This is an optimization exercise on Yosys and OpenROAD, whose aim is small area and a short achievable clock period, not a production implementation.
At most, simulation tests tie the RTL to the original design; equivalence was not proved.
Not every run is shown, and edits may drop behaviour that the tests do not exercise.
Function not checked in runs 1 to 4: the RTL went through the layout flow alone.
Power is estimated from default activity; no workload was simulated.

## flow/design.v in outline (module list and top-level ports)
// module multiplier: 2223 lines
// module mul_fa: 4 lines
// module mul_ha: 4 lines
// module mul_gn: 3 lines
// module mul_gp: 3 lines
// module mul_gpn: 4 lines
// module mul_gpp: 4 lines
// module mul_inv: 3 lines
// module mul_nand: 3 lines
// module mul_nor: 3 lines
// module mul_pg0: 4 lines
// module mul_xnor: 3 lines
// module mul_xor: 3 lines
module multiplier #(parameter N = 32) (
    input logic CLK, EN_mult, EN_blockRead, rst_n,
    input logic [15:0] mult_input0,
    input logic [15:0] mult_input1,
    input logic [N - 1:0] readMem_val,
    output logic RDY_mult, EN_readMem, EN_writeMem, VALID_memVal,
    output logic [N - 1:0] writeMem_val, memVal_data,
    output logic [5:0] writeMem_addr, readMem_addr
    );
  // ...
==> flow/run.sh <==
#!/bin/bash
# synth_recipe.tcl (not shown) runs the flow's synth.tcl, then flattens the netlist and writes it again
# the make line also repeats each setting of config.mk as NAME=value (left out here)
make -C /OpenROAD-flow-scripts/flow DESIGN_CONFIG=/design/flow/config.mk WORK_HOME=/design/flow/orfs CLKGATE_MAP_FILE= SYNTH_SCRIPT=/design/flow/synth_recipe.tcl finish
==> flow/config.mk <==
export PLATFORM = sky130hd
export DESIGN_NAME = multiplier
export DESIGN_NICKNAME = multiplier
export VERILOG_FILES = /design/flow/design.v
export SDC_FILE = /design/flow/constraint.sdc
export NUM_CORES = 4
export LEC_CHECK = 0
export CAP_MARGIN = 20
export CORE_MARGIN = 2
export CORE_UTILIZATION = 40
export SETUP_SLACK_MARGIN = 1.6
export SLEW_MARGIN = 20
export SYNTH_HIERARCHICAL = 1
export SYNTH_MINIMUM_KEEP_SIZE = 0
==> flow/constraint.sdc <==
create_clock -name core_clock -period 3.6 [get_ports {CLK}]
set_input_delay 0.7200 -clock core_clock [delete_from_list [all_inputs] [get_ports {CLK}]]
set_output_delay 0.7200 -clock core_clock [all_outputs]
set_load 0.01 [all_outputs]
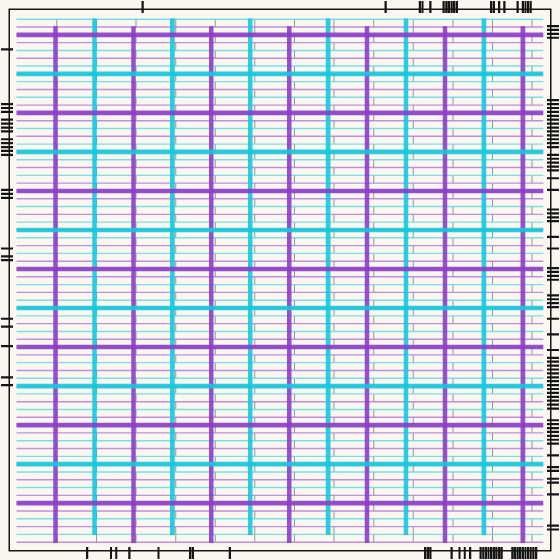
(run_1/floorplan.png)
Pins as bars on the die edge. Tap cells in grey.
Key: VSS = purple; VDD = cyan
148 signal pins sit on the boundary. 68 met1 rails follow the rows. 448 tap cells. 13 straps on met5.
CORE AREA: 0.03345 sq mm
Die H: 188.2 microns
die width: 188.2 microns
maximum vdd ir drop: 0.4643 mV

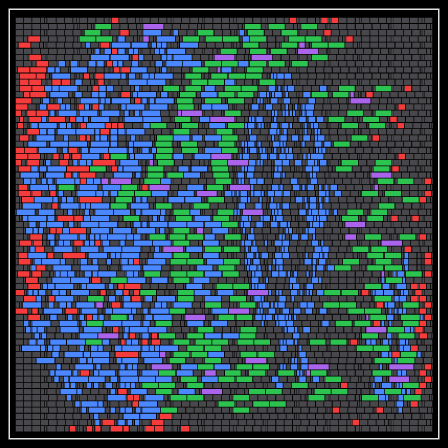
(run_1/class_map.png)
Fill, decap, tap and diode cells in grey.
Key: clock drivers and dummy loads = purple [cells 45, share of their area 5.1%]; remaining buffers and delay cells = red [cells 189, share of their area 13%]; remaining logic cells = blue [cells 852, share of their area 53%]; registers = green [cells 243, share of their area 30%]
num rows: 67
Final Core Density: 50.96%

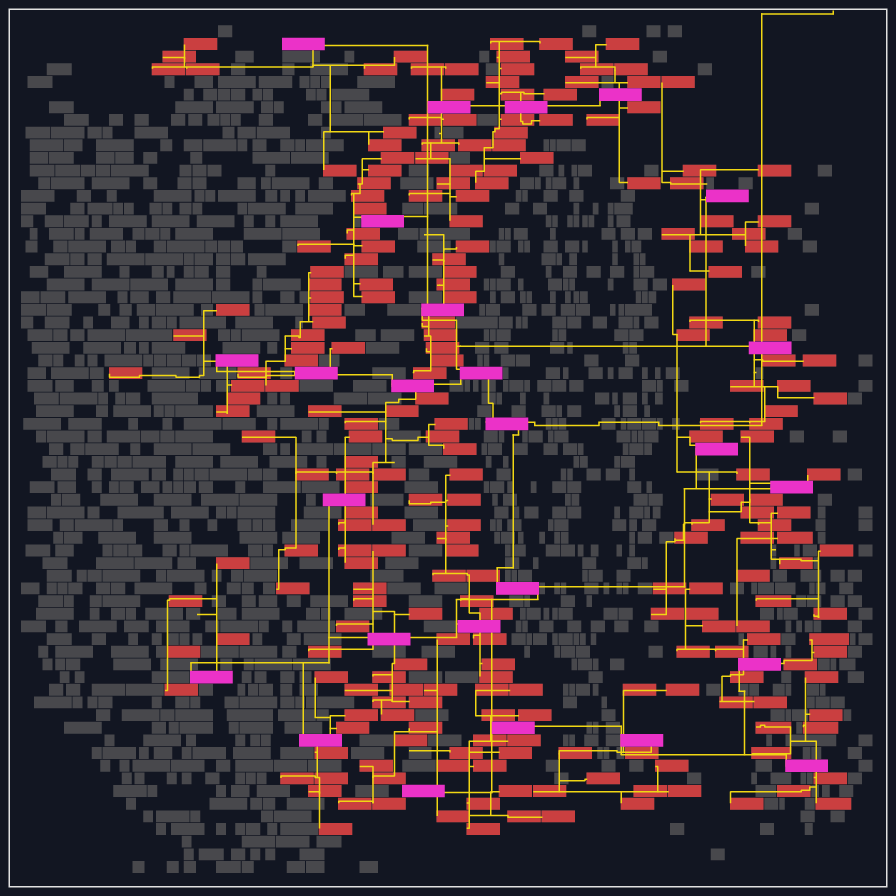
(run_1/clock_wires.png)
Key: flip-flops = red [count 243]; clock wires = yellow [length 2900 microns]; clock-net drivers = magenta [count 26]
There are 27 routed clock nets.
clk pwr: 0.00261 W
clock skew: 0.01273 ns
Clk network pwr share: 21.8%

==> run notes, run 1 <==
- RePlAce Congestion: 0.9094
- Port Buffers: 83
- Total CTS buffers: 26
- Filler cell count: 2951
- Grt total ovfl: 0
- WL met1: 15.32 mm
- Final WS setup: 1.358 ns
- # DRC: 0
- Initial core utilization: 40.56%
- # Taps: 448
- Max Cap Viol: 0
- Total Power: 0.01194 W
- Power Density: 700.6 mW/mm^2
- Initial antenna violation count: 0
- Combinational power share: 43.1%
- WL final: 35.26 mm
- Critical Path Stages: 7
- Leak: 7.097 nW
- Sequential share of power: 35.1%
- Drt pass-1 iters: 5
- Crit path top cell by count: fa_2
- First-pass GRT wire length: 54.88 mm
- Run status: timing/DRC/antenna clean
- Met3 routed WL: 2.384 mm
- Total track usage: 20.30%
- Reg2reg path depth: 9
- Ant. Diodes: 0
- Deepest clock path buffer count: 3
- Sequential Power: 0.00419 W
- Fraction of layout instances using a drive strength above 1: 39.20%
- Finished Cell Area: 0.01704 sq mm
- Hold Violations, Final: 0
- Hold buffer count at CTS: 0
- Area taken by multi-input logic gates: 0.008607 sq mm
- DP Wirelength: 23.79 mm
- Post CTS Setup Buffer Count: 50
- Inverters: 19
- Syn_area_per_cell: 11.36 sq um
- Worst path max stage delay: 0.56 ns
- Starting DRT DRC Count: 527
- Placed cell count: 1655
- Critical Path Sink Type: flip-flop
- Hold slack: 0.3204 ns
- M3 GR Usage: 3.464%
- CP Launch Type: input port
- Area grow syn2layout: 25.62%
- #MultiIn Comb: 833
- Critical path type: in2reg
- Pin count of the biggest net entering global routing: 18
- Top delay family on crit path: adder cells
- Fin crit share: 62.29%
- Global routing's busiest layer: met2
- Unrepaired setup endpoints after global routing: yes
- Multi-input combinational area share: 50.50%
- Clock net sink count: 243
- Post-DP Area: 0.01499 sq mm
- Worst slew margin: 70.35%
- Non-clock buffers: 189
- Reg area: 0.004878 sq mm
- Synth Warn #: 7
- Hold Crit Class: reg2reg
- Seq area share: 28.62%
- I/O pins: 148
- Final Max Tran Viols: 0
- FF+latch count: 243
- Crit path buffers/inverters: 3
- Int Power: 0.007423 W
- Setup violators final: 0
- CP max FO: 7
- Worst Max-Slew Pin Slew: 0.4417 ns
- Post_cts resized: 377
- Final nets: 1592
- GR Util met2: 32.61%
- Finished Layout Cells: 1777
- WHS Path Cells: 0
- H-tree levels: 1
- Post-Syn Area: 0.01357 sq mm
- Vias per std cell: 4.822
- Root Buffer: clkbuf_16
- Min cycle time layout: 2.243 ns
- Syn_nets: 1474
- Clk tree area frac: 4.977%
- Commonest non-fill, non-tap cell in the layout: dfxtp_1
- Post-place setup slack: 0.1429 ns
- Cell Chain, Critical Path: buf_12 > buf_12 > buf_16 > and2_4 > fa_2 > fa_2 > fa_2
- Leading cell kind: multi-input combinational cells
- Critical Path RT: 3.99 ns
- CTS tree: done
- Top power group: combinational logic
- WL per Instance: 19.84 microns
- Highest clock rate: 445.9 MHz
- Reg2Reg Setup Slack: 1.72 ns
- Buffering overhead: 12.19%
- Logic power comb: 0.00514 W
- Met1 usage: 26.77%
- Sum Neg Setup Slack: 0 ns
- Most frequent cells in the layout: dfxtp_1 (236), and2_1 (161), fa_2 (133)
- Cells after Synth: 1194
- Worst skew pair latency: 0.52 ns
- Die area: 0.03541 sq mm
- CP arrival: 2.63 ns
- Met2 WL: 16.07 mm
- Worst-path clk slew: 0.06 ns
- Crit-path slowest cell: fa_2
- Via count: 8568
- Sw Ratio: 37.84%
- DR top layer: met4
- Clk_buf instances: 32
- Vias in the first global route: 9559
- Post-route ant nets: 0
- Sw Pwr: 0.004519 W
==> run_1/layers.png <==
Only two layers are drawn.
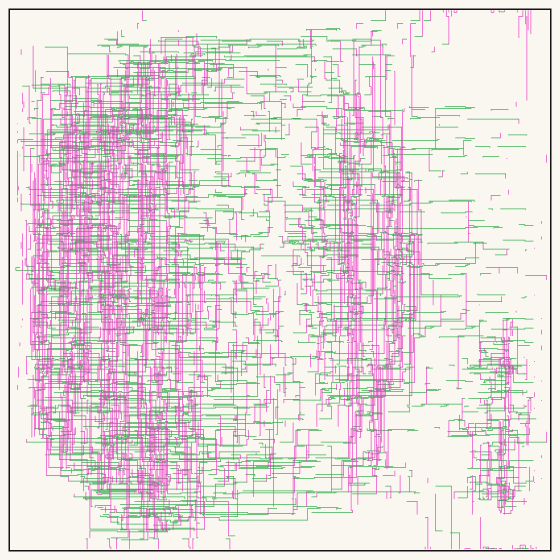

==> run 2: changes to the inputs <==
--- a/flow/config.mk
+++ b/flow/config.mk
@@ -7,8 +7,8 @@
 export LEC_CHECK = 0
 export CAP_MARGIN = 20
 export CORE_MARGIN = 2
-export CORE_UTILIZATION = 40
-export SETUP_SLACK_MARGIN = 1.6
+export CORE_UTILIZATION = 65
+export SETUP_SLACK_MARGIN = 1.3
 export SLEW_MARGIN = 20
 export SYNTH_HIERARCHICAL = 1
 export SYNTH_MINIMUM_KEEP_SIZE = 0
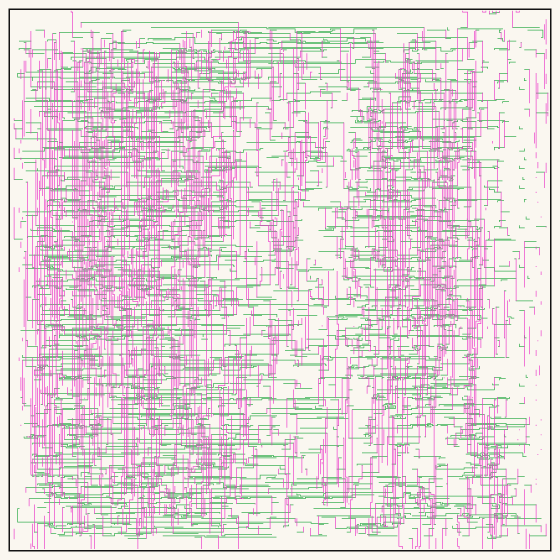
(run_2/layers.png)
Only two layers are drawn.
Key: M1 = green [wire length 13300 microns]; M2 = magenta [wire length 14800 microns]
WL per Instance: 20.48 microns
WL final: 31.87 mm
via count: 8485
total track usage: 30.21%

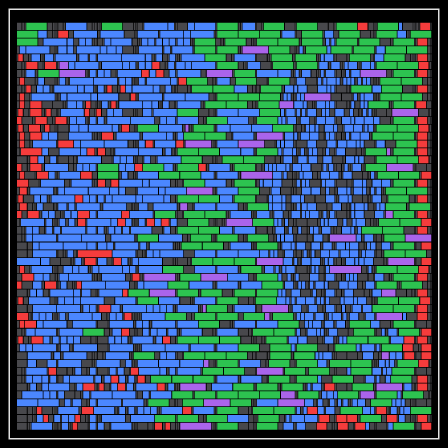
(run_2/class_map.png)
Fill, decap, tap and diode cells in grey.
Key: remaining logic cells = blue [cells 852, share of their area 55%]; remaining buffers and delay cells = red [cells 149, share of their area 8.3%]; clock drivers and dummy loads = purple [cells 42, share of their area 5.5%]; registers = green [cells 243, share of their area 31%]
CORE AREA: 0.02036 sq mm
num rows: 52

==> run notes, run 2 <==
- Reg2Reg Setup Slack: 1.53 ns (-0.19 ns)
- Cell Chain, Critical Path: buf_2 > buf_6 > and2_4 > fa_2 > fa_2 > fa_2
- Fraction of layout instances using a drive strength above 1: 30.72% (-8.5 points)
- Min cycle time layout: 2.276 ns (+0.03324 ns)
- Combinational power share: 42.5% (-0.6 points)
- Seq area share: 30.76% (+2.1 points)
- Critical Path Sink Type: flip-flop
- Port Buffers: 83 (unchanged)
- Drt pass-1 iters: 4 (-1)
- Highest clock rate: 439.4 MHz (-1.5%)
- Crit path top cell by count: fa_2
- #MultiIn Comb: 833 (unchanged)
- Met3 routed WL: 2.495 mm (+4.7%)
- Final WS setup: 1.324 ns (-0.03324 ns)
- Clk tree area frac: 5.393% (+0.42 points)
- Initial antenna violation count: 1 (+1)
- Sw Pwr: 0.004410 W (-2.4%)
- Vias in the first global route: 9162 (-4.2%)
- Post-DP Area: 0.01470 sq mm (-1.9%)
- Commonest non-fill, non-tap cell in the layout: dfxtp_1
- Hold Crit Class: reg2reg
- # DRC: 0 (unchanged)
- CTS tree: done
- Worst Max-Slew Pin Slew: 0.3660 ns (-0.07575 ns)
- Sequential Power: 0.00422 W (about the same)
- Sum Neg Setup Slack: 0 ns (unchanged)
- Hold buffer count at CTS: 0 (unchanged)
- Maximum vdd ir drop: 0.4214 mV (-9.3%)
- WL met1: 13.30 mm (-13%)
- Top delay family on crit path: adder cells
- Syn_nets: 1474 (unchanged)
- Post-place setup slack: 0.2056 ns (+0.06265 ns)
- Synth Warn #: 7 (unchanged)
- Int Power: 0.007517 W (+1.3%)
- Worst path max stage delay: 0.57 ns (about the same)
- Critical path type: in2reg
- Post-Syn Area: 0.01357 sq mm (unchanged)
- Buffering overhead: 8.169% (-4.0 points)
- M3 GR Usage: 6.656% (+3.2 points)
- Met1 usage: 40.57% (+14 points)
- Initial core utilization: 66.63% (+26 points)
- Filler cell count: 1352 (-54%)
- Hold slack: 0.3240 ns (+0.003637 ns)
- H-tree levels: 1 (unchanged)
- Top power group: combinational logic
- Cells after Synth: 1194 (unchanged)
- Critical Path Stages: 6 (-1)
- Die width: 148.5 microns (-21%)
- Post CTS Setup Buffer Count: 17 (-66%)
- Grt total ovfl: 0 (unchanged)
- Max Cap Viol: 0 (unchanged)
- Final Max Tran Viols: 0 (unchanged)
- Worst-path clk slew: 0.06 ns (about the same)
- Unrepaired setup endpoints after global routing: yes
- Leak: 6.518 nW (-8.1%)
- Placed cell count: 1477 (-11%)
- Area taken by multi-input logic gates: 0.008401 sq mm (-2.4%)
- DR top layer: met5
- Sw Ratio: 36.98% (-0.86 points)
- Inverters: 19 (unchanged)
- Reg2reg path depth: 9 (unchanged)
- Crit path buffers/inverters: 2 (-1)
- Non-clock buffers: 149 (-21%)
- Critical Path RT: 4.04 ns (+0.05 ns)
- Met2 WL: 14.84 mm (-7.7%)
- Logic power comb: 0.00507 W (-1%)
- Sequential share of power: 35.4% (+0.3 points)
- Vias per std cell: 5.453 (+13%)
- Reg area: 0.004867 sq mm (-0.23%)
- Syn_area_per_cell: 11.36 sq um (unchanged)
- Clk network pwr share: 22.1% (+0.3 points)
- Hold Violations, Final: 0 (unchanged)
- Die H: 148.5 microns (-21%)
- CP max FO: 8 (+1)
- Root Buffer: clkbuf_16
- Deepest clock path buffer count: 3 (unchanged)
- Leading cell kind: multi-input combinational cells
- Post_cts resized: 178 (-53%)
- Crit-path slowest cell: fa_2
- Final Core Density: 77.70% (+27 points)
- Finished Layout Cells: 1556 (-12%)
- Area grow syn2layout: 16.62%
- Run status: timing/DRC/antenna clean
- Post-route ant nets: 0 (unchanged)
- I/O pins: 148 (unchanged)
- DP Wirelength: 22.03 mm (-7.4%)
- WHS Path Cells: 0 (unchanged)
- CP arrival: 2.72 ns (+0.09 ns)
- Finished Cell Area: 0.01582 sq mm (-7.2%)
- Global routing's busiest layer: met2
- Final nets: 1551 (-2.6%)
- Clk pwr: 0.00264 W (about the same)
- GR Util met2: 48.77% (+16 points)
- Starting DRT DRC Count: 578 (+9.7%)
- Die area: 0.02204 sq mm (-38%)
- Clk_buf instances: 32 (unchanged)
- Power Density: 753.8 mW/mm^2 (+7.6%)
- # Taps: 270 (-40%)
- Pin count of the biggest net entering global routing: 18 (unchanged)
- RePlAce Congestion: 0.8772 (-3.5%)
- Fin crit share: 63.21% (+0.92 points)
- Worst slew margin: 75.44% (+5.1 points)
- First-pass GRT wire length: 50.01 mm (-8.9%)
- CP Launch Type: input port
- Setup violators final: 0 (unchanged)
- Most frequent cells in the layout: dfxtp_1 (241), and2_1 (212), fa_2 (110)
- Multi-input combinational area share: 53.09% (+2.6 points)
- Ant. Diodes: 0 (unchanged)
- Total Power: 0.01193 W (-0.12%)
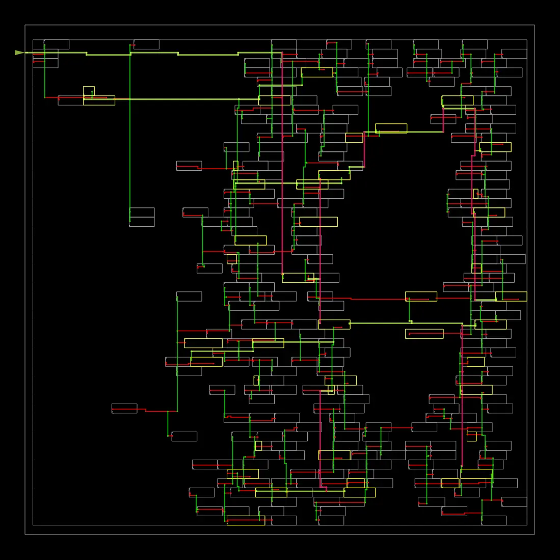
(run_2/clock_nets.png)
total CTS buffers: 25
FF+latch count: 243
worst skew pair latency: 0.50 ns
clock net sink count: 243
clock skew: 0.008326 ns

==> run_2/clock_wires.png <==
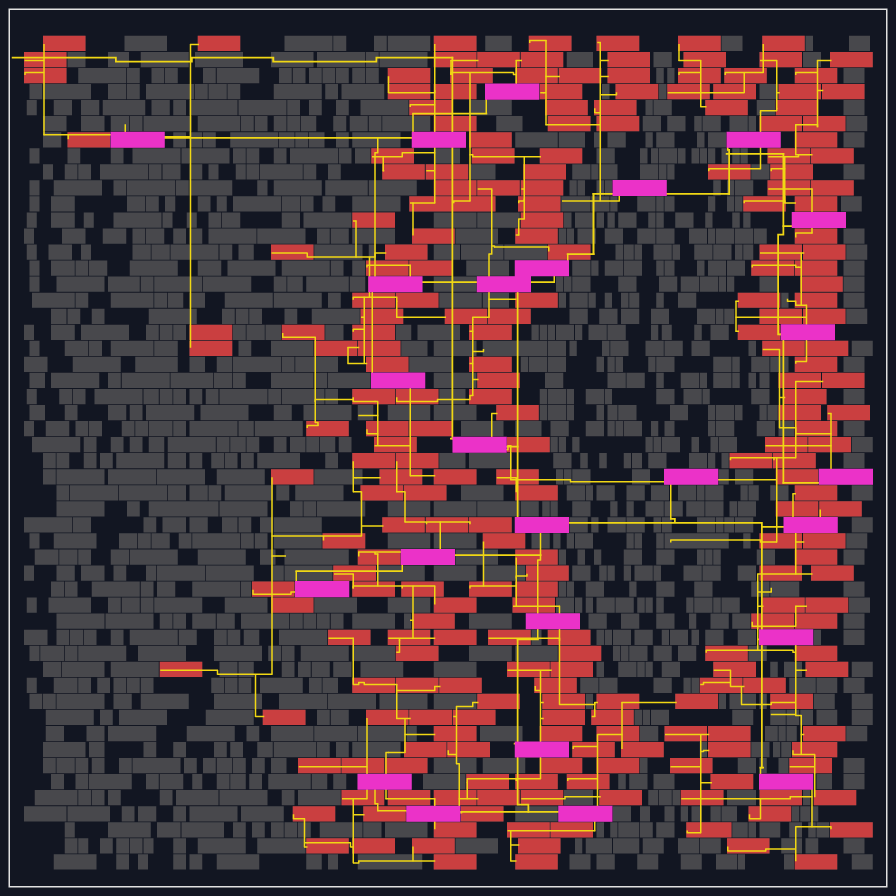

==> run 3: changes to the inputs <==
--- a/flow/config.mk
+++ b/flow/config.mk
@@ -8,6 +8,7 @@
 export CAP_MARGIN = 20
 export CORE_MARGIN = 2
 export CORE_UTILIZATION = 65
+export CTS_BUF_LIST = sky130_fd_sc_hd__clkbuf_4 sky130_fd_sc_hd__clkbuf_8
 export SETUP_SLACK_MARGIN = 1.3
 export SLEW_MARGIN = 20
 export SYNTH_HIERARCHICAL = 1
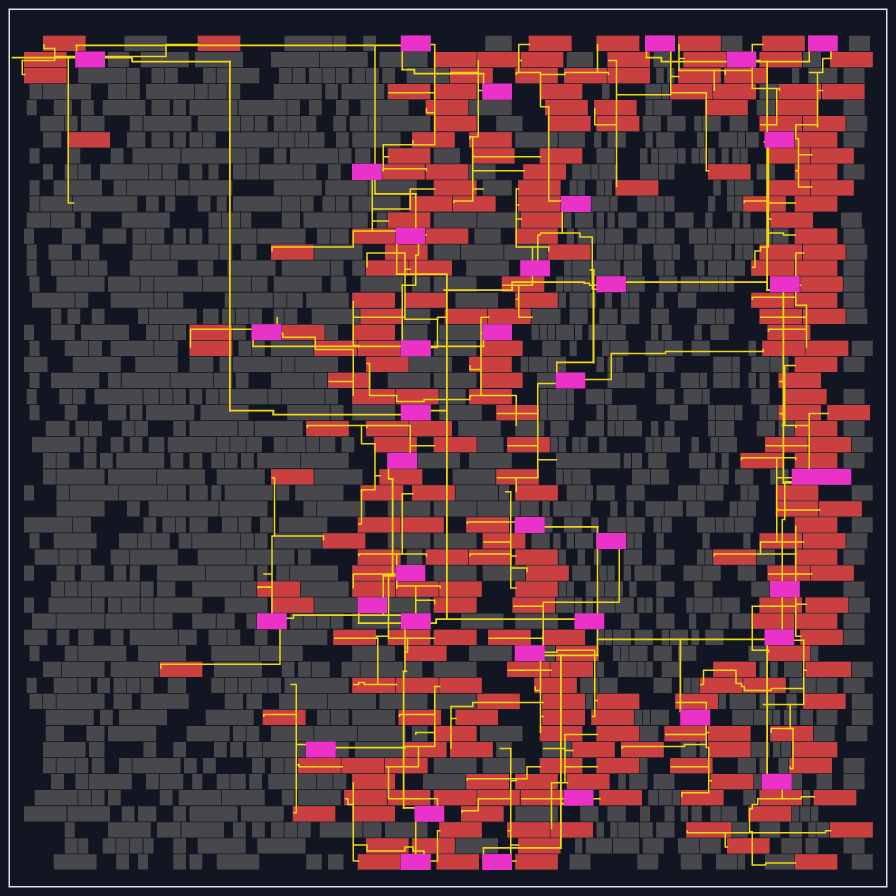
(run_3/clock_wires.png)
Key: clock-net drivers = magenta [count 38]; flip-flops = red [count 243]; clock wires = yellow [length 2760 microns]
There are 39 routed clock nets.
worst skew pair latency: 0.53 ns
clock skew: 0.02990 ns
Clk network pwr share: 21.0%

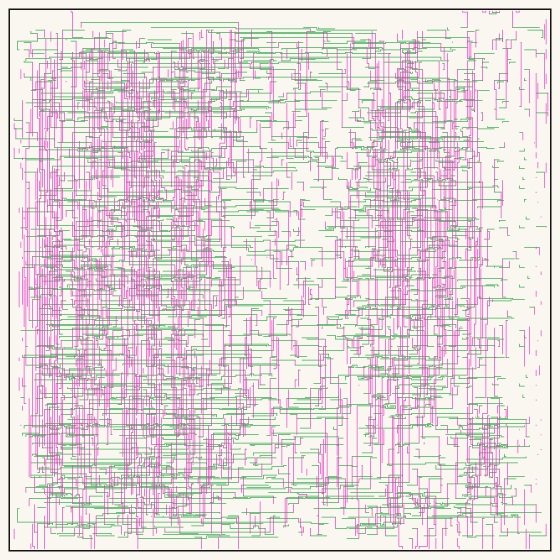
(run_3/layers.png)
Only two layers are drawn.
Key: M2 = magenta [wire length 14100 microns]; M1 = green [wire length 13200 microns]
total track usage: 29.67%
WL per Instance: 19.72 microns
WL final: 31.06 mm
via count: 8494

==> run notes, run 3 <==
- Sequential Power: 0.00421 W (about the same)
- Crit path buffers/inverters: 2 (unchanged)
- Post_cts resized: 159 (-11%)
- Int Power: 0.007299 W (-2.9%)
- Placed cell count: 1477 (unchanged)
- Final nets: 1562 (+0.71%)
- Sw Pwr: 0.004365 W (-1.0%)
- Hold Crit Class: reg2reg
- Die H: 148.5 microns (unchanged)
- CP max FO: 7 (-1)
- Die width: 148.5 microns (unchanged)
- Maximum vdd ir drop: 0.3721 mV (-12%)
- Finished Layout Cells: 1575 (+1.2%)
- Leading cell kind: multi-input combinational cells
- Deepest clock path buffer count: 3 (unchanged)
- Seq area share: 30.86% (+0.098 points)
- DP Wirelength: 22.03 mm (unchanged)
- CTS tree: done
- Top delay family on crit path: adder cells
- Met1 usage: 40.28% (-0.29 points)
- Setup violators final: 0 (unchanged)
- Final Core Density: 77.47% (-0.23 points)
- Syn_area_per_cell: 11.36 sq um (unchanged)
- #MultiIn Comb: 833 (unchanged)
- Hold Violations, Final: 0 (unchanged)
- Starting DRT DRC Count: 516 (-11%)
- Worst Max-Slew Pin Slew: 0.3651 ns (-0.0008799 ns)
- M3 GR Usage: 7.086% (+0.43 points)
- Run status: timing/DRC/antenna clean
- Worst-path clk slew: 0.06 ns (about the same)
- Total Power: 0.01166 W (-2.2%)
- Reg area: 0.004868 sq mm (about the same)
- RePlAce Congestion: 0.8772 (unchanged)
- Met2 WL: 14.07 mm (-5.2%)
- Inverters: 19 (unchanged)
- Clk tree area frac: 5.147% (-0.25 points)
- Post-place setup slack: 0.2056 ns (unchanged)
- Synth Warn #: 7 (unchanged)
- Min cycle time layout: 2.336 ns (+0.06004 ns)
- Power Density: 739.3 mW/mm^2 (-1.9%)
- Vias per std cell: 5.393 (-1.1%)
- Non-clock buffers: 147 (-1.3%)
- Port Buffers: 83 (unchanged)
- Post-DP Area: 0.01470 sq mm (unchanged)
- Sw Ratio: 37.43% (+0.45 points)
- Worst slew margin: 75.50% (about the same)
- Commonest non-fill, non-tap cell in the layout: dfxtp_1
- Pin count of the biggest net entering global routing: 18 (unchanged)
- CORE AREA: 0.02036 sq mm (unchanged)
- Final Max Tran Viols: 0 (unchanged)
- FF+latch count: 243 (unchanged)
- Leak: 6.532 nW (+0.21%)
- GR Util met2: 46.41% (-2.4 points)
- Critical Path Sink Type: flip-flop
- Grt total ovfl: 0 (unchanged)
- Initial antenna violation count: 0 (-1)
- Sum Neg Setup Slack: 0 ns (unchanged)
- Multi-input combinational area share: 53.22% (+0.12 points)
- Combinational power share: 43.0% (+0.5 points)
- Reg2Reg Setup Slack: 1.56 ns (+0.03 ns)
- Cell Chain, Critical Path: dlygate4sd2_1 > buf_6 > and2_4 > fa_2 > fa_1 > fa_1
- Final WS setup: 1.264 ns (-0.06004 ns)
- Most frequent cells in the layout: dfxtp_1 (240), and2_1 (214), fa_2 (110)
- Drt pass-1 iters: 5 (+1)
- Unrepaired setup endpoints after global routing: yes
- Hold buffer count at CTS: 0 (unchanged)
- Buffering overhead: 8.185% (+0.016 points)
- Post-Syn Area: 0.01357 sq mm (unchanged)
- Die area: 0.02204 sq mm (unchanged)
- WHS Path Cells: 0 (unchanged)
- Post CTS Setup Buffer Count: 18 (+1)
- Critical path type: in2reg
- Reg2reg path depth: 9 (unchanged)
- Area taken by multi-input logic gates: 0.008396 sq mm (about the same)
- Fin crit share: 64.88% (+1.7 points)
- I/O pins: 148 (unchanged)
- Top power group: combinational logic
- # DRC: 0 (unchanged)
- Vias in the first global route: 9121 (-0.45%)
- Logic power comb: 0.00501 W (-1%)
- Post-route ant nets: 0 (unchanged)
- Critical Path RT: 4.00 ns (-0.04 ns)
- Max Cap Viol: 0 (unchanged)
- Worst path max stage delay: 0.57 ns (about the same)
- Clock net sink count: 243 (unchanged)
- Crit path top cell by count: fa_1
- DR top layer: met4
- CP Launch Type: input port
- Met3 routed WL: 2.471 mm (-0.96%)
- First-pass GRT wire length: 49.09 mm (-1.8%)
- Area grow syn2layout: 16.28%
- Crit-path slowest cell: fa_2
- Filler cell count: 1367 (+1.1%)
- Root Buffer: clkbuf_8
- Num rows: 52 (unchanged)
- Hold slack: 0.3247 ns (+0.0006320 ns)
- H-tree levels: 2 (+1)
- Fraction of layout instances using a drive strength above 1: 31.80% (+1.1 points)
- Sequential share of power: 36.1% (+0.7 points)
- Cells after Synth: 1194 (unchanged)
- Initial core utilization: 66.63% (unchanged)
- Critical Path Stages: 6 (unchanged)
- WL met1: 13.23 mm (-0.55%)
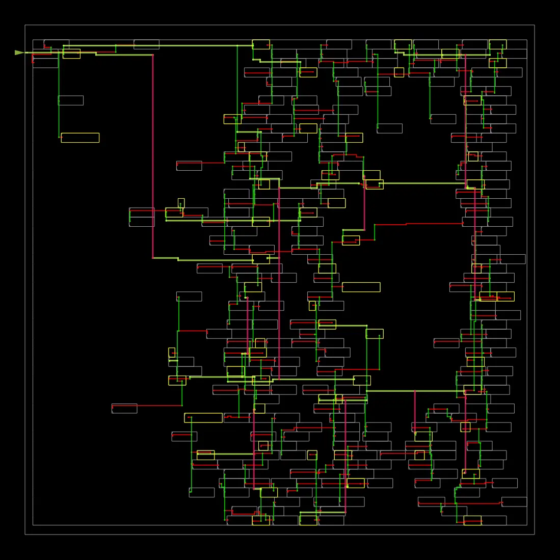
(run_3/clock_nets.png)
clk_buf instances: 53
clk pwr: 0.00245 W
total CTS buffers: 38

==> run_3/class_map.png <==
Fill, decap, tap and diode cells in grey.
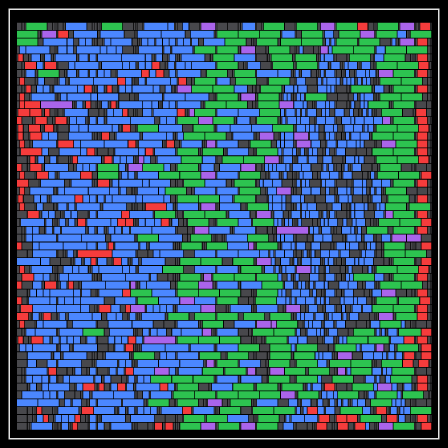

==> run 4: too many edits to list; what changed since run 3 <==
flow/design.v: 2264 -> 2382 lines; modules unchanged: 12
  multiplier: edited, 2223 -> 2341 lines
--- a/flow/config.mk
+++ b/flow/config.mk
@@ -8,7 +8,6 @@
 export CAP_MARGIN = 20
 export CORE_MARGIN = 2
-export CORE_UTILIZATION = 65
-export CTS_BUF_LIST = sky130_fd_sc_hd__clkbuf_4 sky130_fd_sc_hd__clkbuf_8
-export SETUP_SLACK_MARGIN = 1.3
+export CORE_UTILIZATION = 40
+export SETUP_SLACK_MARGIN = 2.0
 export SLEW_MARGIN = 20
 export SYNTH_HIERARCHICAL = 1
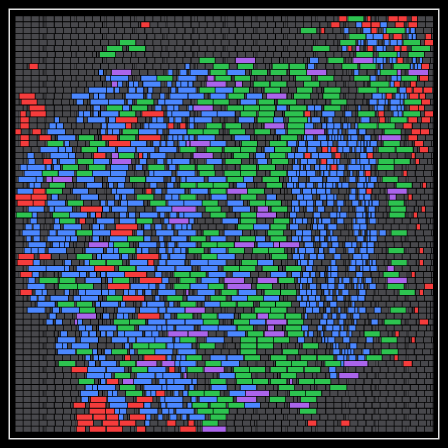
(run_4/class_map.png)
Fill, decap, tap and diode cells in grey.
Key: registers = green [cells 303, share of their area 33%]; remaining buffers and delay cells = red [cells 152, share of their area 10%]; remaining logic cells = blue [cells 847, share of their area 49%]; clock drivers and dummy loads = purple [cells 62, share of their area 6.6%]
Finished Cell Area: 0.01906 sq mm
Final Core Density: 52.31%
Seq area share: 32.41%
CORE AREA: 0.03643 sq mm

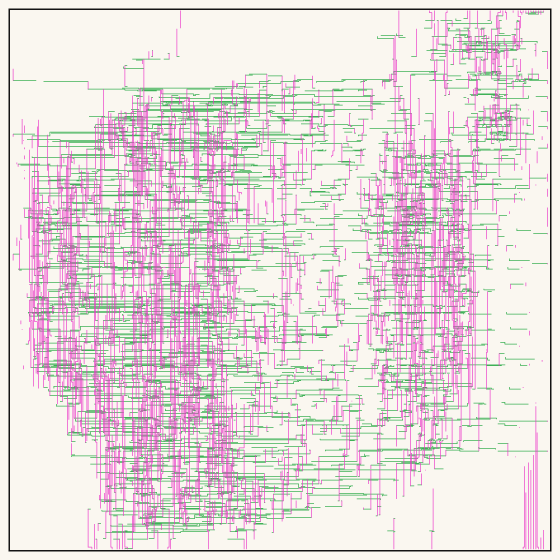
(run_4/layers.png)
Only two layers are drawn.
Key: M2 = magenta [wire length 16800 microns]; M1 = green [wire length 15800 microns]
WL final: 36.21 mm
WL per Instance: 19.76 microns
total track usage: 19.30%

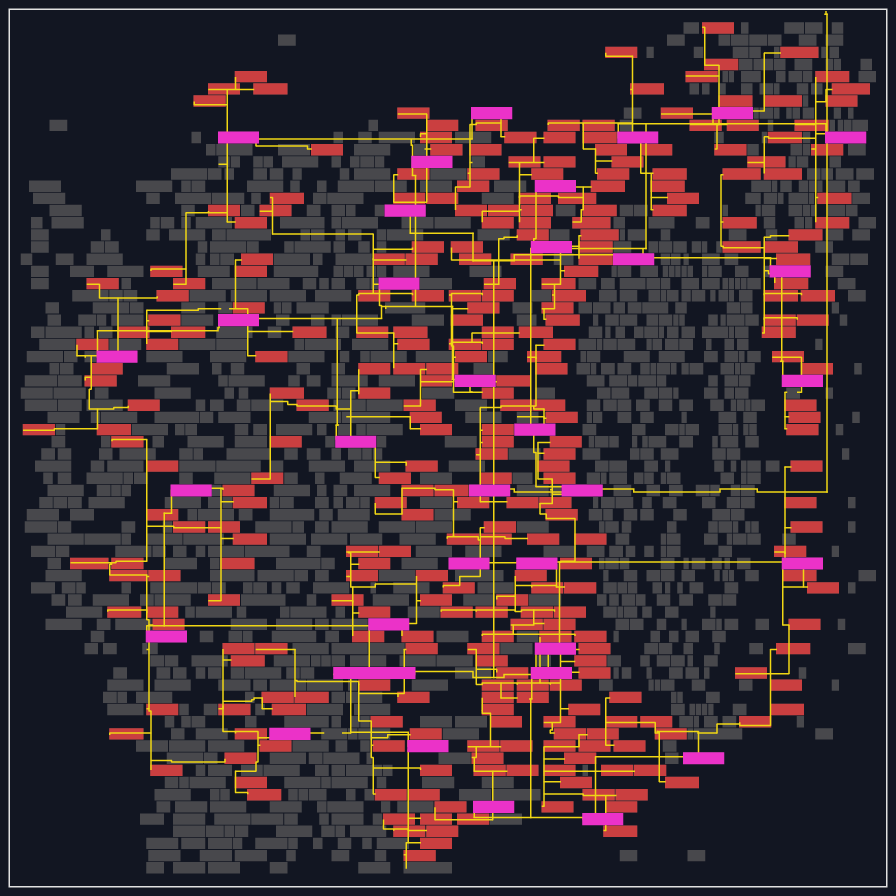
(run_4/clock_wires.png)
Key: clock wires = yellow [length 3610 microns]; flip-flops = red [count 303]; clock-net drivers = magenta [count 35]
Position of the flops: widely spread.
clock skew: 0.01915 ns
Clk network pwr share: 25.8%
worst skew pair latency: 0.52 ns

==> run notes, run 4 <==
- Hold Crit Class: reg2reg
- Root Buffer: clkbuf_16
- DP Wirelength: 24.52 mm (+11%)
- Most frequent cells in the layout: dfxtp_1 (238), fa_2 (143), and2_1 (131)
- Clk tree area frac: 6.387% (+1.2 points)
- Top delay family on crit path: adder cells
- Reg area: 0.006177 sq mm (+27%)
- H-tree levels: 2 (unchanged)
- Met3 routed WL: 2.325 mm (-5.9%)
- # Taps: 468
- Maximum vdd ir drop: 0.3380 mV (-9.2%)
- Crit path top cell by count: fa_2
- Worst Max-Slew Pin Slew: 0.3201 ns (-0.04505 ns)
- Sequential share of power: 36.2% (about the same)
- Commonest non-fill, non-tap cell in the layout: dfxtp_1
- Critical path type: reg2reg
- Buffering overhead: 10.16% (+2.0 points)
- Area grow syn2layout: 29.55%
- Worst path max stage delay: 0.57 ns (about the same)
- Initial core utilization: 40.38% (-26 points)
- WL met1: 15.79 mm (+19%)
- Num rows: 70 (+35%)
- Max Cap Viol: 0 (unchanged)
- Reg2reg path depth: 3 (-6)
- Final WS setup: 1.652 ns (+0.3877 ns)
- Finished Layout Cells: 1832 (+16%)
- Sw Pwr: 0.005124 W (+17%)
- Unrepaired setup endpoints after global routing: yes
- Global routing's busiest layer: met2
- Deepest clock path buffer count: 3 (unchanged)
- Leading cell kind: multi-input combinational cells
- Total Power: 0.01424 W (+22%)
- Sequential Power: 0.00515 W (+22%)
- Highest clock rate: 513.3 MHz
- Clock net sink count: 303 (+25%)
- Initial antenna violation count: 0 (unchanged)
- Final nets: 1619 (+3.6%)
- FF+latch count: 303 (+25%)
- Placed cell count: 1720 (+16%)
- GR Util met2: 31.23% (-15 points)
- Hold Violations, Final: 0 (unchanged)
- Clk pwr: 0.00367 W (+50%)
- Critical Path Sink Type: flip-flop
- Sw Ratio: 35.98% (-1.4 points)
- Sum Neg Setup Slack: 0 ns (unchanged)
- Fin crit share: 54.11% (-11 points)
- CP Launch Type: flip-flop
- Post_cts resized: 645 (+310%)
- Ant. Diodes: 0
- Non-clock buffers: 152 (+3.4%)
- Total CTS buffers: 35 (-7.9%)
- Syn_nets: 1529
- Post-route ant nets: 0 (unchanged)
- Hold buffer count at CTS: 0 (unchanged)
- Leak: 7.738 nW (+18%)
- Min cycle time layout: 1.948 ns (-0.3877 ns)
- Port Buffers: 83 (unchanged)
- Cells after Synth: 1249 (+4.6%)
- Area taken by multi-input logic gates: 0.009046 sq mm (+7.7%)
- Fraction of layout instances using a drive strength above 1: 53.15% (+21 points)
- Worst-path clk slew: 0.06 ns (about the same)
- #MultiIn Comb: 821 (-1.4%)
- Worst slew margin: 78.58% (+3.1 points)
- RePlAce Congestion: 0.8591 (-2.1%)
- Run status: timing/DRC/antenna clean
- Starting DRT DRC Count: 392 (-24%)
- Post-Syn Area: 0.01471 sq mm (+8.4%)
- Pin count of the biggest net entering global routing: 18 (unchanged)
- Final Max Tran Viols: 0 (unchanged)
- CTS tree: done
- Via count: 8698 (+2.4%)
- Post-place setup slack: 0.5339 ns (+0.3283 ns)
- Filler cell count: 3113 (+130%)
- Inverters: 26 (+7)
- M3 GR Usage: 3.644% (-3.4 points)
- Top power group: combinational logic
- Crit path buffers/inverters: 0 (-2)
- Vias in the first global route: 9537 (+4.6%)
- Grt total ovfl: 0 (unchanged)
- Post CTS Setup Buffer Count: 26 (+8)
- Met2 WL: 16.80 mm (+19%)
- Syn_area_per_cell: 11.78 sq um (+3.7%)
- DR top layer: met4
- Vias per std cell: 4.748 (-12%)
- Int Power: 0.009116 W (+25%)
- Met1 usage: 25.73% (-15 points)
- Post-DP Area: 0.01617 sq mm (+10%)
- Crit-path slowest cell: fa_2
- Critical Path RT: 4.06 ns (+0.06 ns)
- Critical Path Stages: 3 (-3)
- Logic power comb: 0.00543 W (+8.4%)
- Setup violators final: 0 (unchanged)
- CP max FO: 1 (-6)
- Cell Chain, Critical Path: fa_2 > fa_2 > fa_2
- Synth Warn #: 7 (unchanged)
- # DRC: 0 (unchanged)
- First-pass GRT wire length: 55.37 mm (+13%)
- Multi-input combinational area share: 47.46% (-5.8 points)
- Clk_buf instances: 44 (-17%)
- Drt pass-1 iters: 4 (-1)
- I/O pins: 148 (unchanged)
- Die H: 195.8 microns (+32%)
- Reg2Reg Setup Slack: 1.65 ns (+0.09 ns)
- WHS Path Cells: 0 (unchanged)
- CP arrival: 2.41 ns
- Hold slack: 0.3245 ns (-0.0002040 ns)
- Die width: 195.8 microns (+32%)
- Combinational power share: 38.1% (-4.9 points)
- Power Density: 747.2 mW/mm^2 (+1.1%)
- Die area: 0.03833 sq mm (+74%)
==> run_4/floorplan.png <==
Pins as bars on the die edge. Tap cells in grey.
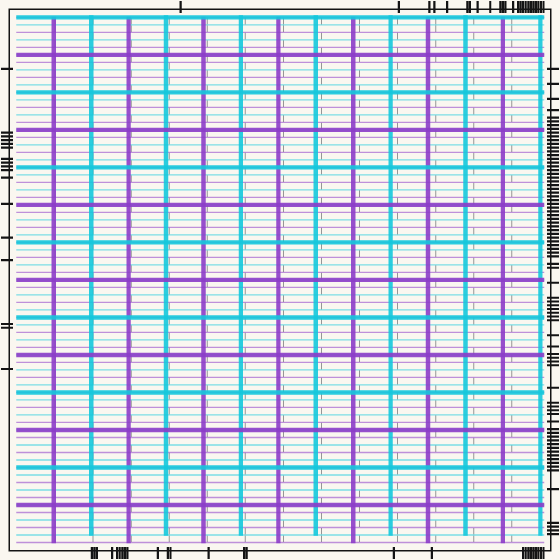

--- run 5: outline of the changes from run 4 ---
flow/design.v: 2382 -> 2408 lines; modules unchanged: 12
  multiplier: edited, 2341 -> 2367 lines
--- a/flow/config.mk
+++ b/flow/config.mk
@@ -8,5 +8,5 @@
 export CAP_MARGIN = 20
 export CORE_MARGIN = 2
-export CORE_UTILIZATION = 40
+export CORE_UTILIZATION = 65
 export SETUP_SLACK_MARGIN = 2.0
 export SLEW_MARGIN = 20
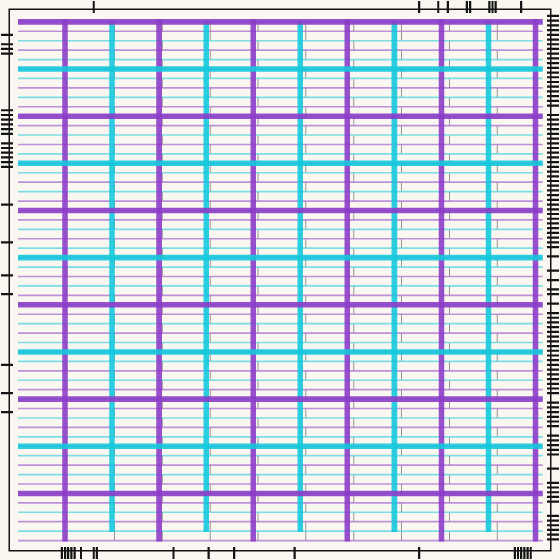
(run_5/floorplan.png)
Pins as bars on the die edge. Tap cells in grey.
Key: VSS = purple; VDD = cyan
11 straps on met4. 56 met1 rails follow the rows. The core has 55 rows. 11 straps on met5.
CORE AREA: 0.02264 sq mm
Die H: 155.7 microns

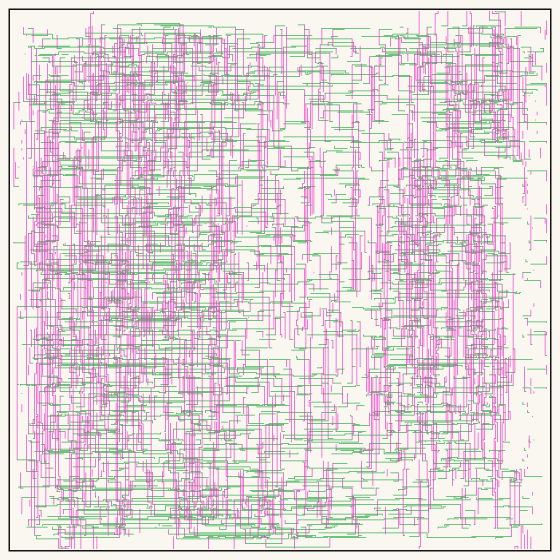
(run_5/layers.png)
Only two layers are drawn.
Key: M2 = magenta [wire length 16500 microns]; M1 = green [wire length 14900 microns]
WL final: 34.40 mm
WL per Instance: 21.22 microns

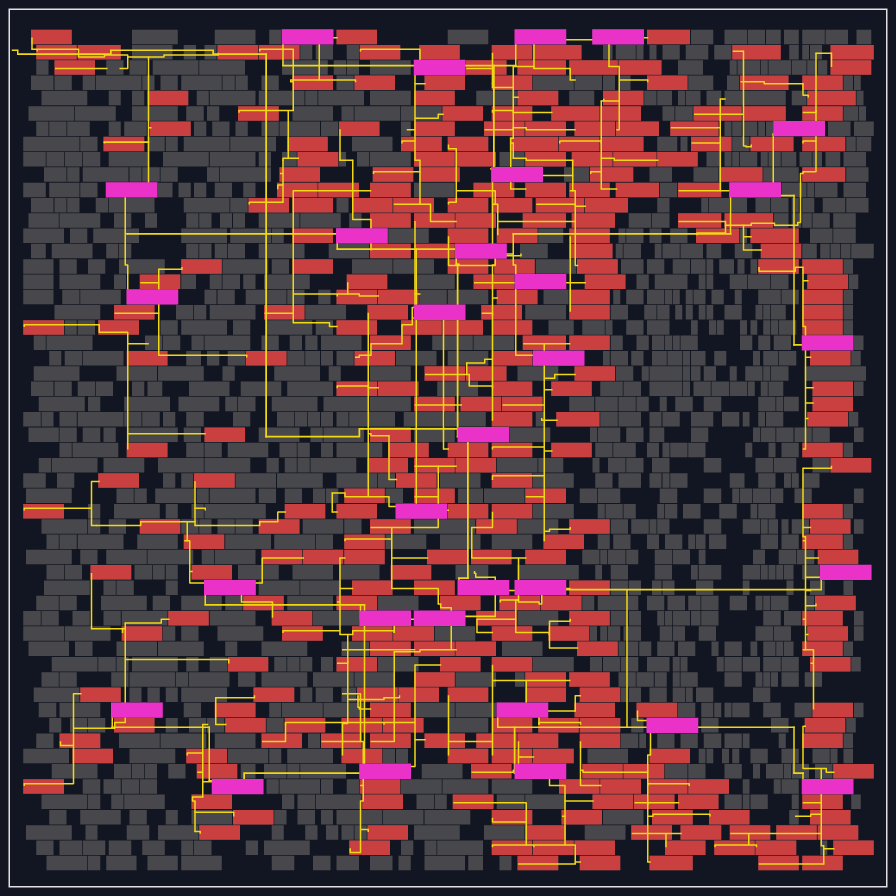
(run_5/clock_wires.png)
Key: clock-net drivers = magenta [count 30]; flip-flops = red [count 317]; clock wires = yellow [length 3270 microns]
Position of the flops: widely spread. There are 31 routed clock nets.
clock skew: 0.01462 ns
worst skew pair latency: 0.55 ns

==> run notes, run 5 <==
- Run status: timing/DRC/antenna clean
- Post-place setup slack: 0.4521 ns (-0.08186 ns)
- Pin count of the biggest net entering global routing: 18 (unchanged)
- Grt total ovfl: 0 (unchanged)
- Critical Path Stages: 1 (-2)
- Area grow syn2layout: 19.10%
- Clk tree area frac: 6.107% (-0.28 points)
- Post_cts resized: 524 (-19%)
- Root Buffer: clkbuf_16
- Sequential Power: 0.00536 W (+4.1%)
- Fraction of layout instances using a drive strength above 1: 42.37% (-11 points)
- Hold Violations, Final: 0 (unchanged)
- Power Density: 761.5 mW/mm^2 (+1.9%)
- # DRC: 0 (unchanged)
- Clk network pwr share: 24.9% (-0.9 points)
- Finished Cell Area: 0.01783 sq mm (-6.5%)
- Met3 routed WL: 2.133 mm (-8.3%)
- WL met1: 14.93 mm (-5.5%)
- Reg2reg path depth: 7 (+4)
- Reg2Reg Setup Slack: 1.98 ns (+0.33 ns)
- Combinational power share: 35.6% (-2.5 points)
- Placed cell count: 1533 (-11%)
- Min cycle time layout: 1.736 ns (-0.2118 ns)
- Final nets: 1592 (-1.7%)
- Seq area share: 36.04% (+3.6 points)
- Sw Pwr: 0.004855 W (-5.3%)
- # Taps: 285 (-39%)
- Port Buffers: 83 (unchanged)
- Commonest non-fill, non-tap cell in the layout: dfxtp_1
- DR top layer: met4
- Reg area: 0.006425 sq mm (+4.0%)
- M3 GR Usage: 4.667% (+1.0 points)
- Vias per std cell: 5.463 (+15%)
- Synth Warn #: 7 (unchanged)
- Post-route ant nets: 0 (unchanged)
- Total CTS buffers: 30 (-14%)
- Critical Path RT: 2.88 ns (-1.18 ns)
- Clock net sink count: 317 (+4.6%)
- Logic power comb: 0.00483 W (-11%)
- GR Util met2: 47.89% (+17 points)
- Worst slew margin: 77.46% (-1.1 points)
- Ant. Diodes: 0 (unchanged)
- Drt pass-1 iters: 4 (unchanged)
- Hold slack: 0.3252 ns (+0.0007580 ns)
- Buffering overhead: 6.472% (-3.7 points)
- Total Power: 0.01357 W (-4.7%)
- CP Launch Type: flip-flop
- Post CTS Setup Buffer Count: 18 (-31%)
- Post-Syn Area: 0.01497 sq mm (+1.7%)
- Int Power: 0.008719 W (-4.4%)
- Sw Ratio: 35.76% (-0.22 points)
- Initial core utilization: 66.11% (+26 points)
- Setup violators final: 0 (unchanged)
- CTS tree: done
- Deepest clock path buffer count: 3 (unchanged)
- Most frequent cells in the layout: dfxtp_1 (280), and2_1 (147), fa_1 (114)
- Final WS setup: 1.864 ns (+0.2118 ns)
- Filler cell count: 1389 (-55%)
- Num rows: 55 (-21%)
- Highest clock rate: 575.9 MHz (+12%)
- Area taken by multi-input logic gates: 0.008691 sq mm (-3.9%)
- Inverters: 29 (+12%)
- Via count: 8855 (+1.8%)
- Die area: 0.02425 sq mm (-37%)
- DP Wirelength: 23.13 mm (-5.7%)
- #MultiIn Comb: 815 (-0.73%)
- Fin crit share: 48.23% (-5.9 points)
- Clk_buf instances: 36 (-18%)
- Hold Crit Class: reg2reg
- Worst Max-Slew Pin Slew: 0.3376 ns (+0.01750 ns)
- Total track usage: 28.56% (+9.3 points)
- Unrepaired setup endpoints after global routing: yes
- Worst-path clk slew: 0.06 ns (about the same)
- Met1 usage: 38.88% (+13 points)
- Final Max Tran Viols: 0 (unchanged)
- Leading cell kind: multi-input combinational cells
- Sequential share of power: 39.5% (+3.3 points)
- Crit-path slowest cell: dfxtp_4
- Sum Neg Setup Slack: 0 ns (unchanged)
- Met2 WL: 16.55 mm (-1.5%)
- Starting DRT DRC Count: 382 (-2.6%)
- Worst path max stage delay: 0.35 ns (-0.22 ns)
- Post-DP Area: 0.01601 sq mm (-1.0%)
- First-pass GRT wire length: 52.16 mm (-5.8%)
- FF+latch count: 317 (+4.6%)
- CP max FO: 2 (+1)
- Cell Chain, Critical Path: buf_6
- Syn_nets: 1540 (+0.72%)
- WHS Path Cells: 0 (unchanged)
- Die width: 155.7 microns (-20%)
- Leak: 7.455 nW (-3.7%)
- Vias in the first global route: 9660 (+1.3%)
- Final Core Density: 78.73% (+26 points)
- Global routing's busiest layer: met2
- Critical Path Sink Type: primary output
- Crit path buffers/inverters: 1 (+1)
- Cells after Synth: 1260 (+0.88%)
- Syn_area_per_cell: 11.88 sq um (+0.85%)
- I/O pins: 148 (unchanged)
- Max Cap Viol: 0 (unchanged)
- H-tree levels: 1 (-1)
- Multi-input combinational area share: 48.75% (+1.3 points)
- Non-clock buffers: 119 (-22%)
- Critical path type: reg2out
- Initial antenna violation count: 0 (unchanged)
- Top power group: sequential cells
- Clk pwr: 0.00338 W (-7.9%)
- Maximum vdd ir drop: 0.4710 mV (+39%)
- RePlAce Congestion: 0.8836 (+2.9%)
- CP arrival: 1.02 ns (-1.39 ns)
- Finished Layout Cells: 1621 (-12%)
- Hold buffer count at CTS: 0 (unchanged)
- Top delay family on crit path: flip-flops
==> run_5/clock_nets.png <==
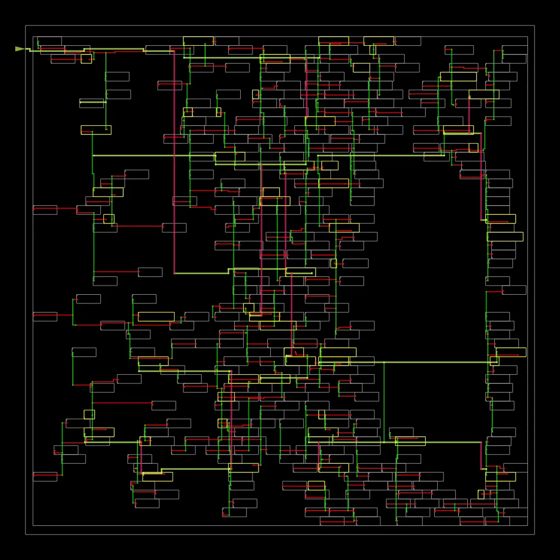

==> run 6: changes to the inputs <==
--- a/flow/config.mk
+++ b/flow/config.mk
@@ -8,7 +8,8 @@
 export CAP_MARGIN = 20
 export CORE_MARGIN = 2
 export CORE_UTILIZATION = 65
-export SETUP_SLACK_MARGIN = 2.0
+export CTS_BUF_LIST = sky130_fd_sc_hd__clkbuf_8
+export SETUP_SLACK_MARGIN = 1.8
 export SLEW_MARGIN = 20
 export SYNTH_HIERARCHICAL = 1
 export SYNTH_MINIMUM_KEEP_SIZE = 0
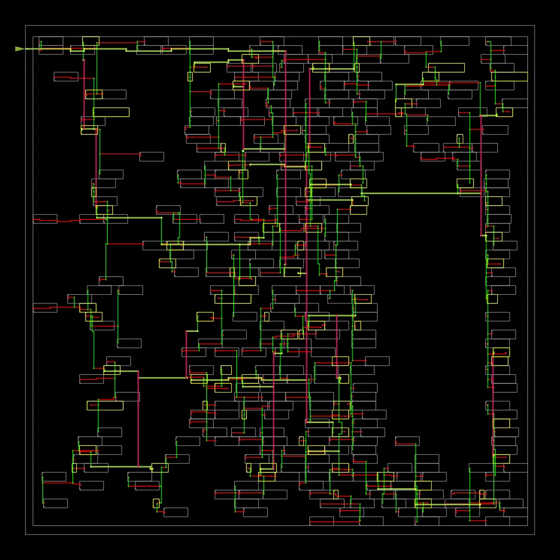
(run_6/clock_nets.png)
clk pwr: 0.00322 W
clk_buf instances: 60
clock skew: 0.02362 ns
FF+latch count: 317

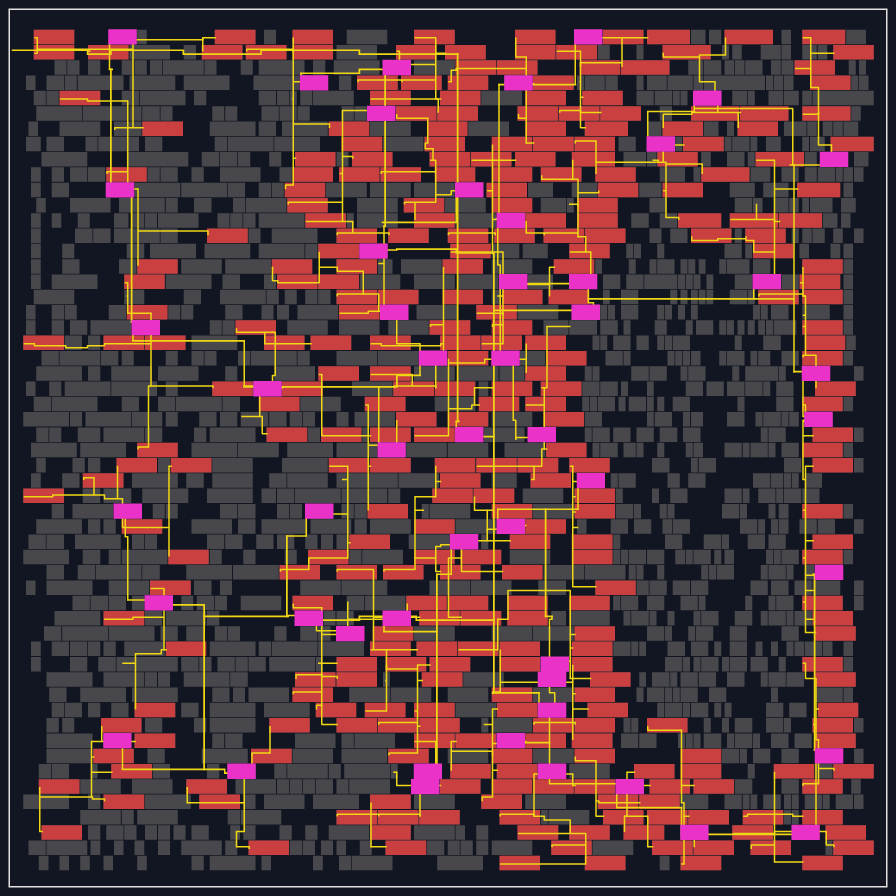
(run_6/clock_wires.png)
Key: flip-flops = red [count 317]; clock-net drivers = magenta [count 50]; clock wires = yellow [length 3410 microns]
Position of the flops: widely spread.
worst skew pair latency: 0.57 ns
Clk network pwr share: 25.3%

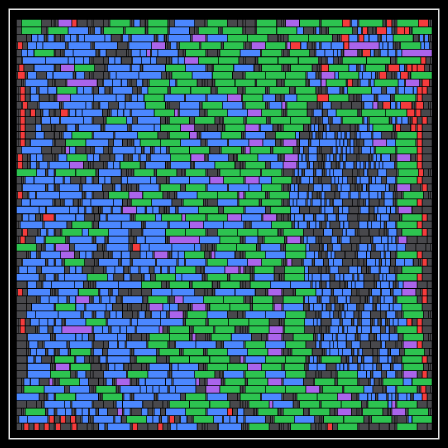
(run_6/class_map.png)
Fill, decap, tap and diode cells in grey.
Key: remaining buffers and delay cells = red [cells 98, share of their area 3.4%]; registers = green [cells 317, share of their area 39%]; remaining logic cells = blue [cells 844, share of their area 51%]; clock drivers and dummy loads = purple [cells 90, share of their area 6.6%]
Finished Cell Area: 0.01692 sq mm
Final Core Density: 74.73%
Seq area share: 37.77%
num rows: 55

==> run notes, run 6 <==
- Hold buffer count at CTS: 0 (unchanged)
- Initial core utilization: 66.11% (unchanged)
- Via count: 8512 (-3.9%)
- Reg area: 0.006390 sq mm (-0.55%)
- First-pass GRT wire length: 49.33 mm (-5.4%)
- Total track usage: 26.88% (-1.7 points)
- Crit-path slowest cell: fa_2
- Met3 routed WL: 2.234 mm (+4.7%)
- Setup violators final: 0 (unchanged)
- Placed cell count: 1532 (-0.065%)
- Int Power: 0.008249 W (-5.4%)
- Syn_area_per_cell: 11.88 sq um (unchanged)
- Clock net sink count: 317 (unchanged)
- Total Power: 0.01272 W (-6.3%)
- Leak: 7.238 nW (-2.9%)
- Critical Path RT: 4.10 ns (+1.22 ns)
- Total CTS buffers: 50 (+67%)
- Critical Path Sink Type: flip-flop
- Area taken by multi-input logic gates: 0.008401 sq mm (-3.3%)
- Most frequent cells in the layout: dfxtp_1 (300), and2_1 (167), fa_1 (120)
- Maximum vdd ir drop: 0.3124 mV (-34%)
- Post-Syn Area: 0.01497 sq mm (unchanged)
- CORE AREA: 0.02264 sq mm (unchanged)
- Vias in the first global route: 9533 (-1.3%)
- M3 GR Usage: 5.944% (+1.3 points)
- Cell Chain, Critical Path: buf_2 > and2_1 > fa_2 > fa_2
- Min cycle time layout: 1.784 ns (+0.04790 ns)
- Sequential share of power: 41.3% (+1.8 points)
- Ant. Diodes: 0 (unchanged)
- Highest clock rate: 560.5 MHz (-2.7%)
- Die H: 155.7 microns (unchanged)
- Logic power comb: 0.00425 W (-12%)
- Met1 usage: 38.01% (-0.86 points)
- Hold slack: 0.3242 ns (-0.0009910 ns)
- GR Util met2: 41.59% (-6.3 points)
- Clk tree area frac: 6.471% (+0.36 points)
- Sw Pwr: 0.004472 W (-7.9%)
- Post-DP Area: 0.01598 sq mm (-0.17%)
- Worst slew margin: 72.48% (-5.0 points)
- Sum Neg Setup Slack: 0 ns (unchanged)
- Inverters: 29 (unchanged)
- Sw Ratio: 35.15% (-0.61 points)
- WL per Instance: 18.87 microns (-11%)
- Critical path type: in2reg
- Non-clock buffers: 98 (-18%)
- Worst Max-Slew Pin Slew: 0.4128 ns (+0.07524 ns)
- CP arrival: 2.29 ns (+1.27 ns)
- Multi-input combinational area share: 49.65% (+0.90 points)
- RePlAce Congestion: 0.9348 (+5.8%)
- CP Launch Type: input port
- Port Buffers: 83 (unchanged)
- Combinational power share: 33.4% (-2.2 points)
- Vias per std cell: 5.209 (-4.6%)
- Run status: timing/DRC/antenna clean
- Fraction of layout instances using a drive strength above 1: 34.47% (-7.9 points)
- Critical Path Stages: 4 (+3)
- Final nets: 1591 (-0.063%)
- Reg2Reg Setup Slack: 1.86 ns (-0.12 ns)
- Unrepaired setup endpoints after global routing: yes
- Reg2reg path depth: 7 (unchanged)
- Final Max Tran Viols: 0 (unchanged)
- Worst path max stage delay: 0.53 ns (+0.18 ns)
- Root Buffer: clkbuf_8
- Post-place setup slack: 0.5241 ns (+0.07203 ns)
- Starting DRT DRC Count: 404 (+5.8%)
- # DRC: 0 (unchanged)
- Filler cell count: 1507 (+8.5%)
- # Taps: 285 (unchanged)
- Grt total ovfl: 0 (unchanged)
- Drt pass-1 iters: 4 (unchanged)
- Finished Layout Cells: 1634 (+0.80%)
- Initial antenna violation count: 0 (unchanged)
- Top power group: sequential cells
- Syn_nets: 1540 (unchanged)
==> run_6/layers.png <==
Only two layers are drawn.
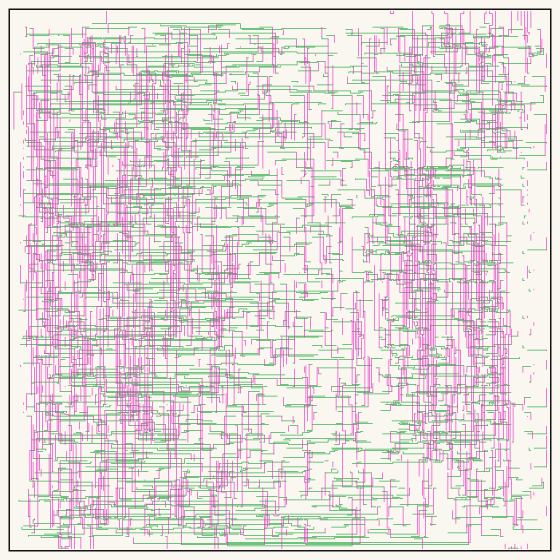

==> run 7: changes to the inputs <==
--- a/flow/config.mk
+++ b/flow/config.mk
@@ -8,7 +8,7 @@
 export CAP_MARGIN = 20
 export CORE_MARGIN = 2
 export CORE_UTILIZATION = 65
-export CTS_BUF_LIST = sky130_fd_sc_hd__clkbuf_8
+export CTS_CLUSTER_SIZE = 25
 export SETUP_SLACK_MARGIN = 1.8
 export SLEW_MARGIN = 20
 export SYNTH_HIERARCHICAL = 1
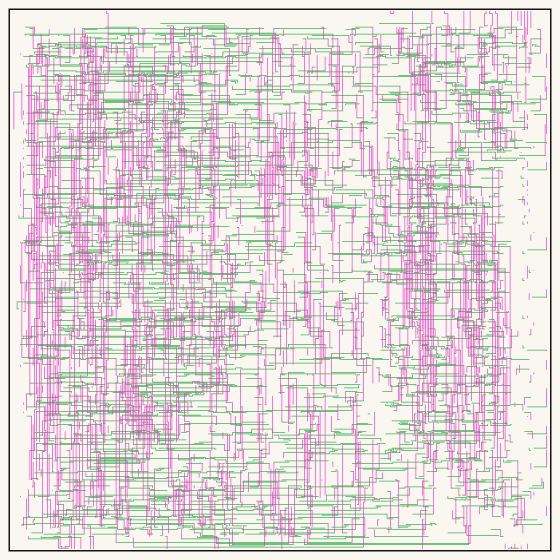
(run_7/layers.png)
Only two layers are drawn.
Key: M2 = magenta [wire length 14700 microns]; M1 = green [wire length 14500 microns]
WL final: 32.02 mm
total track usage: 27.61%
WL per Instance: 20.02 microns

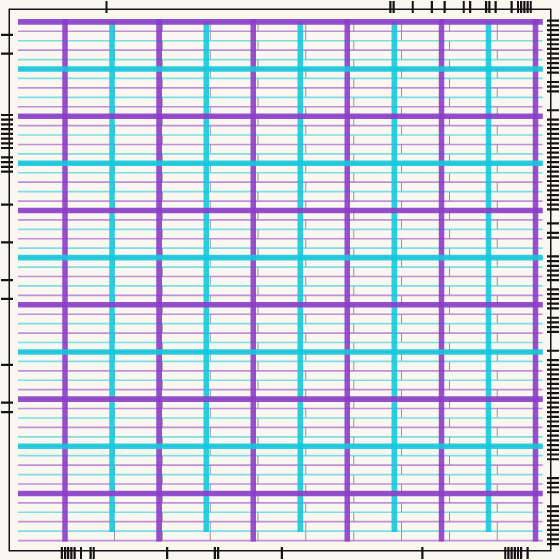
(run_7/floorplan.png)
Pins as bars on the die edge. Tap cells in grey.
Key: VSS = purple; VDD = cyan
The core has 55 rows. 56 met1 rails follow the rows.
die width: 155.7 microns
maximum vdd ir drop: 0.3804 mV

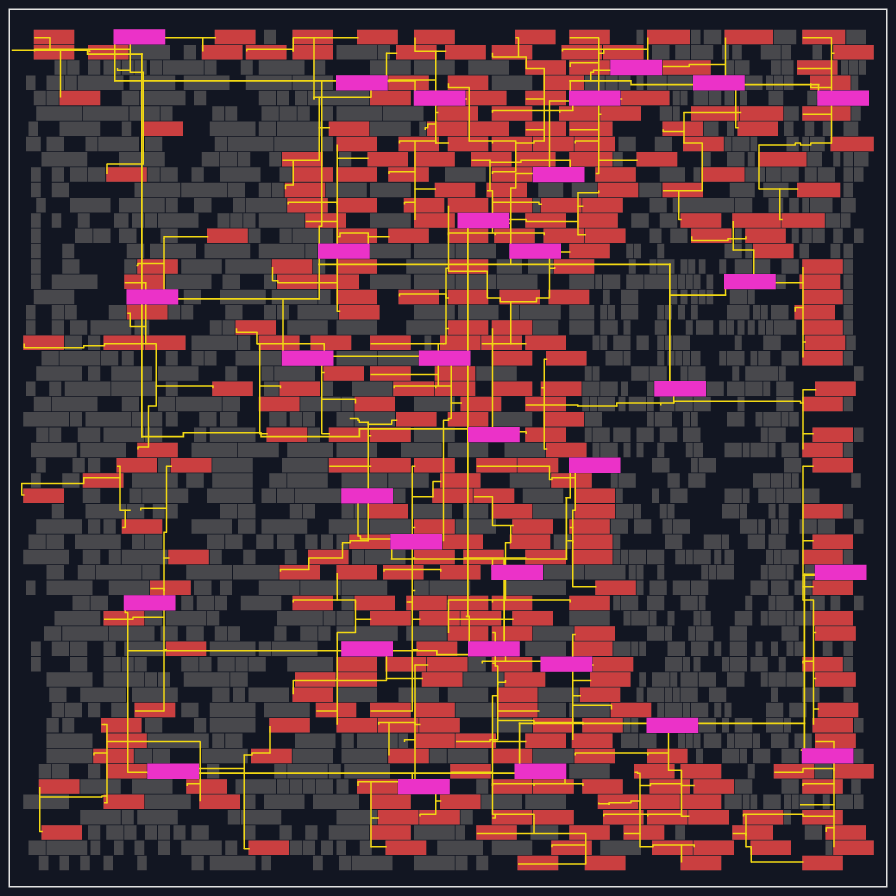
(run_7/clock_wires.png)
Key: clock wires = yellow [length 3280 microns]; clock-net drivers = magenta [count 31]; flip-flops = red [count 317]
There are 32 routed clock nets. Position of the flops: widely spread.
clk pwr: 0.00336 W
worst skew pair latency: 0.56 ns
Clk network pwr share: 25.9%

==> run notes, run 7 <==
- Critical Path Sink Type: flip-flop
- Highest clock rate: 560.4 MHz (about the same)
- Via count: 8515 (+0.035%)
- Sw Pwr: 0.004546 W (+1.7%)
- Worst slew margin: 73.51% (+1.0 points)
- Leading cell kind: multi-input combinational cells
- Min cycle time layout: 1.784 ns (+0.0001200 ns)
- Commonest non-fill, non-tap cell in the layout: dfxtp_1
- Post-Syn Area: 0.01497 sq mm (unchanged)
- Worst path max stage delay: 0.48 ns (-0.05 ns)
- Sw Ratio: 35.15% (about the same)
- Vias per std cell: 5.325 (+2.2%)
- Setup violators final: 0 (unchanged)
- Crit-path slowest cell: fa_1
- Fin crit share: 49.56%
- Grt total ovfl: 0 (unchanged)
- First-pass GRT wire length: 50.47 mm (+2.3%)
- CP Launch Type: input port
- Num rows: 55 (unchanged)
- Max Cap Viol: 0
- Top delay family on crit path: adder cells
- Critical Path RT: 4.02 ns (-0.08 ns)
- I/O pins: 148
- Area taken by multi-input logic gates: 0.008389 sq mm (-0.13%)
- GR Util met2: 44.12% (+2.5 points)
- CP arrival: 2.21 ns (-0.08 ns)
- Leak: 7.119 nW (-1.6%)
- Buffering overhead: 3.278%
- Hold Crit Class: reg2reg
- Top power group: sequential cells
- Starting DRT DRC Count: 442 (+9.4%)
- Hold Violations, Final: 0
- Drt pass-1 iters: 5 (+1)
- Clock skew: 0.01289 ns (-0.01072 ns)
- Met3 routed WL: 2.103 mm (-5.9%)
- Root Buffer: clkbuf_16
- Fraction of layout instances using a drive strength above 1: 33.26% (-1.2 points)
- Initial antenna violation count: 0 (unchanged)
- Initial core utilization: 66.11% (unchanged)
- CORE AREA: 0.02264 sq mm (unchanged)
- Logic power comb: 0.00431 W (+1%)
- Clk tree area frac: 6.407% (-0.064 points)
- Critical Path Stages: 4 (unchanged)
- Cells after Synth: 1260
- Deepest clock path buffer count: 3
- # DRC: 0 (unchanged)
- H-tree levels: 1
- Seq area share: 37.83% (+0.067 points)
- Syn_area_per_cell: 11.88 sq um (unchanged)
- Non-clock buffers: 96 (-2.0%)
- Combinational power share: 33.3% (about the same)
- Sequential Power: 0.00527 W
- Reg2reg path depth: 7 (unchanged)
- Hold slack: 0.3256 ns (+0.001393 ns)
- Cell Chain, Critical Path: buf_2 > and2_1 > fa_2 > fa_1
- Final nets: 1570 (-1.3%)
- Total Power: 0.01294 W (+1.7%)
- Post CTS Setup Buffer Count: 8
- FF+latch count: 317 (unchanged)
- Worst Max-Slew Pin Slew: 0.3973 ns (-0.01548 ns)
- Sum Neg Setup Slack: 0 ns (unchanged)
- Unrepaired setup endpoints after global routing: yes
- Vias in the first global route: 9437 (-1.0%)
- # Taps: 285 (unchanged)
- CTS tree: done
- Total CTS buffers: 31 (-38%)
- Multi-input combinational area share: 49.72% (+0.070 points)
- Area grow syn2layout: 12.73%
- Int Power: 0.008389 W (+1.7%)
- Reg area: 0.006384 sq mm (about the same)
- Reg2Reg Setup Slack: 1.87 ns (about the same)
- Clk_buf instances: 36 (-40%)
- Pin count of the biggest net entering global routing: 18
- Sequential share of power: 40.7% (-0.6 points)
- Finished Cell Area: 0.01687 sq mm (-0.27%)
- Critical path type: in2reg
- Finished Layout Cells: 1599 (-2.1%)
- Inverters: 29 (unchanged)
- Most frequent cells in the layout: dfxtp_1 (301), and2_1 (167), fa_1 (120)
- CP max FO: 16
- Final Core Density: 74.52% (-0.20 points)
- Synth Warn #: 7
- RePlAce Congestion: 0.9348 (unchanged)
- Hold buffer count at CTS: 0 (unchanged)
- M3 GR Usage: 4.722% (-1.2 points)
- Final Max Tran Viols: 0 (unchanged)
- Filler cell count: 1485 (-1.5%)
- Final WS setup: 1.816 ns
- Port Buffers: 83 (unchanged)
- Clock net sink count: 317 (unchanged)
- Placed cell count: 1532 (unchanged)
- Global routing's busiest layer: met2
- Syn_nets: 1540 (unchanged)
- Ant. Diodes: 0 (unchanged)
- Post-DP Area: 0.01598 sq mm (unchanged)
- Met1 usage: 39.48% (+1.5 points)
- Run status: timing/DRC/antenna clean
- Post-place setup slack: 0.5241 ns (unchanged)
- Die area: 0.02425 sq mm
==> run_7/clock_nets.png <==
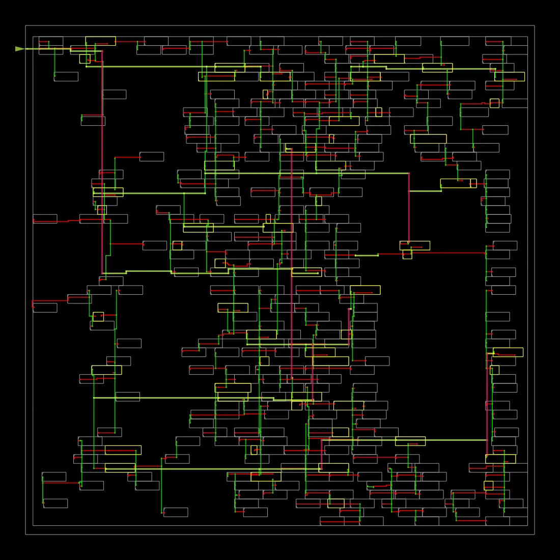

==> run 8: changes to the inputs <==
--- a/flow/config.mk
+++ b/flow/config.mk
@@ -5,10 +5,10 @@
 export SDC_FILE = /design/flow/constraint.sdc
 export NUM_CORES = 4
 export LEC_CHECK = 0
+export ABC_AREA = 1
 export CAP_MARGIN = 20
 export CORE_MARGIN = 2
 export CORE_UTILIZATION = 65
-export CTS_CLUSTER_SIZE = 25
 export SETUP_SLACK_MARGIN = 1.8
 export SLEW_MARGIN = 20
 export SYNTH_HIERARCHICAL = 1
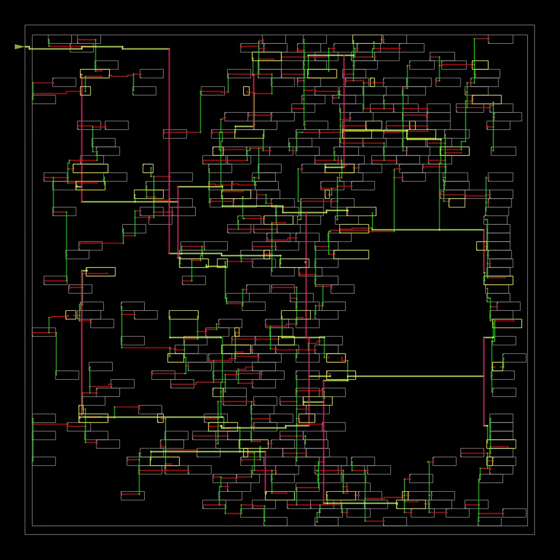
(run_8/clock_nets.png)
clk_buf instances: 45
clock net sink count: 317
worst skew pair latency: 0.51 ns
clock skew: 0.01394 ns

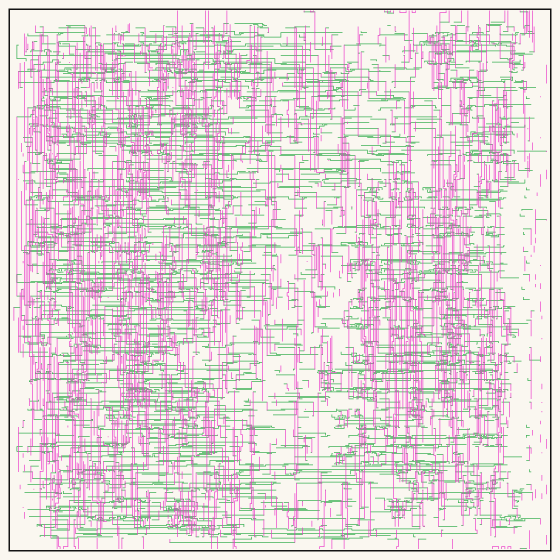
(run_8/layers.png)
Only two layers are drawn.
Key: M2 = magenta [wire length 16200 microns]; M1 = green [wire length 14700 microns]
via count: 10.46k
WL final: 35.25 mm
total track usage: 28.34%
WL per Instance: 16.34 microns

==> run notes, run 8 <==
- Run status: timing/DRC/antenna clean
- GR Util met2: 45.42% (+1.3 points)
- Die area: 0.02589 sq mm (+6.7%)
- Root Buffer: clkbuf_16
- Port Buffers: 83 (unchanged)
- Grt total ovfl: 0 (unchanged)
- #MultiIn Comb: 933
- Syn_nets: 2059 (+34%)
- FF+latch count: 317 (unchanged)
- Clk network pwr share: 25.5% (-0.4 points)
- Crit path top cell by count: fa_1
- CP max FO: 16 (unchanged)
- Post-DP Area: 0.01674 sq mm (+4.7%)
- Critical Path RT: 3.99 ns (-0.03 ns)
- Crit path buffers/inverters: 2
- I/O pins: 148 (unchanged)
- Hold Crit Class: reg2reg
- Critical Path Stages: 5 (+1)
- Unrepaired setup endpoints after global routing: yes
- Sequential Power: 0.00528 W (about the same)
- Fraction of layout instances using a drive strength above 1: 20.40% (-13 points)
- CP arrival: 2.16 ns (-0.05 ns)
- Min cycle time layout: 1.768 ns (-0.01626 ns)
- Post CTS Setup Buffer Count: 15 (+7)
- Top delay family on crit path: adder cells
- CTS tree: done
- WHS Path Cells: 0
- Syn_area_per_cell: 8.994 sq um (-24%)
- Met3 routed WL: 2.952 mm (+40%)
- CP Launch Type: input port
- M3 GR Usage: 5.940% (+1.2 points)
- Drt pass-1 iters: 5 (unchanged)
- Cells after Synth: 1779 (+41%)
- Int Power: 0.008515 W (+1.5%)
- DP Wirelength: 25.10 mm
- Filler cell count: 1759 (+18%)
- Initial antenna violation count: 0 (unchanged)
- Setup violators final: 0 (unchanged)
- Reg2Reg Setup Slack: 1.89 ns (+0.02 ns)
- Deepest clock path buffer count: 3 (unchanged)
- Non-clock buffers: 121 (+26%)
- Most frequent cells in the layout: nand2_1 (494), inv_1 (386), dfxtp_1 (292)
- Worst Max-Slew Pin Slew: 0.5230 ns (+0.1257 ns)
- Final WS setup: 1.832 ns (+0.01626 ns)
- Hold slack: 0.3240 ns (-0.001642 ns)
- Area grow syn2layout: 13.11%
- Post_cts resized: 328
- Met2 WL: 16.23 mm
- Sw Pwr: 0.004974 W (+9.4%)
- Leading cell kind: multi-input combinational cells
- Finished Cell Area: 0.01810 sq mm (+7.3%)
- Critical Path Sink Type: flip-flop
- Pin count of the biggest net entering global routing: 17 (-1)
- Inverters: 400 (+1300%)
- Reg area: 0.006385 sq mm (about the same)
- Initial core utilization: 65.99% (-0.12 points)
- Top power group: sequential cells
- Worst path max stage delay: 0.57 ns (+0.09 ns)
- Max Cap Viol: 0 (unchanged)
- First-pass GRT wire length: 56.04 mm (+11%)
- Met1 usage: 37.65% (-1.8 points)
- Post-place setup slack: 0.4709 ns (-0.05318 ns)
- Starting DRT DRC Count: 634 (+43%)
- Crit-path slowest cell: fa_1
- Critical path type: in2reg
- Combinational power share: 35.3% (+2.0 points)
- Final Core Density: 74.63% (+0.11 points)
- Vias in the first global route: 10.77k (+14%)
- # Taps: 324 (+14%)
- Total CTS buffers: 34 (+9.7%)
- Ant. Diodes: 0 (unchanged)
- Fin crit share: 49.11% (-0.45 points)
- Global routing's busiest layer: met2
- Sw Ratio: 36.87% (+1.7 points)
- Buffering overhead: 5.662% (+2.4 points)
- Worst slew margin: 65.03% (-8.5 points)
- Finished Layout Cells: 2157 (+35%)
- H-tree levels: 2 (+1)
- DR top layer: met4
- Logic power comb: 0.00476 W (+10%)
- Final nets: 2087 (+33%)
- Seq area share: 35.28% (-2.6 points)
- Area taken by multi-input logic gates: 0.007652 sq mm (-8.8%)
- Vias per std cell: 4.851 (-8.9%)
- Worst-path clk slew: 0.06 ns
- Clk tree area frac: 6.236% (-0.17 points)
- # DRC: 0 (unchanged)
- Num rows: 57 (+3.6%)
- WL met1: 14.68 mm
- Power Density: 745.4 mW/mm^2
- Post-route ant nets: 0
- Final Max Tran Viols: 0 (unchanged)
- Synth Warn #: 7 (unchanged)
- Reg2reg path depth: 11 (+4)
- Post-Syn Area: 0.01600 sq mm (+6.9%)
- Hold buffer count at CTS: 0 (unchanged)
- Sum Neg Setup Slack: 0 ns (unchanged)
- Cell Chain, Critical Path: clkbuf_4 > nand2_1 > inv_1 > fa_1 > fa_1
- Leak: 9.800 nW (+38%)
- Hold Violations, Final: 0 (unchanged)
- Multi-input combinational area share: 42.28% (-7.4 points)
- Placed cell count: 2073 (+35%)
- RePlAce Congestion: 0.8801 (-5.9%)
- Sequential share of power: 39.1% (-1.6 points)
- Highest clock rate: 565.6 MHz (+0.92%)
- Total Power: 0.01349 W (+4.3%)
- Commonest non-fill, non-tap cell in the layout: nand2_1
- Clk pwr: 0.00344 W (+2%)
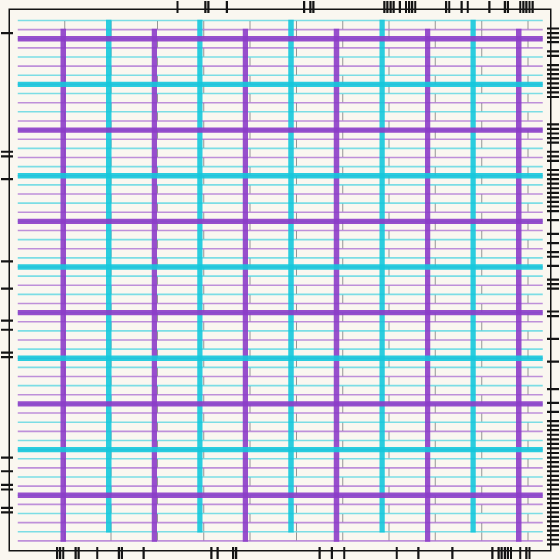
(run_8/floorplan.png)
Pins as bars on the die edge. Tap cells in grey.
Key: VSS = purple; VDD = cyan
148 signal pins sit on the boundary. 58 met1 rails follow the rows. The core has 57 rows.
Die H: 160.9 microns
maximum vdd ir drop: 0.4081 mV
die width: 160.9 microns
CORE AREA: 0.02425 sq mm

==> run_8/class_map.png <==
Fill, decap, tap and diode cells in grey.
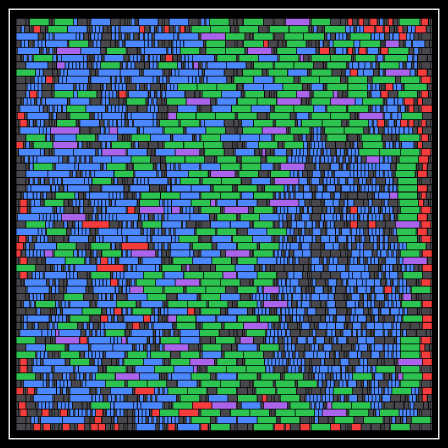

==> run 9: changes to the inputs <==
--- a/flow/config.mk
+++ b/flow/config.mk
@@ -5,7 +5,6 @@
 export SDC_FILE = /design/flow/constraint.sdc
 export NUM_CORES = 4
 export LEC_CHECK = 0
-export ABC_AREA = 1
 export CAP_MARGIN = 20
 export CORE_MARGIN = 2
 export CORE_UTILIZATION = 65
@@ -13,3 +12,4 @@
 export SLEW_MARGIN = 20
 export SYNTH_HIERARCHICAL = 1
 export SYNTH_MINIMUM_KEEP_SIZE = 0
+export TNS_END_PERCENT = 30
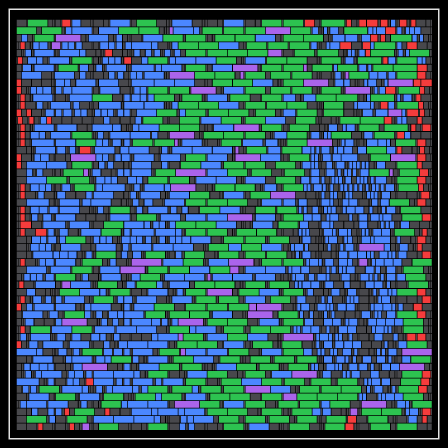
(run_9/class_map.png)
Fill, decap, tap and diode cells in grey.
Key: clock drivers and dummy loads = purple [cells 56, share of their area 6.4%]; remaining buffers and delay cells = red [cells 97, share of their area 4.1%]; remaining logic cells = blue [cells 844, share of their area 50%]; registers = green [cells 317, share of their area 39%]
CORE AREA: 0.02264 sq mm
Final Core Density: 73.80%
Finished Cell Area: 0.01671 sq mm

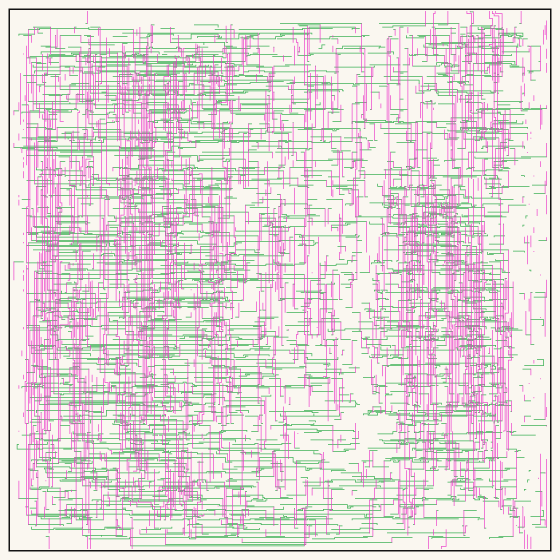
(run_9/layers.png)
Only two layers are drawn.
Key: M2 = magenta [wire length 14300 microns]; M1 = green [wire length 14300 microns]
WL final: 31.81 mm
WL per Instance: 19.90 microns
total track usage: 27.03%
via count: 8490

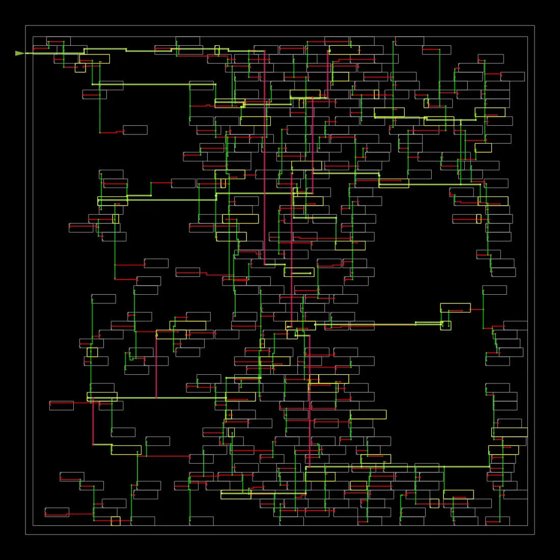
(run_9/clock_nets.png)
clk pwr: 0.00325 W
clk_buf instances: 42
clock skew: 0.01015 ns
total CTS buffers: 31
worst skew pair latency: 0.55 ns

==> run notes, run 9 <==
- Area grow syn2layout: 11.65%
- Deepest clock path buffer count: 3 (unchanged)
- Leading cell kind: multi-input combinational cells
- Cells after Synth: 1260 (-29%)
- Combinational power share: 33.4% (-1.9 points)
- Area taken by multi-input logic gates: 0.008147 sq mm (+6.5%)
- Cell Chain, Critical Path: clkdlybuf4s15_1
- # Taps: 285 (-12%)
- Post-DP Area: 0.01574 sq mm (-6.0%)
- Finished Layout Cells: 1599 (-26%)
- Worst path max stage delay: 0.33 ns (-0.24 ns)
- Power Density: 764.8 mW/mm^2 (+2.6%)
- Seq area share: 38.20% (+2.9 points)
- DR top layer: met4
- Post-Syn Area: 0.01497 sq mm (-6.5%)
- Unrepaired setup endpoints after global routing: yes
- Crit-path slowest cell: dfxtp_1
- Grt total ovfl: 0 (unchanged)
- Die H: 155.7 microns (-3.2%)
- Inverters: 29 (-93%)
- Syn_area_per_cell: 11.88 sq um (+32%)
- Max Cap Viol: 0 (unchanged)
- Critical Path Stages: 1 (-4)
- #MultiIn Comb: 815 (-13%)
- Worst Max-Slew Pin Slew: 0.4150 ns (-0.1079 ns)
- Hold Violations, Final: 0 (unchanged)
- Logic power comb: 0.00427 W (-10%)
- First-pass GRT wire length: 49.37 mm (-12%)
- Leak: 7.195 nW (-27%)
- Int Power: 0.008317 W (-2.3%)
- Pin count of the biggest net entering global routing: 18 (+1)
- Sequential share of power: 41.1% (+2.0 points)
- Total Power: 0.01278 W (-5.3%)
- WHS Path Cells: 0 (unchanged)
- Vias per std cell: 5.310 (+9.4%)
- Multi-input combinational area share: 48.75% (+6.5 points)
- Post CTS Setup Buffer Count: 3 (-12)
- CP max FO: 1 (-15)
- Die area: 0.02425 sq mm (-6.3%)
- Hold Crit Class: reg2reg
- Port Buffers: 83 (unchanged)
- Clock net sink count: 317 (unchanged)
- Crit path buffers/inverters: 1 (-1)
- Syn_nets: 1540 (-25%)
- Hold buffer count at CTS: 0 (unchanged)
- Min cycle time layout: 1.845 ns (+0.07695 ns)
- Final nets: 1571 (-25%)
- Synth Warn #: 7 (unchanged)
- Post-place setup slack: 0.4700 ns (-0.0009500 ns)
- Fraction of layout instances using a drive strength above 1: 23.52% (+3.1 points)
- Reg area: 0.006384 sq mm (about the same)
- Worst slew margin: 72.33% (+7.3 points)
- Num rows: 55 (-3.5%)
- Critical Path Sink Type: primary output
- Final WS setup: 1.755 ns (-0.07695 ns)
- Clk tree area frac: 6.222% (-0.014 points)
- Maximum vdd ir drop: 0.3391 mV (-17%)
- Initial core utilization: 66.11% (+0.12 points)
- M3 GR Usage: 6.111% (+0.17 points)
- Filler cell count: 1592 (-9.5%)
- Global routing's busiest layer: met2
- Post-route ant nets: 0 (unchanged)
- # DRC: 0 (unchanged)
- Sw Pwr: 0.004462 W (-10%)
- Met3 routed WL: 2.437 mm (-17%)
- Sequential Power: 0.00526 W (about the same)
- Reg2Reg Setup Slack: 1.87 ns (-0.02 ns)
- CP Launch Type: flip-flop
- Buffering overhead: 4.036% (-1.6 points)
- Run status: timing/DRC/antenna clean
- GR Util met2: 41.61% (-3.8 points)
- Final Max Tran Viols: 0 (unchanged)
- Root Buffer: clkbuf_16
- Post_cts resized: 263 (-20%)
- FF+latch count: 317 (unchanged)
- Top power group: sequential cells
- Ant. Diodes: 0 (unchanged)
- H-tree levels: 1 (-1)
- Setup violators final: 0 (unchanged)
- Placed cell count: 1532 (-26%)
- Met1 usage: 38.96% (+1.3 points)
- Highest clock rate: 542.0 MHz (-4.2%)
- Commonest non-fill, non-tap cell in the layout: dfxtp_1
- Sw Ratio: 34.92% (-2.0 points)
- Reg2reg path depth: 9 (-2)
- Non-clock buffers: 97 (-20%)
- RePlAce Congestion: 0.9108 (+3.5%)
- DP Wirelength: 22.67 mm (-9.7%)
- CP arrival: 1.13 ns (-1.03 ns)
- Clk network pwr share: 25.4% (about the same)
- WL met1: 14.29 mm (-2.7%)
- Top delay family on crit path: flip-flops
- Drt pass-1 iters: 4 (-1)
- Critical path type: reg2out
- Worst-path clk slew: 0.06 ns (about the same)
- Vias in the first global route: 9069 (-16%)
- CTS tree: done
- Met2 WL: 14.26 mm (-12%)
- Fin crit share: 51.25% (+2.1 points)
- Most frequent cells in the layout: dfxtp_1 (303), and2_1 (195), fa_1 (191)
- Starting DRT DRC Count: 489 (-23%)
- I/O pins: 148 (unchanged)
- Initial antenna violation count: 1 (+1)
- Critical Path RT: 2.88 ns (-1.11 ns)
- Die width: 155.7 microns (-3.2%)
- Hold slack: 0.3250 ns (+0.001070 ns)
- Sum Neg Setup Slack: 0 ns (unchanged)
==> run 10: changes to the inputs <==
--- a/flow/config.mk
+++ b/flow/config.mk
@@ -12,4 +12,3 @@
 export SLEW_MARGIN = 20
 export SYNTH_HIERARCHICAL = 1
 export SYNTH_MINIMUM_KEEP_SIZE = 0
-export TNS_END_PERCENT = 30
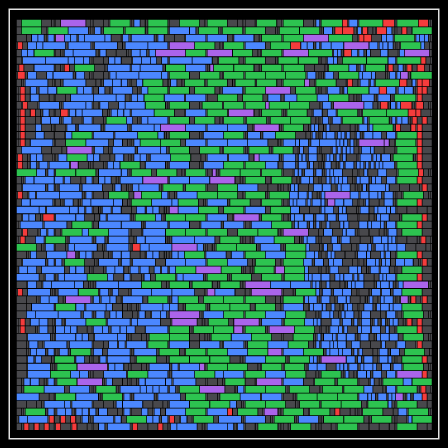
(run_10/class_map.png)
Fill, decap, tap and diode cells in grey.
Key: remaining buffers and delay cells = red [cells 96, share of their area 3.3%]; registers = green [cells 317, share of their area 39%]; remaining logic cells = blue [cells 844, share of their area 51%]; clock drivers and dummy loads = purple [cells 57, share of their area 6.5%]
Finished Cell Area: 0.01687 sq mm
Final Core Density: 74.52%

==> run notes, run 10 <==
- Deepest clock path buffer count: 3 (unchanged)
- Cells after Synth: 1260 (unchanged)
- Clock net sink count: 317 (unchanged)
- Post-route ant nets: 0 (unchanged)
- Worst Max-Slew Pin Slew: 0.3973 ns (-0.01771 ns)
- Hold slack: 0.3256 ns (+0.0005720 ns)
- Ant. Diodes: 0 (unchanged)
- Sum Neg Setup Slack: 0 ns (unchanged)
- Inverters: 29 (unchanged)
- FF+latch count: 317 (unchanged)
- Finished Layout Cells: 1599 (unchanged)
- Worst path max stage delay: 0.48 ns (+0.15 ns)
- Post-DP Area: 0.01598 sq mm (+1.6%)
- Clk_buf instances: 36 (-14%)
- Vias in the first global route: 9437 (+4.1%)
- # Taps: 285 (unchanged)
- Die width: 155.7 microns (unchanged)
- Met3 routed WL: 2.103 mm (-14%)
- Reg2reg path depth: 7 (-2)
- Logic power comb: 0.00431 W (+0.9%)
- Top power group: sequential cells
- Power Density: 766.6 mW/mm^2 (+0.24%)
- DR top layer: met4
- Synth Warn #: 7 (unchanged)
- Total Power: 0.01294 W (+1.2%)
- Min cycle time layout: 1.784 ns (-0.06069 ns)
- CP Launch Type: input port
- Total track usage: 27.61% (+0.58 points)
- Root Buffer: clkbuf_16
- CP max FO: 16 (+15)
- Pin count of the biggest net entering global routing: 18 (unchanged)
- Area grow syn2layout: 12.73%
- WL met1: 14.51 mm (+1.5%)
- Reg area: 0.006384 sq mm (unchanged)
- Placed cell count: 1532 (unchanged)
- Hold Violations, Final: 0 (unchanged)
- Worst slew margin: 73.51% (+1.2 points)
- Sw Pwr: 0.004546 W (+1.9%)
- Leading cell kind: multi-input combinational cells
- # DRC: 0 (unchanged)
- Die H: 155.7 microns (unchanged)
- Post-Syn Area: 0.01497 sq mm (unchanged)
- GR Util met2: 44.12% (+2.5 points)
- Critical Path Sink Type: flip-flop
- Syn_nets: 1540 (unchanged)
- Port Buffers: 83 (unchanged)
- WHS Path Cells: 0 (unchanged)
- Final Max Tran Viols: 0 (unchanged)
- Post_cts resized: 379 (+44%)
- Drt pass-1 iters: 5 (+1)
- Filler cell count: 1485 (-6.7%)
- Final WS setup: 1.816 ns (+0.06069 ns)
- Syn_area_per_cell: 11.88 sq um (unchanged)
- Worst skew pair latency: 0.56 ns (about the same)
- Sw Ratio: 35.15% (+0.23 points)
- Sequential Power: 0.00527 W (about the same)
- Met1 usage: 39.48% (+0.52 points)
- CORE AREA: 0.02264 sq mm (unchanged)
- Total CTS buffers: 31 (unchanged)
- Seq area share: 37.83% (-0.37 points)
- H-tree levels: 1 (unchanged)
- Critical Path RT: 4.02 ns (+1.14 ns)
- Grt total ovfl: 0 (unchanged)
- Hold buffer count at CTS: 0 (unchanged)
- Maximum vdd ir drop: 0.3804 mV (+12%)
- Clk network pwr share: 25.9% (+0.5 points)
- Vias per std cell: 5.325 (+0.29%)
- Buffering overhead: 3.278% (-0.76 points)
- Worst-path clk slew: 0.06 ns (about the same)
- Crit-path slowest cell: fa_1
- Commonest non-fill, non-tap cell in the layout: dfxtp_1
- Critical path type: in2reg
- Leak: 7.119 nW (-1.1%)
- Cell Chain, Critical Path: buf_2 > and2_1 > fa_2 > fa_1
- CP arrival: 2.21 ns (+1.08 ns)
- Die area: 0.02425 sq mm (unchanged)
- Global routing's busiest layer: met2
- Run status: timing/DRC/antenna clean
- Crit path buffers/inverters: 1 (unchanged)
- Via count: 8515 (+0.29%)
- I/O pins: 148 (unchanged)
- Highest clock rate: 560.4 MHz (+3.4%)
- Final nets: 1570 (-0.064%)
- Post-place setup slack: 0.5241 ns (+0.05413 ns)
- M3 GR Usage: 4.722% (-1.4 points)
- Starting DRT DRC Count: 442 (-9.6%)
- Initial core utilization: 66.11% (unchanged)
- Clock skew: 0.01289 ns (+0.002748 ns)
- RePlAce Congestion: 0.9348 (+2.6%)
- Unrepaired setup endpoints after global routing: yes
- Non-clock buffers: 96 (-1.0%)
- Area taken by multi-input logic gates: 0.008389 sq mm (+3.0%)
- WL final: 32.02 mm (+0.63%)
- DP Wirelength: 22.79 mm (+0.51%)
- Clk tree area frac: 6.407% (+0.18 points)
- First-pass GRT wire length: 50.47 mm (+2.2%)
- Reg2Reg Setup Slack: 1.87 ns (about the same)
- Multi-input combinational area share: 49.72% (+0.97 points)
- Num rows: 55 (unchanged)
- Fin crit share: 49.56% (-1.7 points)
- Fraction of layout instances using a drive strength above 1: 33.26% (+9.7 points)
- Combinational power share: 33.3% (about the same)
- Critical Path Stages: 4 (+3)
- Met2 WL: 14.70 mm (+3.0%)
- Initial antenna violation count: 0 (-1)
- Sequential share of power: 40.7% (-0.4 points)
- CTS tree: done
- Top delay family on crit path: adder cells
- WL per Instance: 20.02 microns (+0.63%)
- Setup violators final: 0 (unchanged)
- Hold Crit Class: reg2reg
- Post CTS Setup Buffer Count: 8 (+5)
- Int Power: 0.008389 W (+0.86%)
- #MultiIn Comb: 815 (unchanged)
- Clk pwr: 0.00336 W (+3%)
- Most frequent cells in the layout: dfxtp_1 (301), and2_1 (167), fa_1 (120)
- Max Cap Viol: 0 (unchanged)
==> run 11: changes to the inputs <==
--- a/flow/config.mk
+++ b/flow/config.mk
@@ -7,7 +7,7 @@
 export LEC_CHECK = 0
 export CAP_MARGIN = 20
 export CORE_MARGIN = 2
-export CORE_UTILIZATION = 65
+export CORE_UTILIZATION = 75
 export SETUP_SLACK_MARGIN = 1.8
 export SLEW_MARGIN = 20
 export SYNTH_HIERARCHICAL = 1
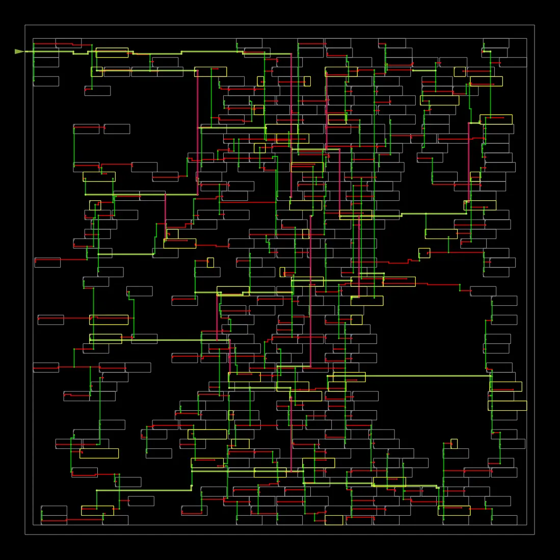
(run_11/clock_nets.png)
clock skew: 0.01785 ns
clk pwr: 0.00346 W
clk_buf instances: 37
total CTS buffers: 30
worst skew pair latency: 0.56 ns

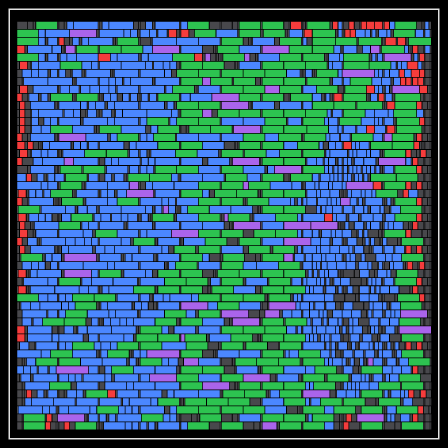
(run_11/class_map.png)
Fill, decap, tap and diode cells in grey.
Key: clock drivers and dummy loads = purple [cells 56, share of their area 6.6%]; remaining logic cells = blue [cells 844, share of their area 51%]; remaining buffers and delay cells = red [cells 98, share of their area 3.5%]; registers = green [cells 317, share of their area 39%]
Seq area share: 37.75%
Finished Cell Area: 0.01691 sq mm
CORE AREA: 0.01953 sq mm

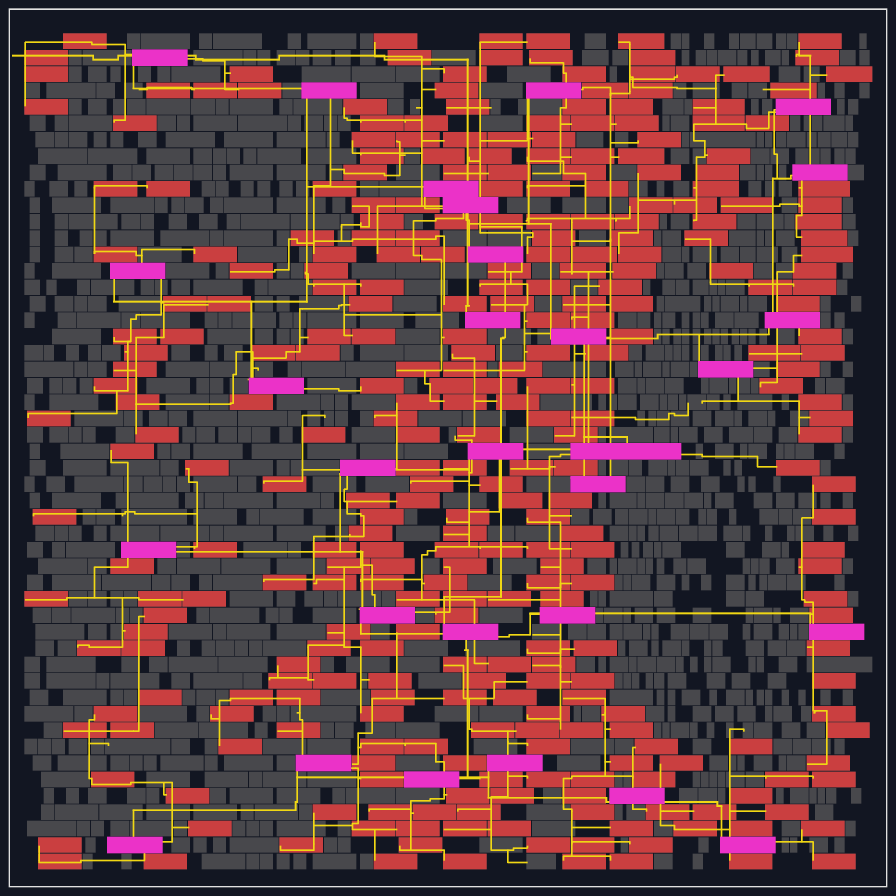
(run_11/clock_wires.png)
Key: clock-net drivers = magenta [count 30]; flip-flops = red [count 317]; clock wires = yellow [length 3530 microns]
There are 31 routed clock nets. Position of the flops: widely spread.
Clk network pwr share: 25.7%

==> run notes, run 11 <==
- Area grow syn2layout: 13.00%
- Worst slew margin: 71.05% (-2.5 points)
- Most frequent cells in the layout: dfxtp_1 (298), and2_1 (167), fa_1 (120)
- Final nets: 1571 (+0.064%)
- Vias per std cell: 5.968 (+12%)
- Total track usage: 35.82% (+8.2 points)
- Post-route ant nets: 0 (unchanged)
- H-tree levels: 1 (unchanged)
- M3 GR Usage: 7.390% (+2.7 points)
- Syn_nets: 1540 (unchanged)
- Leading cell kind: multi-input combinational cells
- Critical Path Sink Type: flip-flop
- Hold Violations, Final: 0 (unchanged)
- Sw Ratio: 36.63% (+1.5 points)
- Post_cts resized: 374 (-1.3%)
- Crit path buffers/inverters: 1 (unchanged)
- Worst Max-Slew Pin Slew: 0.4342 ns (+0.03693 ns)
- Unrepaired setup endpoints after global routing: yes
- I/O pins: 148 (unchanged)
- Critical Path Stages: 4 (unchanged)
- Top delay family on crit path: adder cells
- Combinational power share: 34.5% (+1.2 points)
- Die width: 145.3 microns (-6.7%)
- Clock net sink count: 317 (unchanged)
- Via count: 9429 (+11%)
- Placed cell count: 1511 (-1.4%)
- Met1 usage: 46.84% (+7.4 points)
- WL per Instance: 24.14 microns (+21%)
- Fraction of layout instances using a drive strength above 1: 34.30% (+1.0 points)
- Highest clock rate: 546.4 MHz (-2.5%)
- Int Power: 0.008529 W (+1.7%)
- Multi-input combinational area share: 49.73% (about the same)
- Cell Chain, Critical Path: buf_2 > and2_1 > fa_1 > fa_2
- Area taken by multi-input logic gates: 0.008411 sq mm (+0.25%)
- WHS Path Cells: 0 (unchanged)
- DR top layer: met5
- Buffering overhead: 3.470% (+0.19 points)
- FF+latch count: 317 (unchanged)
- Met2 WL: 18.62 mm (+27%)
- Critical Path RT: 4.09 ns (+0.07 ns)
- Sequential Power: 0.00535 W (+2%)
- CTS tree: done
- Post-Syn Area: 0.01497 sq mm (unchanged)
- Reg area: 0.006385 sq mm (about the same)
- Filler cell count: 900 (-39%)
- Grt total ovfl: 0 (unchanged)
- Inverters: 29 (unchanged)
- Starting DRT DRC Count: 892 (+100%)
- Root Buffer: clkbuf_16
- Final WS setup: 1.770 ns (-0.04596 ns)
- Post-DP Area: 0.01595 sq mm (-0.20%)
- Post CTS Setup Buffer Count: 9 (+1)
- Vias in the first global route: 10.19k (+8.0%)
- Crit-path slowest cell: fa_2
- Top power group: sequential cells
- Power Density: 795.9 mW/mm^2 (+3.8%)
- Hold buffer count at CTS: 0 (unchanged)
- Commonest non-fill, non-tap cell in the layout: dfxtp_1
- Initial core utilization: 76.65% (+11 points)
- Syn_area_per_cell: 11.88 sq um (unchanged)
- Leak: 7.163 nW (+0.61%)
- Clk tree area frac: 6.444% (+0.037 points)
- Sum Neg Setup Slack: 0 ns (unchanged)
- Global routing's busiest layer: met2
- RePlAce Congestion: 0.9235 (-1.2%)
- # Taps: 265 (-7.0%)
- Worst path max stage delay: 0.56 ns (+0.08 ns)
- Cells after Synth: 1260 (unchanged)
- Final Core Density: 86.61% (+12 points)
- First-pass GRT wire length: 57.99 mm (+15%)
- Initial antenna violation count: 1 (+1)
- Setup violators final: 0 (unchanged)
- Synth Warn #: 7 (unchanged)
- Pin count of the biggest net entering global routing: 18 (unchanged)
- # DRC: 0 (unchanged)
- Final Max Tran Viols: 0 (unchanged)
- Max Cap Viol: 0 (unchanged)
- Hold slack: 0.3195 ns (-0.006133 ns)
- Port Buffers: 83 (unchanged)
- CP max FO: 16 (unchanged)
- Total Power: 0.01346 W (+4.1%)
- Die area: 0.02110 sq mm (-13%)
- Drt pass-1 iters: 5 (unchanged)
- CP arrival: 2.32 ns (+0.11 ns)
- WL final: 38.14 mm (+19%)
- Logic power comb: 0.00465 W (+7.9%)
- Sequential share of power: 39.7% (-1.0 points)
- Worst-path clk slew: 0.07 ns (about the same)
- Met3 routed WL: 3.309 mm (+57%)
- Maximum vdd ir drop: 0.5123 mV (+35%)
- Fin crit share: 50.84% (+1.3 points)
- Finished Layout Cells: 1580 (-1.2%)
- Ant. Diodes: 0 (unchanged)
- Min cycle time layout: 1.830 ns (+0.04596 ns)
- DP Wirelength: 23.78 mm (+4.3%)
- Non-clock buffers: 98 (+2.1%)
- Hold Crit Class: reg2reg
- GR Util met2: 59.98% (+16 points)
- CP Launch Type: input port
- Die H: 145.3 microns (-6.7%)
- Num rows: 51 (-7.3%)
- Deepest clock path buffer count: 3 (unchanged)
- Reg2Reg Setup Slack: 1.79 ns (-0.08 ns)
- Critical path type: in2reg
- Post-place setup slack: 0.5049 ns (-0.01922 ns)
- Run status: timing/DRC/antenna clean
- Reg2reg path depth: 9 (+2)
- WL met1: 14.68 mm (+1.2%)
- #MultiIn Comb: 815 (unchanged)
- Sw Pwr: 0.004931 W (+8.5%)
==> run_11/floorplan.png <==
Pins as bars on the die edge. Tap cells in grey.
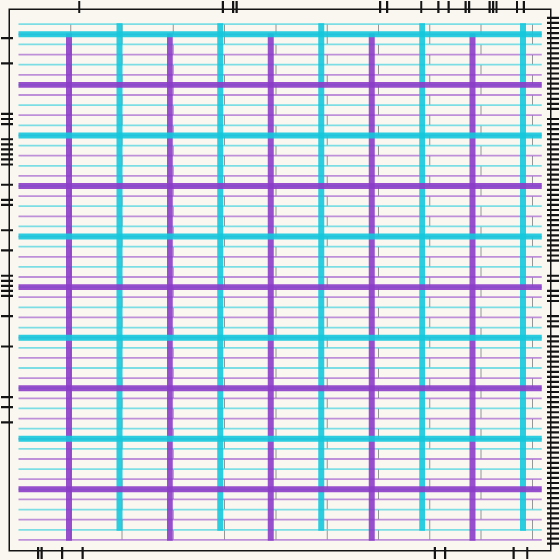

==> run 12: changes to the inputs <==
--- a/flow/config.mk
+++ b/flow/config.mk
@@ -7,8 +7,8 @@
 export LEC_CHECK = 0
 export CAP_MARGIN = 20
 export CORE_MARGIN = 2
-export CORE_UTILIZATION = 75
-export SETUP_SLACK_MARGIN = 1.8
+export CORE_UTILIZATION = 65
+export SETUP_SLACK_MARGIN = 1.7
 export SLEW_MARGIN = 20
 export SYNTH_HIERARCHICAL = 1
 export SYNTH_MINIMUM_KEEP_SIZE = 0
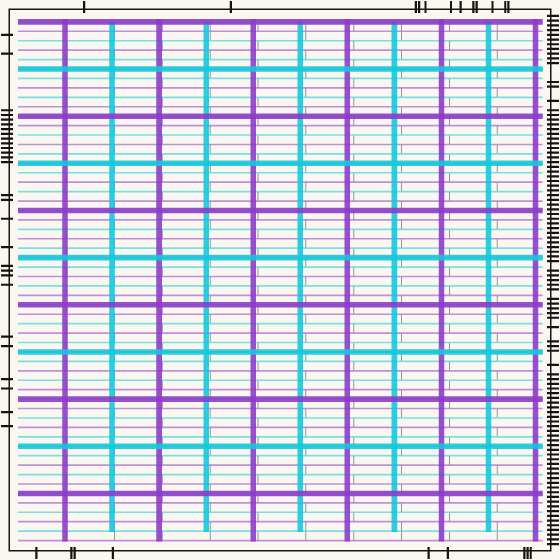
(run_12/floorplan.png)
Pins as bars on the die edge. Tap cells in grey.
Key: VDD = cyan; VSS = purple
285 tap cells. 148 signal pins sit on the boundary.
maximum vdd ir drop: 0.3949 mV
CORE AREA: 0.02264 sq mm
Die H: 155.7 microns
die width: 155.7 microns

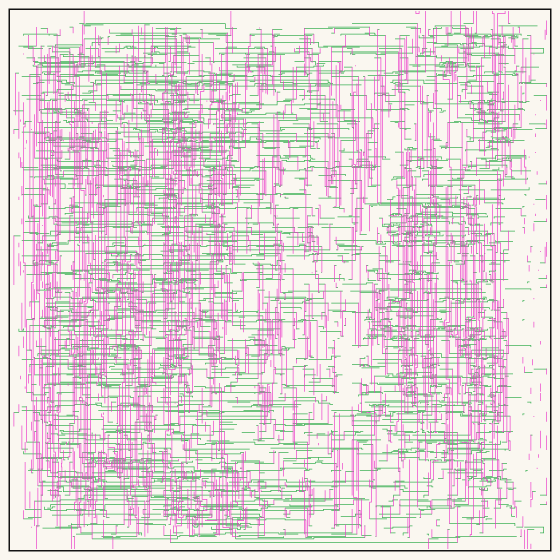
(run_12/layers.png)
Only two layers are drawn.
Key: M1 = green [wire length 14100 microns]; M2 = magenta [wire length 15800 microns]
total track usage: 28.23%
via count: 8634

==> run notes, run 12 <==
- Run status: timing/DRC/antenna clean
- DR top layer: met4
- Syn_nets: 1540 (unchanged)
- Leading cell kind: multi-input combinational cells
- Min cycle time layout: 1.914 ns (+0.08411 ns)
- Post_cts resized: 216 (-42%)
- Initial core utilization: 66.11% (-11 points)
- Met1 usage: 38.63% (-8.2 points)
- Area grow syn2layout: 14.54%
- WL per Instance: 20.39 microns (-16%)
- CP max FO: 16 (unchanged)
- Hold slack: 0.3252 ns (+0.005698 ns)
- Finished Layout Cells: 1614 (+2.2%)
- Int Power: 0.008352 W (-2.1%)
- Cells after Synth: 1260 (unchanged)
- M3 GR Usage: 5.639% (-1.8 points)
- Highest clock rate: 522.4 MHz (-4.4%)
- Global routing's busiest layer: met2
- Non-clock buffers: 113 (+15%)
- # DRC: 0 (unchanged)
- Post CTS Setup Buffer Count: 12 (+3)
- # Taps: 285 (+7.5%)
- First-pass GRT wire length: 51.43 mm (-11%)
- Synth Warn #: 7 (unchanged)
- Clk pwr: 0.00323 W (-6.6%)
- Cell Chain, Critical Path: clkdlybuf4s15_2 > and2_4 > fa_2 > fa_1
- Post-DP Area: 0.01597 sq mm (+0.14%)
- Clk_buf instances: 41 (+11%)
- #MultiIn Comb: 815 (unchanged)
- Crit-path slowest cell: fa_2
- Met3 routed WL: 2.187 mm (-34%)
- Fin crit share: 53.18% (+2.3 points)
- FF+latch count: 317 (unchanged)
- Setup violators final: 0 (unchanged)
- Hold Crit Class: reg2reg
- Logic power comb: 0.00433 W (-6.9%)
- Sequential share of power: 41.0% (+1.3 points)
- RePlAce Congestion: 0.8991 (-2.6%)
- Sw Ratio: 34.87% (-1.8 points)
- Deepest clock path buffer count: 3 (unchanged)
- CP arrival: 2.33 ns (about the same)
- Critical Path Stages: 4 (unchanged)
- Root Buffer: clkbuf_16
- WL met1: 14.15 mm (-3.6%)
- Final nets: 1587 (+1.0%)
- Reg area: 0.006381 sq mm (about the same)
- Area taken by multi-input logic gates: 0.008292 sq mm (-1.4%)
- H-tree levels: 1 (unchanged)
- Sum Neg Setup Slack: 0 ns (unchanged)
- Filler cell count: 1531 (+70%)
- WL final: 32.91 mm (-14%)
- Hold buffer count at CTS: 0 (unchanged)
- Max Cap Viol: 0 (unchanged)
- WHS Path Cells: 0 (unchanged)
- Top delay family on crit path: adder cells
- Commonest non-fill, non-tap cell in the layout: dfxtp_1
- Critical Path Sink Type: flip-flop
- Crit path buffers/inverters: 1 (unchanged)
- Sequential Power: 0.00526 W (-2%)
- Die area: 0.02425 sq mm (+15%)
- Top power group: sequential cells
- Sw Pwr: 0.004473 W (-9.3%)
- Combinational power share: 33.8% (-0.7 points)
- Clock skew: 0.01182 ns (-0.006030 ns)
- Clk tree area frac: 6.021% (-0.42 points)
- Critical Path RT: 4.01 ns (-0.08 ns)
- Fraction of layout instances using a drive strength above 1: 28.69% (-5.6 points)
- Met2 WL: 15.76 mm (-15%)
- Vias per std cell: 5.349 (-10%)
- Placed cell count: 1539 (+1.9%)
- Worst Max-Slew Pin Slew: 0.4251 ns (-0.009127 ns)
- Num rows: 55 (+7.8%)
- Unrepaired setup endpoints after global routing: yes
- Buffering overhead: 5.657% (+2.2 points)
- Power Density: 748.1 mW/mm^2 (-6.0%)
- Critical path type: in2reg
- Worst-path clk slew: 0.06 ns (about the same)
- Total Power: 0.01283 W (-4.7%)
- Post-place setup slack: 0.4948 ns (-0.01009 ns)
- Worst path max stage delay: 0.57 ns (about the same)
- Clock net sink count: 317 (unchanged)
- Most frequent cells in the layout: dfxtp_1 (305), and2_1 (171), fa_1 (138)
- Port Buffers: 83 (unchanged)
- GR Util met2: 46.08% (-14 points)
- Reg2Reg Setup Slack: 1.82 ns (+0.03 ns)
- I/O pins: 148 (unchanged)
- Starting DRT DRC Count: 399 (-55%)
- Worst skew pair latency: 0.55 ns (about the same)
- Drt pass-1 iters: 7 (+2)
- DP Wirelength: 22.74 mm (-4.4%)
- Grt total ovfl: 0 (unchanged)
- CP Launch Type: input port
- Inverters: 29 (unchanged)
- Final WS setup: 1.686 ns (-0.08411 ns)
- Initial antenna violation count: 2 (+1)
- Clk network pwr share: 25.2% (-0.5 points)
- Ant. Diodes: 1 (+1)
- Vias in the first global route: 9346 (-8.3%)
- Post-Syn Area: 0.01497 sq mm (unchanged)
- Final Max Tran Viols: 0 (unchanged)
- Post-route ant nets: 0 (unchanged)
- Total CTS buffers: 31 (+3.3%)
- Syn_area_per_cell: 11.88 sq um (unchanged)
- Pin count of the biggest net entering global routing: 18 (unchanged)
- Hold Violations, Final: 0 (unchanged)
- Multi-input combinational area share: 48.37% (-1.4 points)
- CTS tree: done
- Reg2reg path depth: 7 (-2)
- Leak: 7.264 nW (+1.4%)
- Worst slew margin: 71.66% (+0.61 points)
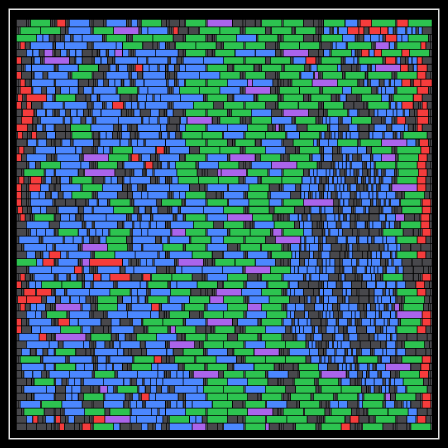
(run_12/class_map.png)
Fill, decap, tap and diode cells in grey.
Key: registers = green [cells 317, share of their area 38%]; remaining buffers and delay cells = red [cells 113, share of their area 5.8%]; clock drivers and dummy loads = purple [cells 54, share of their area 6.2%]; remaining logic cells = blue [cells 844, share of their area 50%]
Finished Cell Area: 0.01714 sq mm
Final Core Density: 75.72%
Seq area share: 37.22%

==> run_12/clock_wires.png <==
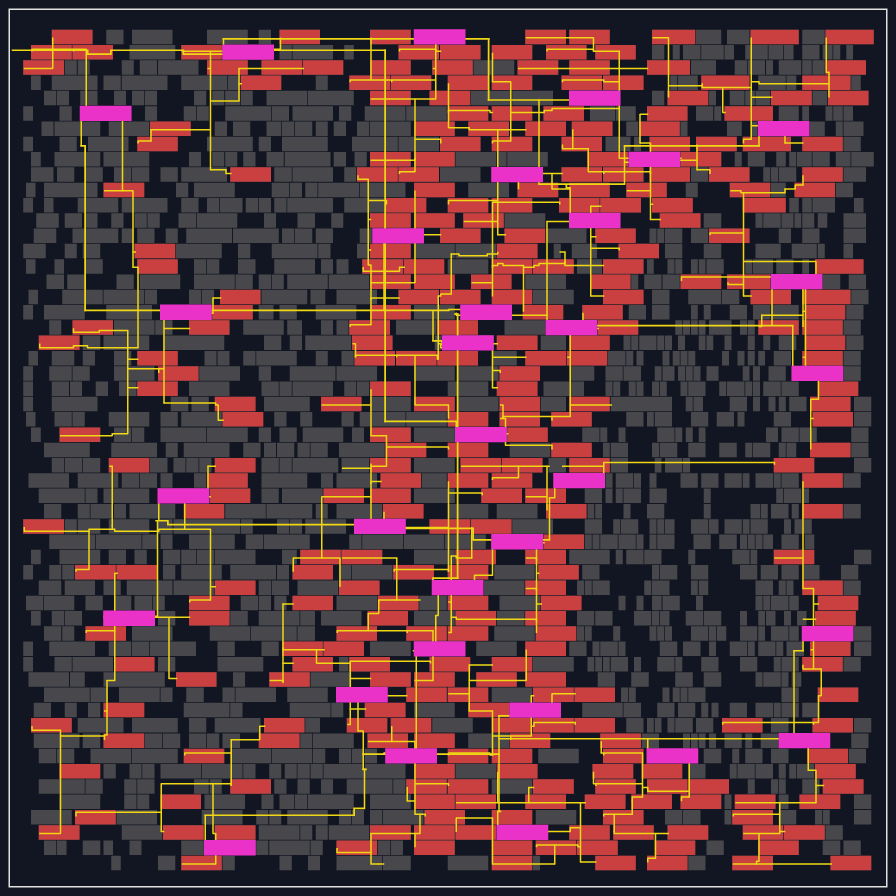

==> run 13: changes to the inputs <==
--- a/flow/config.mk
+++ b/flow/config.mk
@@ -8,7 +8,7 @@
 export CAP_MARGIN = 20
 export CORE_MARGIN = 2
 export CORE_UTILIZATION = 65
-export SETUP_SLACK_MARGIN = 1.7
+export SETUP_SLACK_MARGIN = 1.9
 export SLEW_MARGIN = 20
 export SYNTH_HIERARCHICAL = 1
 export SYNTH_MINIMUM_KEEP_SIZE = 0
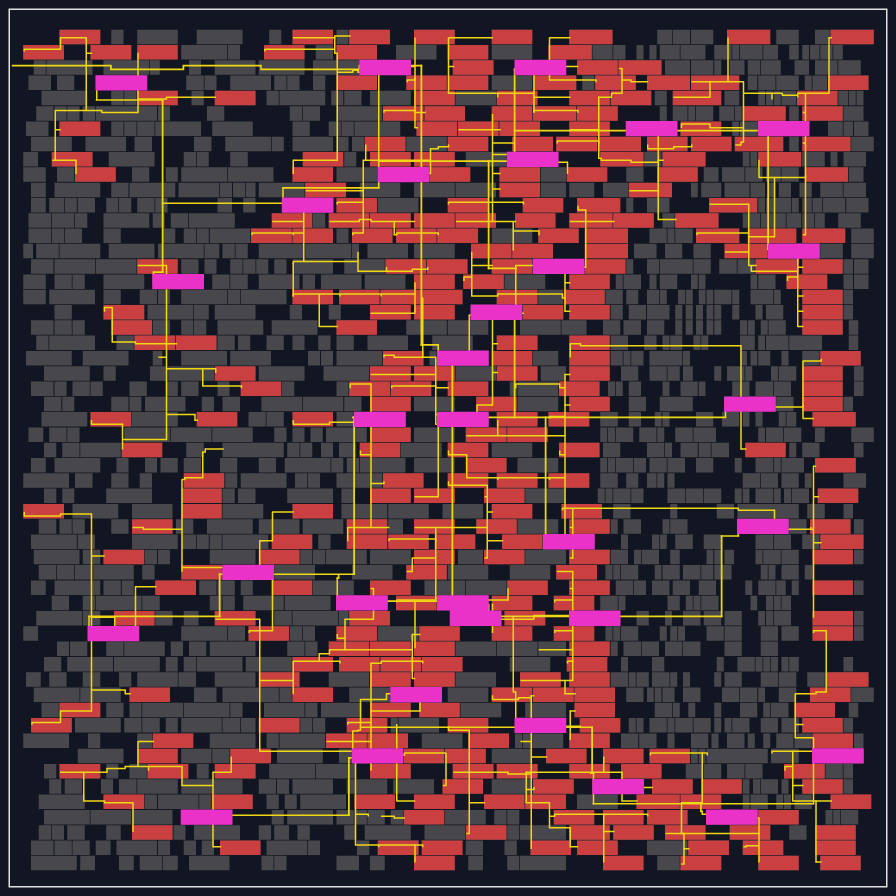
(run_13/clock_wires.png)
Key: clock wires = yellow [length 3310 microns]; clock-net drivers = magenta [count 31]; flip-flops = red [count 317]
There are 32 routed clock nets. Position of the flops: widely spread.
clk pwr: 0.00326 W
clock skew: 0.01111 ns
worst skew pair latency: 0.54 ns

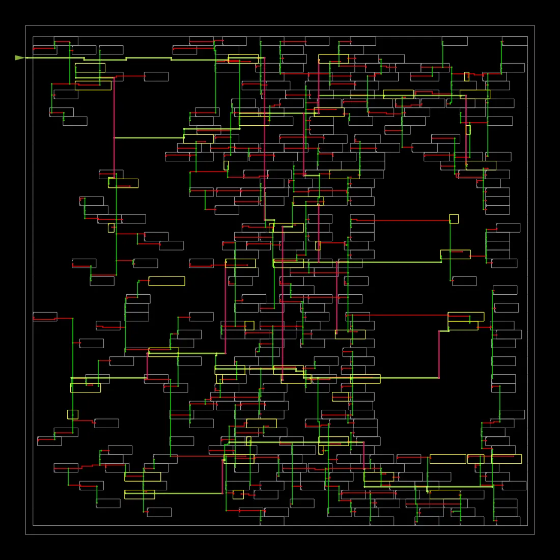
(run_13/clock_nets.png)
clk_buf instances: 40
total CTS buffers: 31

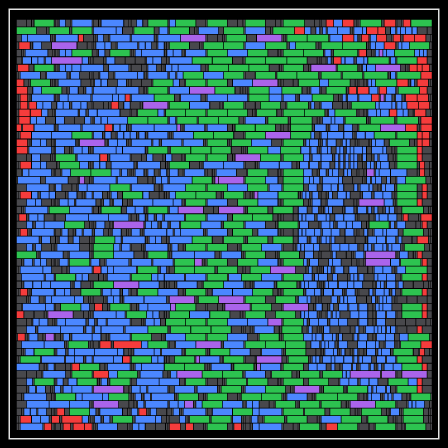
(run_13/class_map.png)
Fill, decap, tap and diode cells in grey.
Key: remaining buffers and delay cells = red [cells 112, share of their area 5.7%]; remaining logic cells = blue [cells 844, share of their area 51%]; clock drivers and dummy loads = purple [cells 51, share of their area 6.0%]; registers = green [cells 317, share of their area 38%]
Seq area share: 36.88%
Finished Cell Area: 0.01737 sq mm
Final Core Density: 76.70%

==> run notes, run 13 <==
- Worst path max stage delay: 0.34 ns (-0.23 ns)
- Sequential Power: 0.00529 W (about the same)
- Area taken by multi-input logic gates: 0.008507 sq mm (+2.6%)
- Final WS setup: 1.881 ns (+0.1952 ns)
- Leak: 7.274 nW (+0.14%)
- Clk network pwr share: 24.9% (-0.3 points)
- Buffering overhead: 5.570% (-0.087 points)
- Non-clock buffers: 112 (-0.88%)
- Multi-input combinational area share: 48.99% (+0.62 points)
- Min cycle time layout: 1.719 ns (-0.1952 ns)
- Initial core utilization: 66.11% (unchanged)
- Synth Warn #: 7 (unchanged)
- Commonest non-fill, non-tap cell in the layout: dfxtp_1
- Syn_area_per_cell: 11.88 sq um (unchanged)
- Critical Path Sink Type: primary output
- #MultiIn Comb: 815 (unchanged)
- Total track usage: 27.46% (-0.77 points)
- Worst-path clk slew: 0.06 ns (about the same)
- Sw Pwr: 0.004572 W (+2.2%)
- Fraction of layout instances using a drive strength above 1: 37.24% (+8.5 points)
- Fin crit share: 47.75% (-5.4 points)
- WL final: 32.18 mm (-2.2%)
- Drt pass-1 iters: 5 (-2)
- Reg area: 0.006404 sq mm (+0.35%)
- Ant. Diodes: 0 (-1)
- Post CTS Setup Buffer Count: 20 (+8)
- Critical path type: reg2out
- M3 GR Usage: 4.611% (-1.0 points)
- Port Buffers: 83 (unchanged)
- Met1 usage: 38.68% (+0.051 points)
- Pin count of the biggest net entering global routing: 18 (unchanged)
- Int Power: 0.008520 W (+2.0%)
- Crit path buffers/inverters: 1 (unchanged)
- Run status: timing/DRC/antenna clean
- Met2 WL: 15.18 mm (-3.7%)
- Sequential share of power: 40.4% (-0.6 points)
- Highest clock rate: 581.7 MHz (+11%)
- Cells after Synth: 1260 (unchanged)
- Clock net sink count: 317 (unchanged)
- Setup violators final: 0 (unchanged)
- Inverters: 29 (unchanged)
- H-tree levels: 1 (unchanged)
- # DRC: 0 (unchanged)
- GR Util met2: 44.56% (-1.5 points)
- CP arrival: 1.00 ns (-1.33 ns)
- Area grow syn2layout: 16.03%
- WL per Instance: 20.00 microns (-1.9%)
- Reg2Reg Setup Slack: 1.97 ns (+0.15 ns)
- Clk tree area frac: 5.887% (-0.13 points)
- RePlAce Congestion: 0.9015 (+0.27%)
- Final Max Tran Viols: 0 (unchanged)
- Num rows: 55 (unchanged)
- Most frequent cells in the layout: dfxtp_1 (283), and2_1 (165), fa_1 (114)
- Via count: 8566 (-0.79%)
- Vias per std cell: 5.324 (-0.48%)
- # Taps: 285 (unchanged)
- Post-Syn Area: 0.01497 sq mm (unchanged)
- CP Launch Type: flip-flop
- Top power group: sequential cells
- Die width: 155.7 microns (unchanged)
- Critical Path RT: 2.88 ns (-1.13 ns)
- I/O pins: 148 (unchanged)
- Total Power: 0.01309 W (+2.1%)
- Grt total ovfl: 0 (unchanged)
- Filler cell count: 1472 (-3.9%)
- DP Wirelength: 23.08 mm (+1.5%)
- Hold Crit Class: reg2reg
- First-pass GRT wire length: 50.40 mm (-2.0%)
- CTS tree: done
- Deepest clock path buffer count: 3 (unchanged)
- WHS Path Cells: 0 (unchanged)
- Max Cap Viol: 0 (unchanged)
- Starting DRT DRC Count: 407 (+2.0%)
- Vias in the first global route: 9349 (+0.032%)
- Hold Violations, Final: 0 (unchanged)
- Hold slack: 0.3273 ns (+0.002137 ns)
- Top delay family on crit path: flip-flops
- Leading cell kind: multi-input combinational cells
- Combinational power share: 34.7% (+0.9 points)
- Unrepaired setup endpoints after global routing: yes
- Worst Max-Slew Pin Slew: 0.3609 ns (-0.06417 ns)
- DR top layer: met4
- Post-route ant nets: 0 (unchanged)
- Syn_nets: 1540 (unchanged)
- Cell Chain, Critical Path: buf_6
- WL met1: 14.51 mm (+2.6%)
- Crit-path slowest cell: dfxtp_4
- Logic power comb: 0.00454 W (+4.8%)
- Finished Layout Cells: 1609 (-0.31%)
- Worst slew margin: 75.85% (+4.2 points)
- CP max FO: 2 (-14)
- Initial antenna violation count: 0 (-2)
- Post-place setup slack: 0.4806 ns (-0.01414 ns)

re-timing with driven ports:
The results above use ideal ports. As a check the final layouts listed here were re-extracted and re-timed, cells and wires unchanged.
Step 1 assumes that a clkbuf_16 drives the clock port and a buf_2 every other input.
Step 2, shift: input delay + t, output delay - t, t = (earliest + latest rising clock arrival at the registers) / 2. This alone moves slack from input paths to output paths.
Slacks: no drivers / after step 1 / after step 2; pairs: no drivers / after step 1.
| run | shift t [ns] | slack for setup (ns) | slew at the worst register clock pin (ns) | pins driven straight from the clock port |
|---|---|---|---|---|
| run 1 | 0.564 | 1.358 / 1.359 / 0.796 | 0.06 / 0.06 | 1 |
| run 2 | 0.545 | 1.324 / 1.336 / 0.804 | 0.07 / 0.07 | 1 |
| run 3 | 0.554 | 1.264 / 1.283 / 0.729 | 0.06 / 0.06 | 1 |
| run 4 | 0.563 | 1.652 / 1.652 / 1.248 | 0.06 / 0.06 | 1 |
| run 5 | 0.599 | 1.864 / 1.812 / 1.332 | 0.07 / 0.07 | 1 |
| run 6 | 0.601 | 1.816 / 1.795 / 1.228 | 0.06 / 0.06 | 1 |
| run 7 | 0.607 | 1.816 / 1.786 / 1.238 | 0.07 / 0.07 | 1 |
| run 8 | 0.557 | 1.832 / 1.782 / 1.296 | 0.07 / 0.07 | 1 |
| run 9 | 0.592 | 1.755 / 1.706 / 1.202 | 0.06 / 0.06 | 1 |
| run 10 | 0.607 | 1.816 / 1.786 / 1.238 | 0.07 / 0.07 | 1 |
| run 11 | 0.598 | 1.770 / 1.776 / 1.198 | 0.07 / 0.07 | 1 |
| run 12 | 0.588 | 1.686 / 1.700 / 1.125 | 0.07 / 0.07 | 1 |
| run 13 | 0.583 | 1.881 / 1.836 / 1.313 | 0.06 / 0.06 | 1 |
After both steps setup and hold are still met in every run listed. For run 6, which loses most, drivers alone change the setup slack by -0.021 ns; drivers and shift together by -0.588 ns.
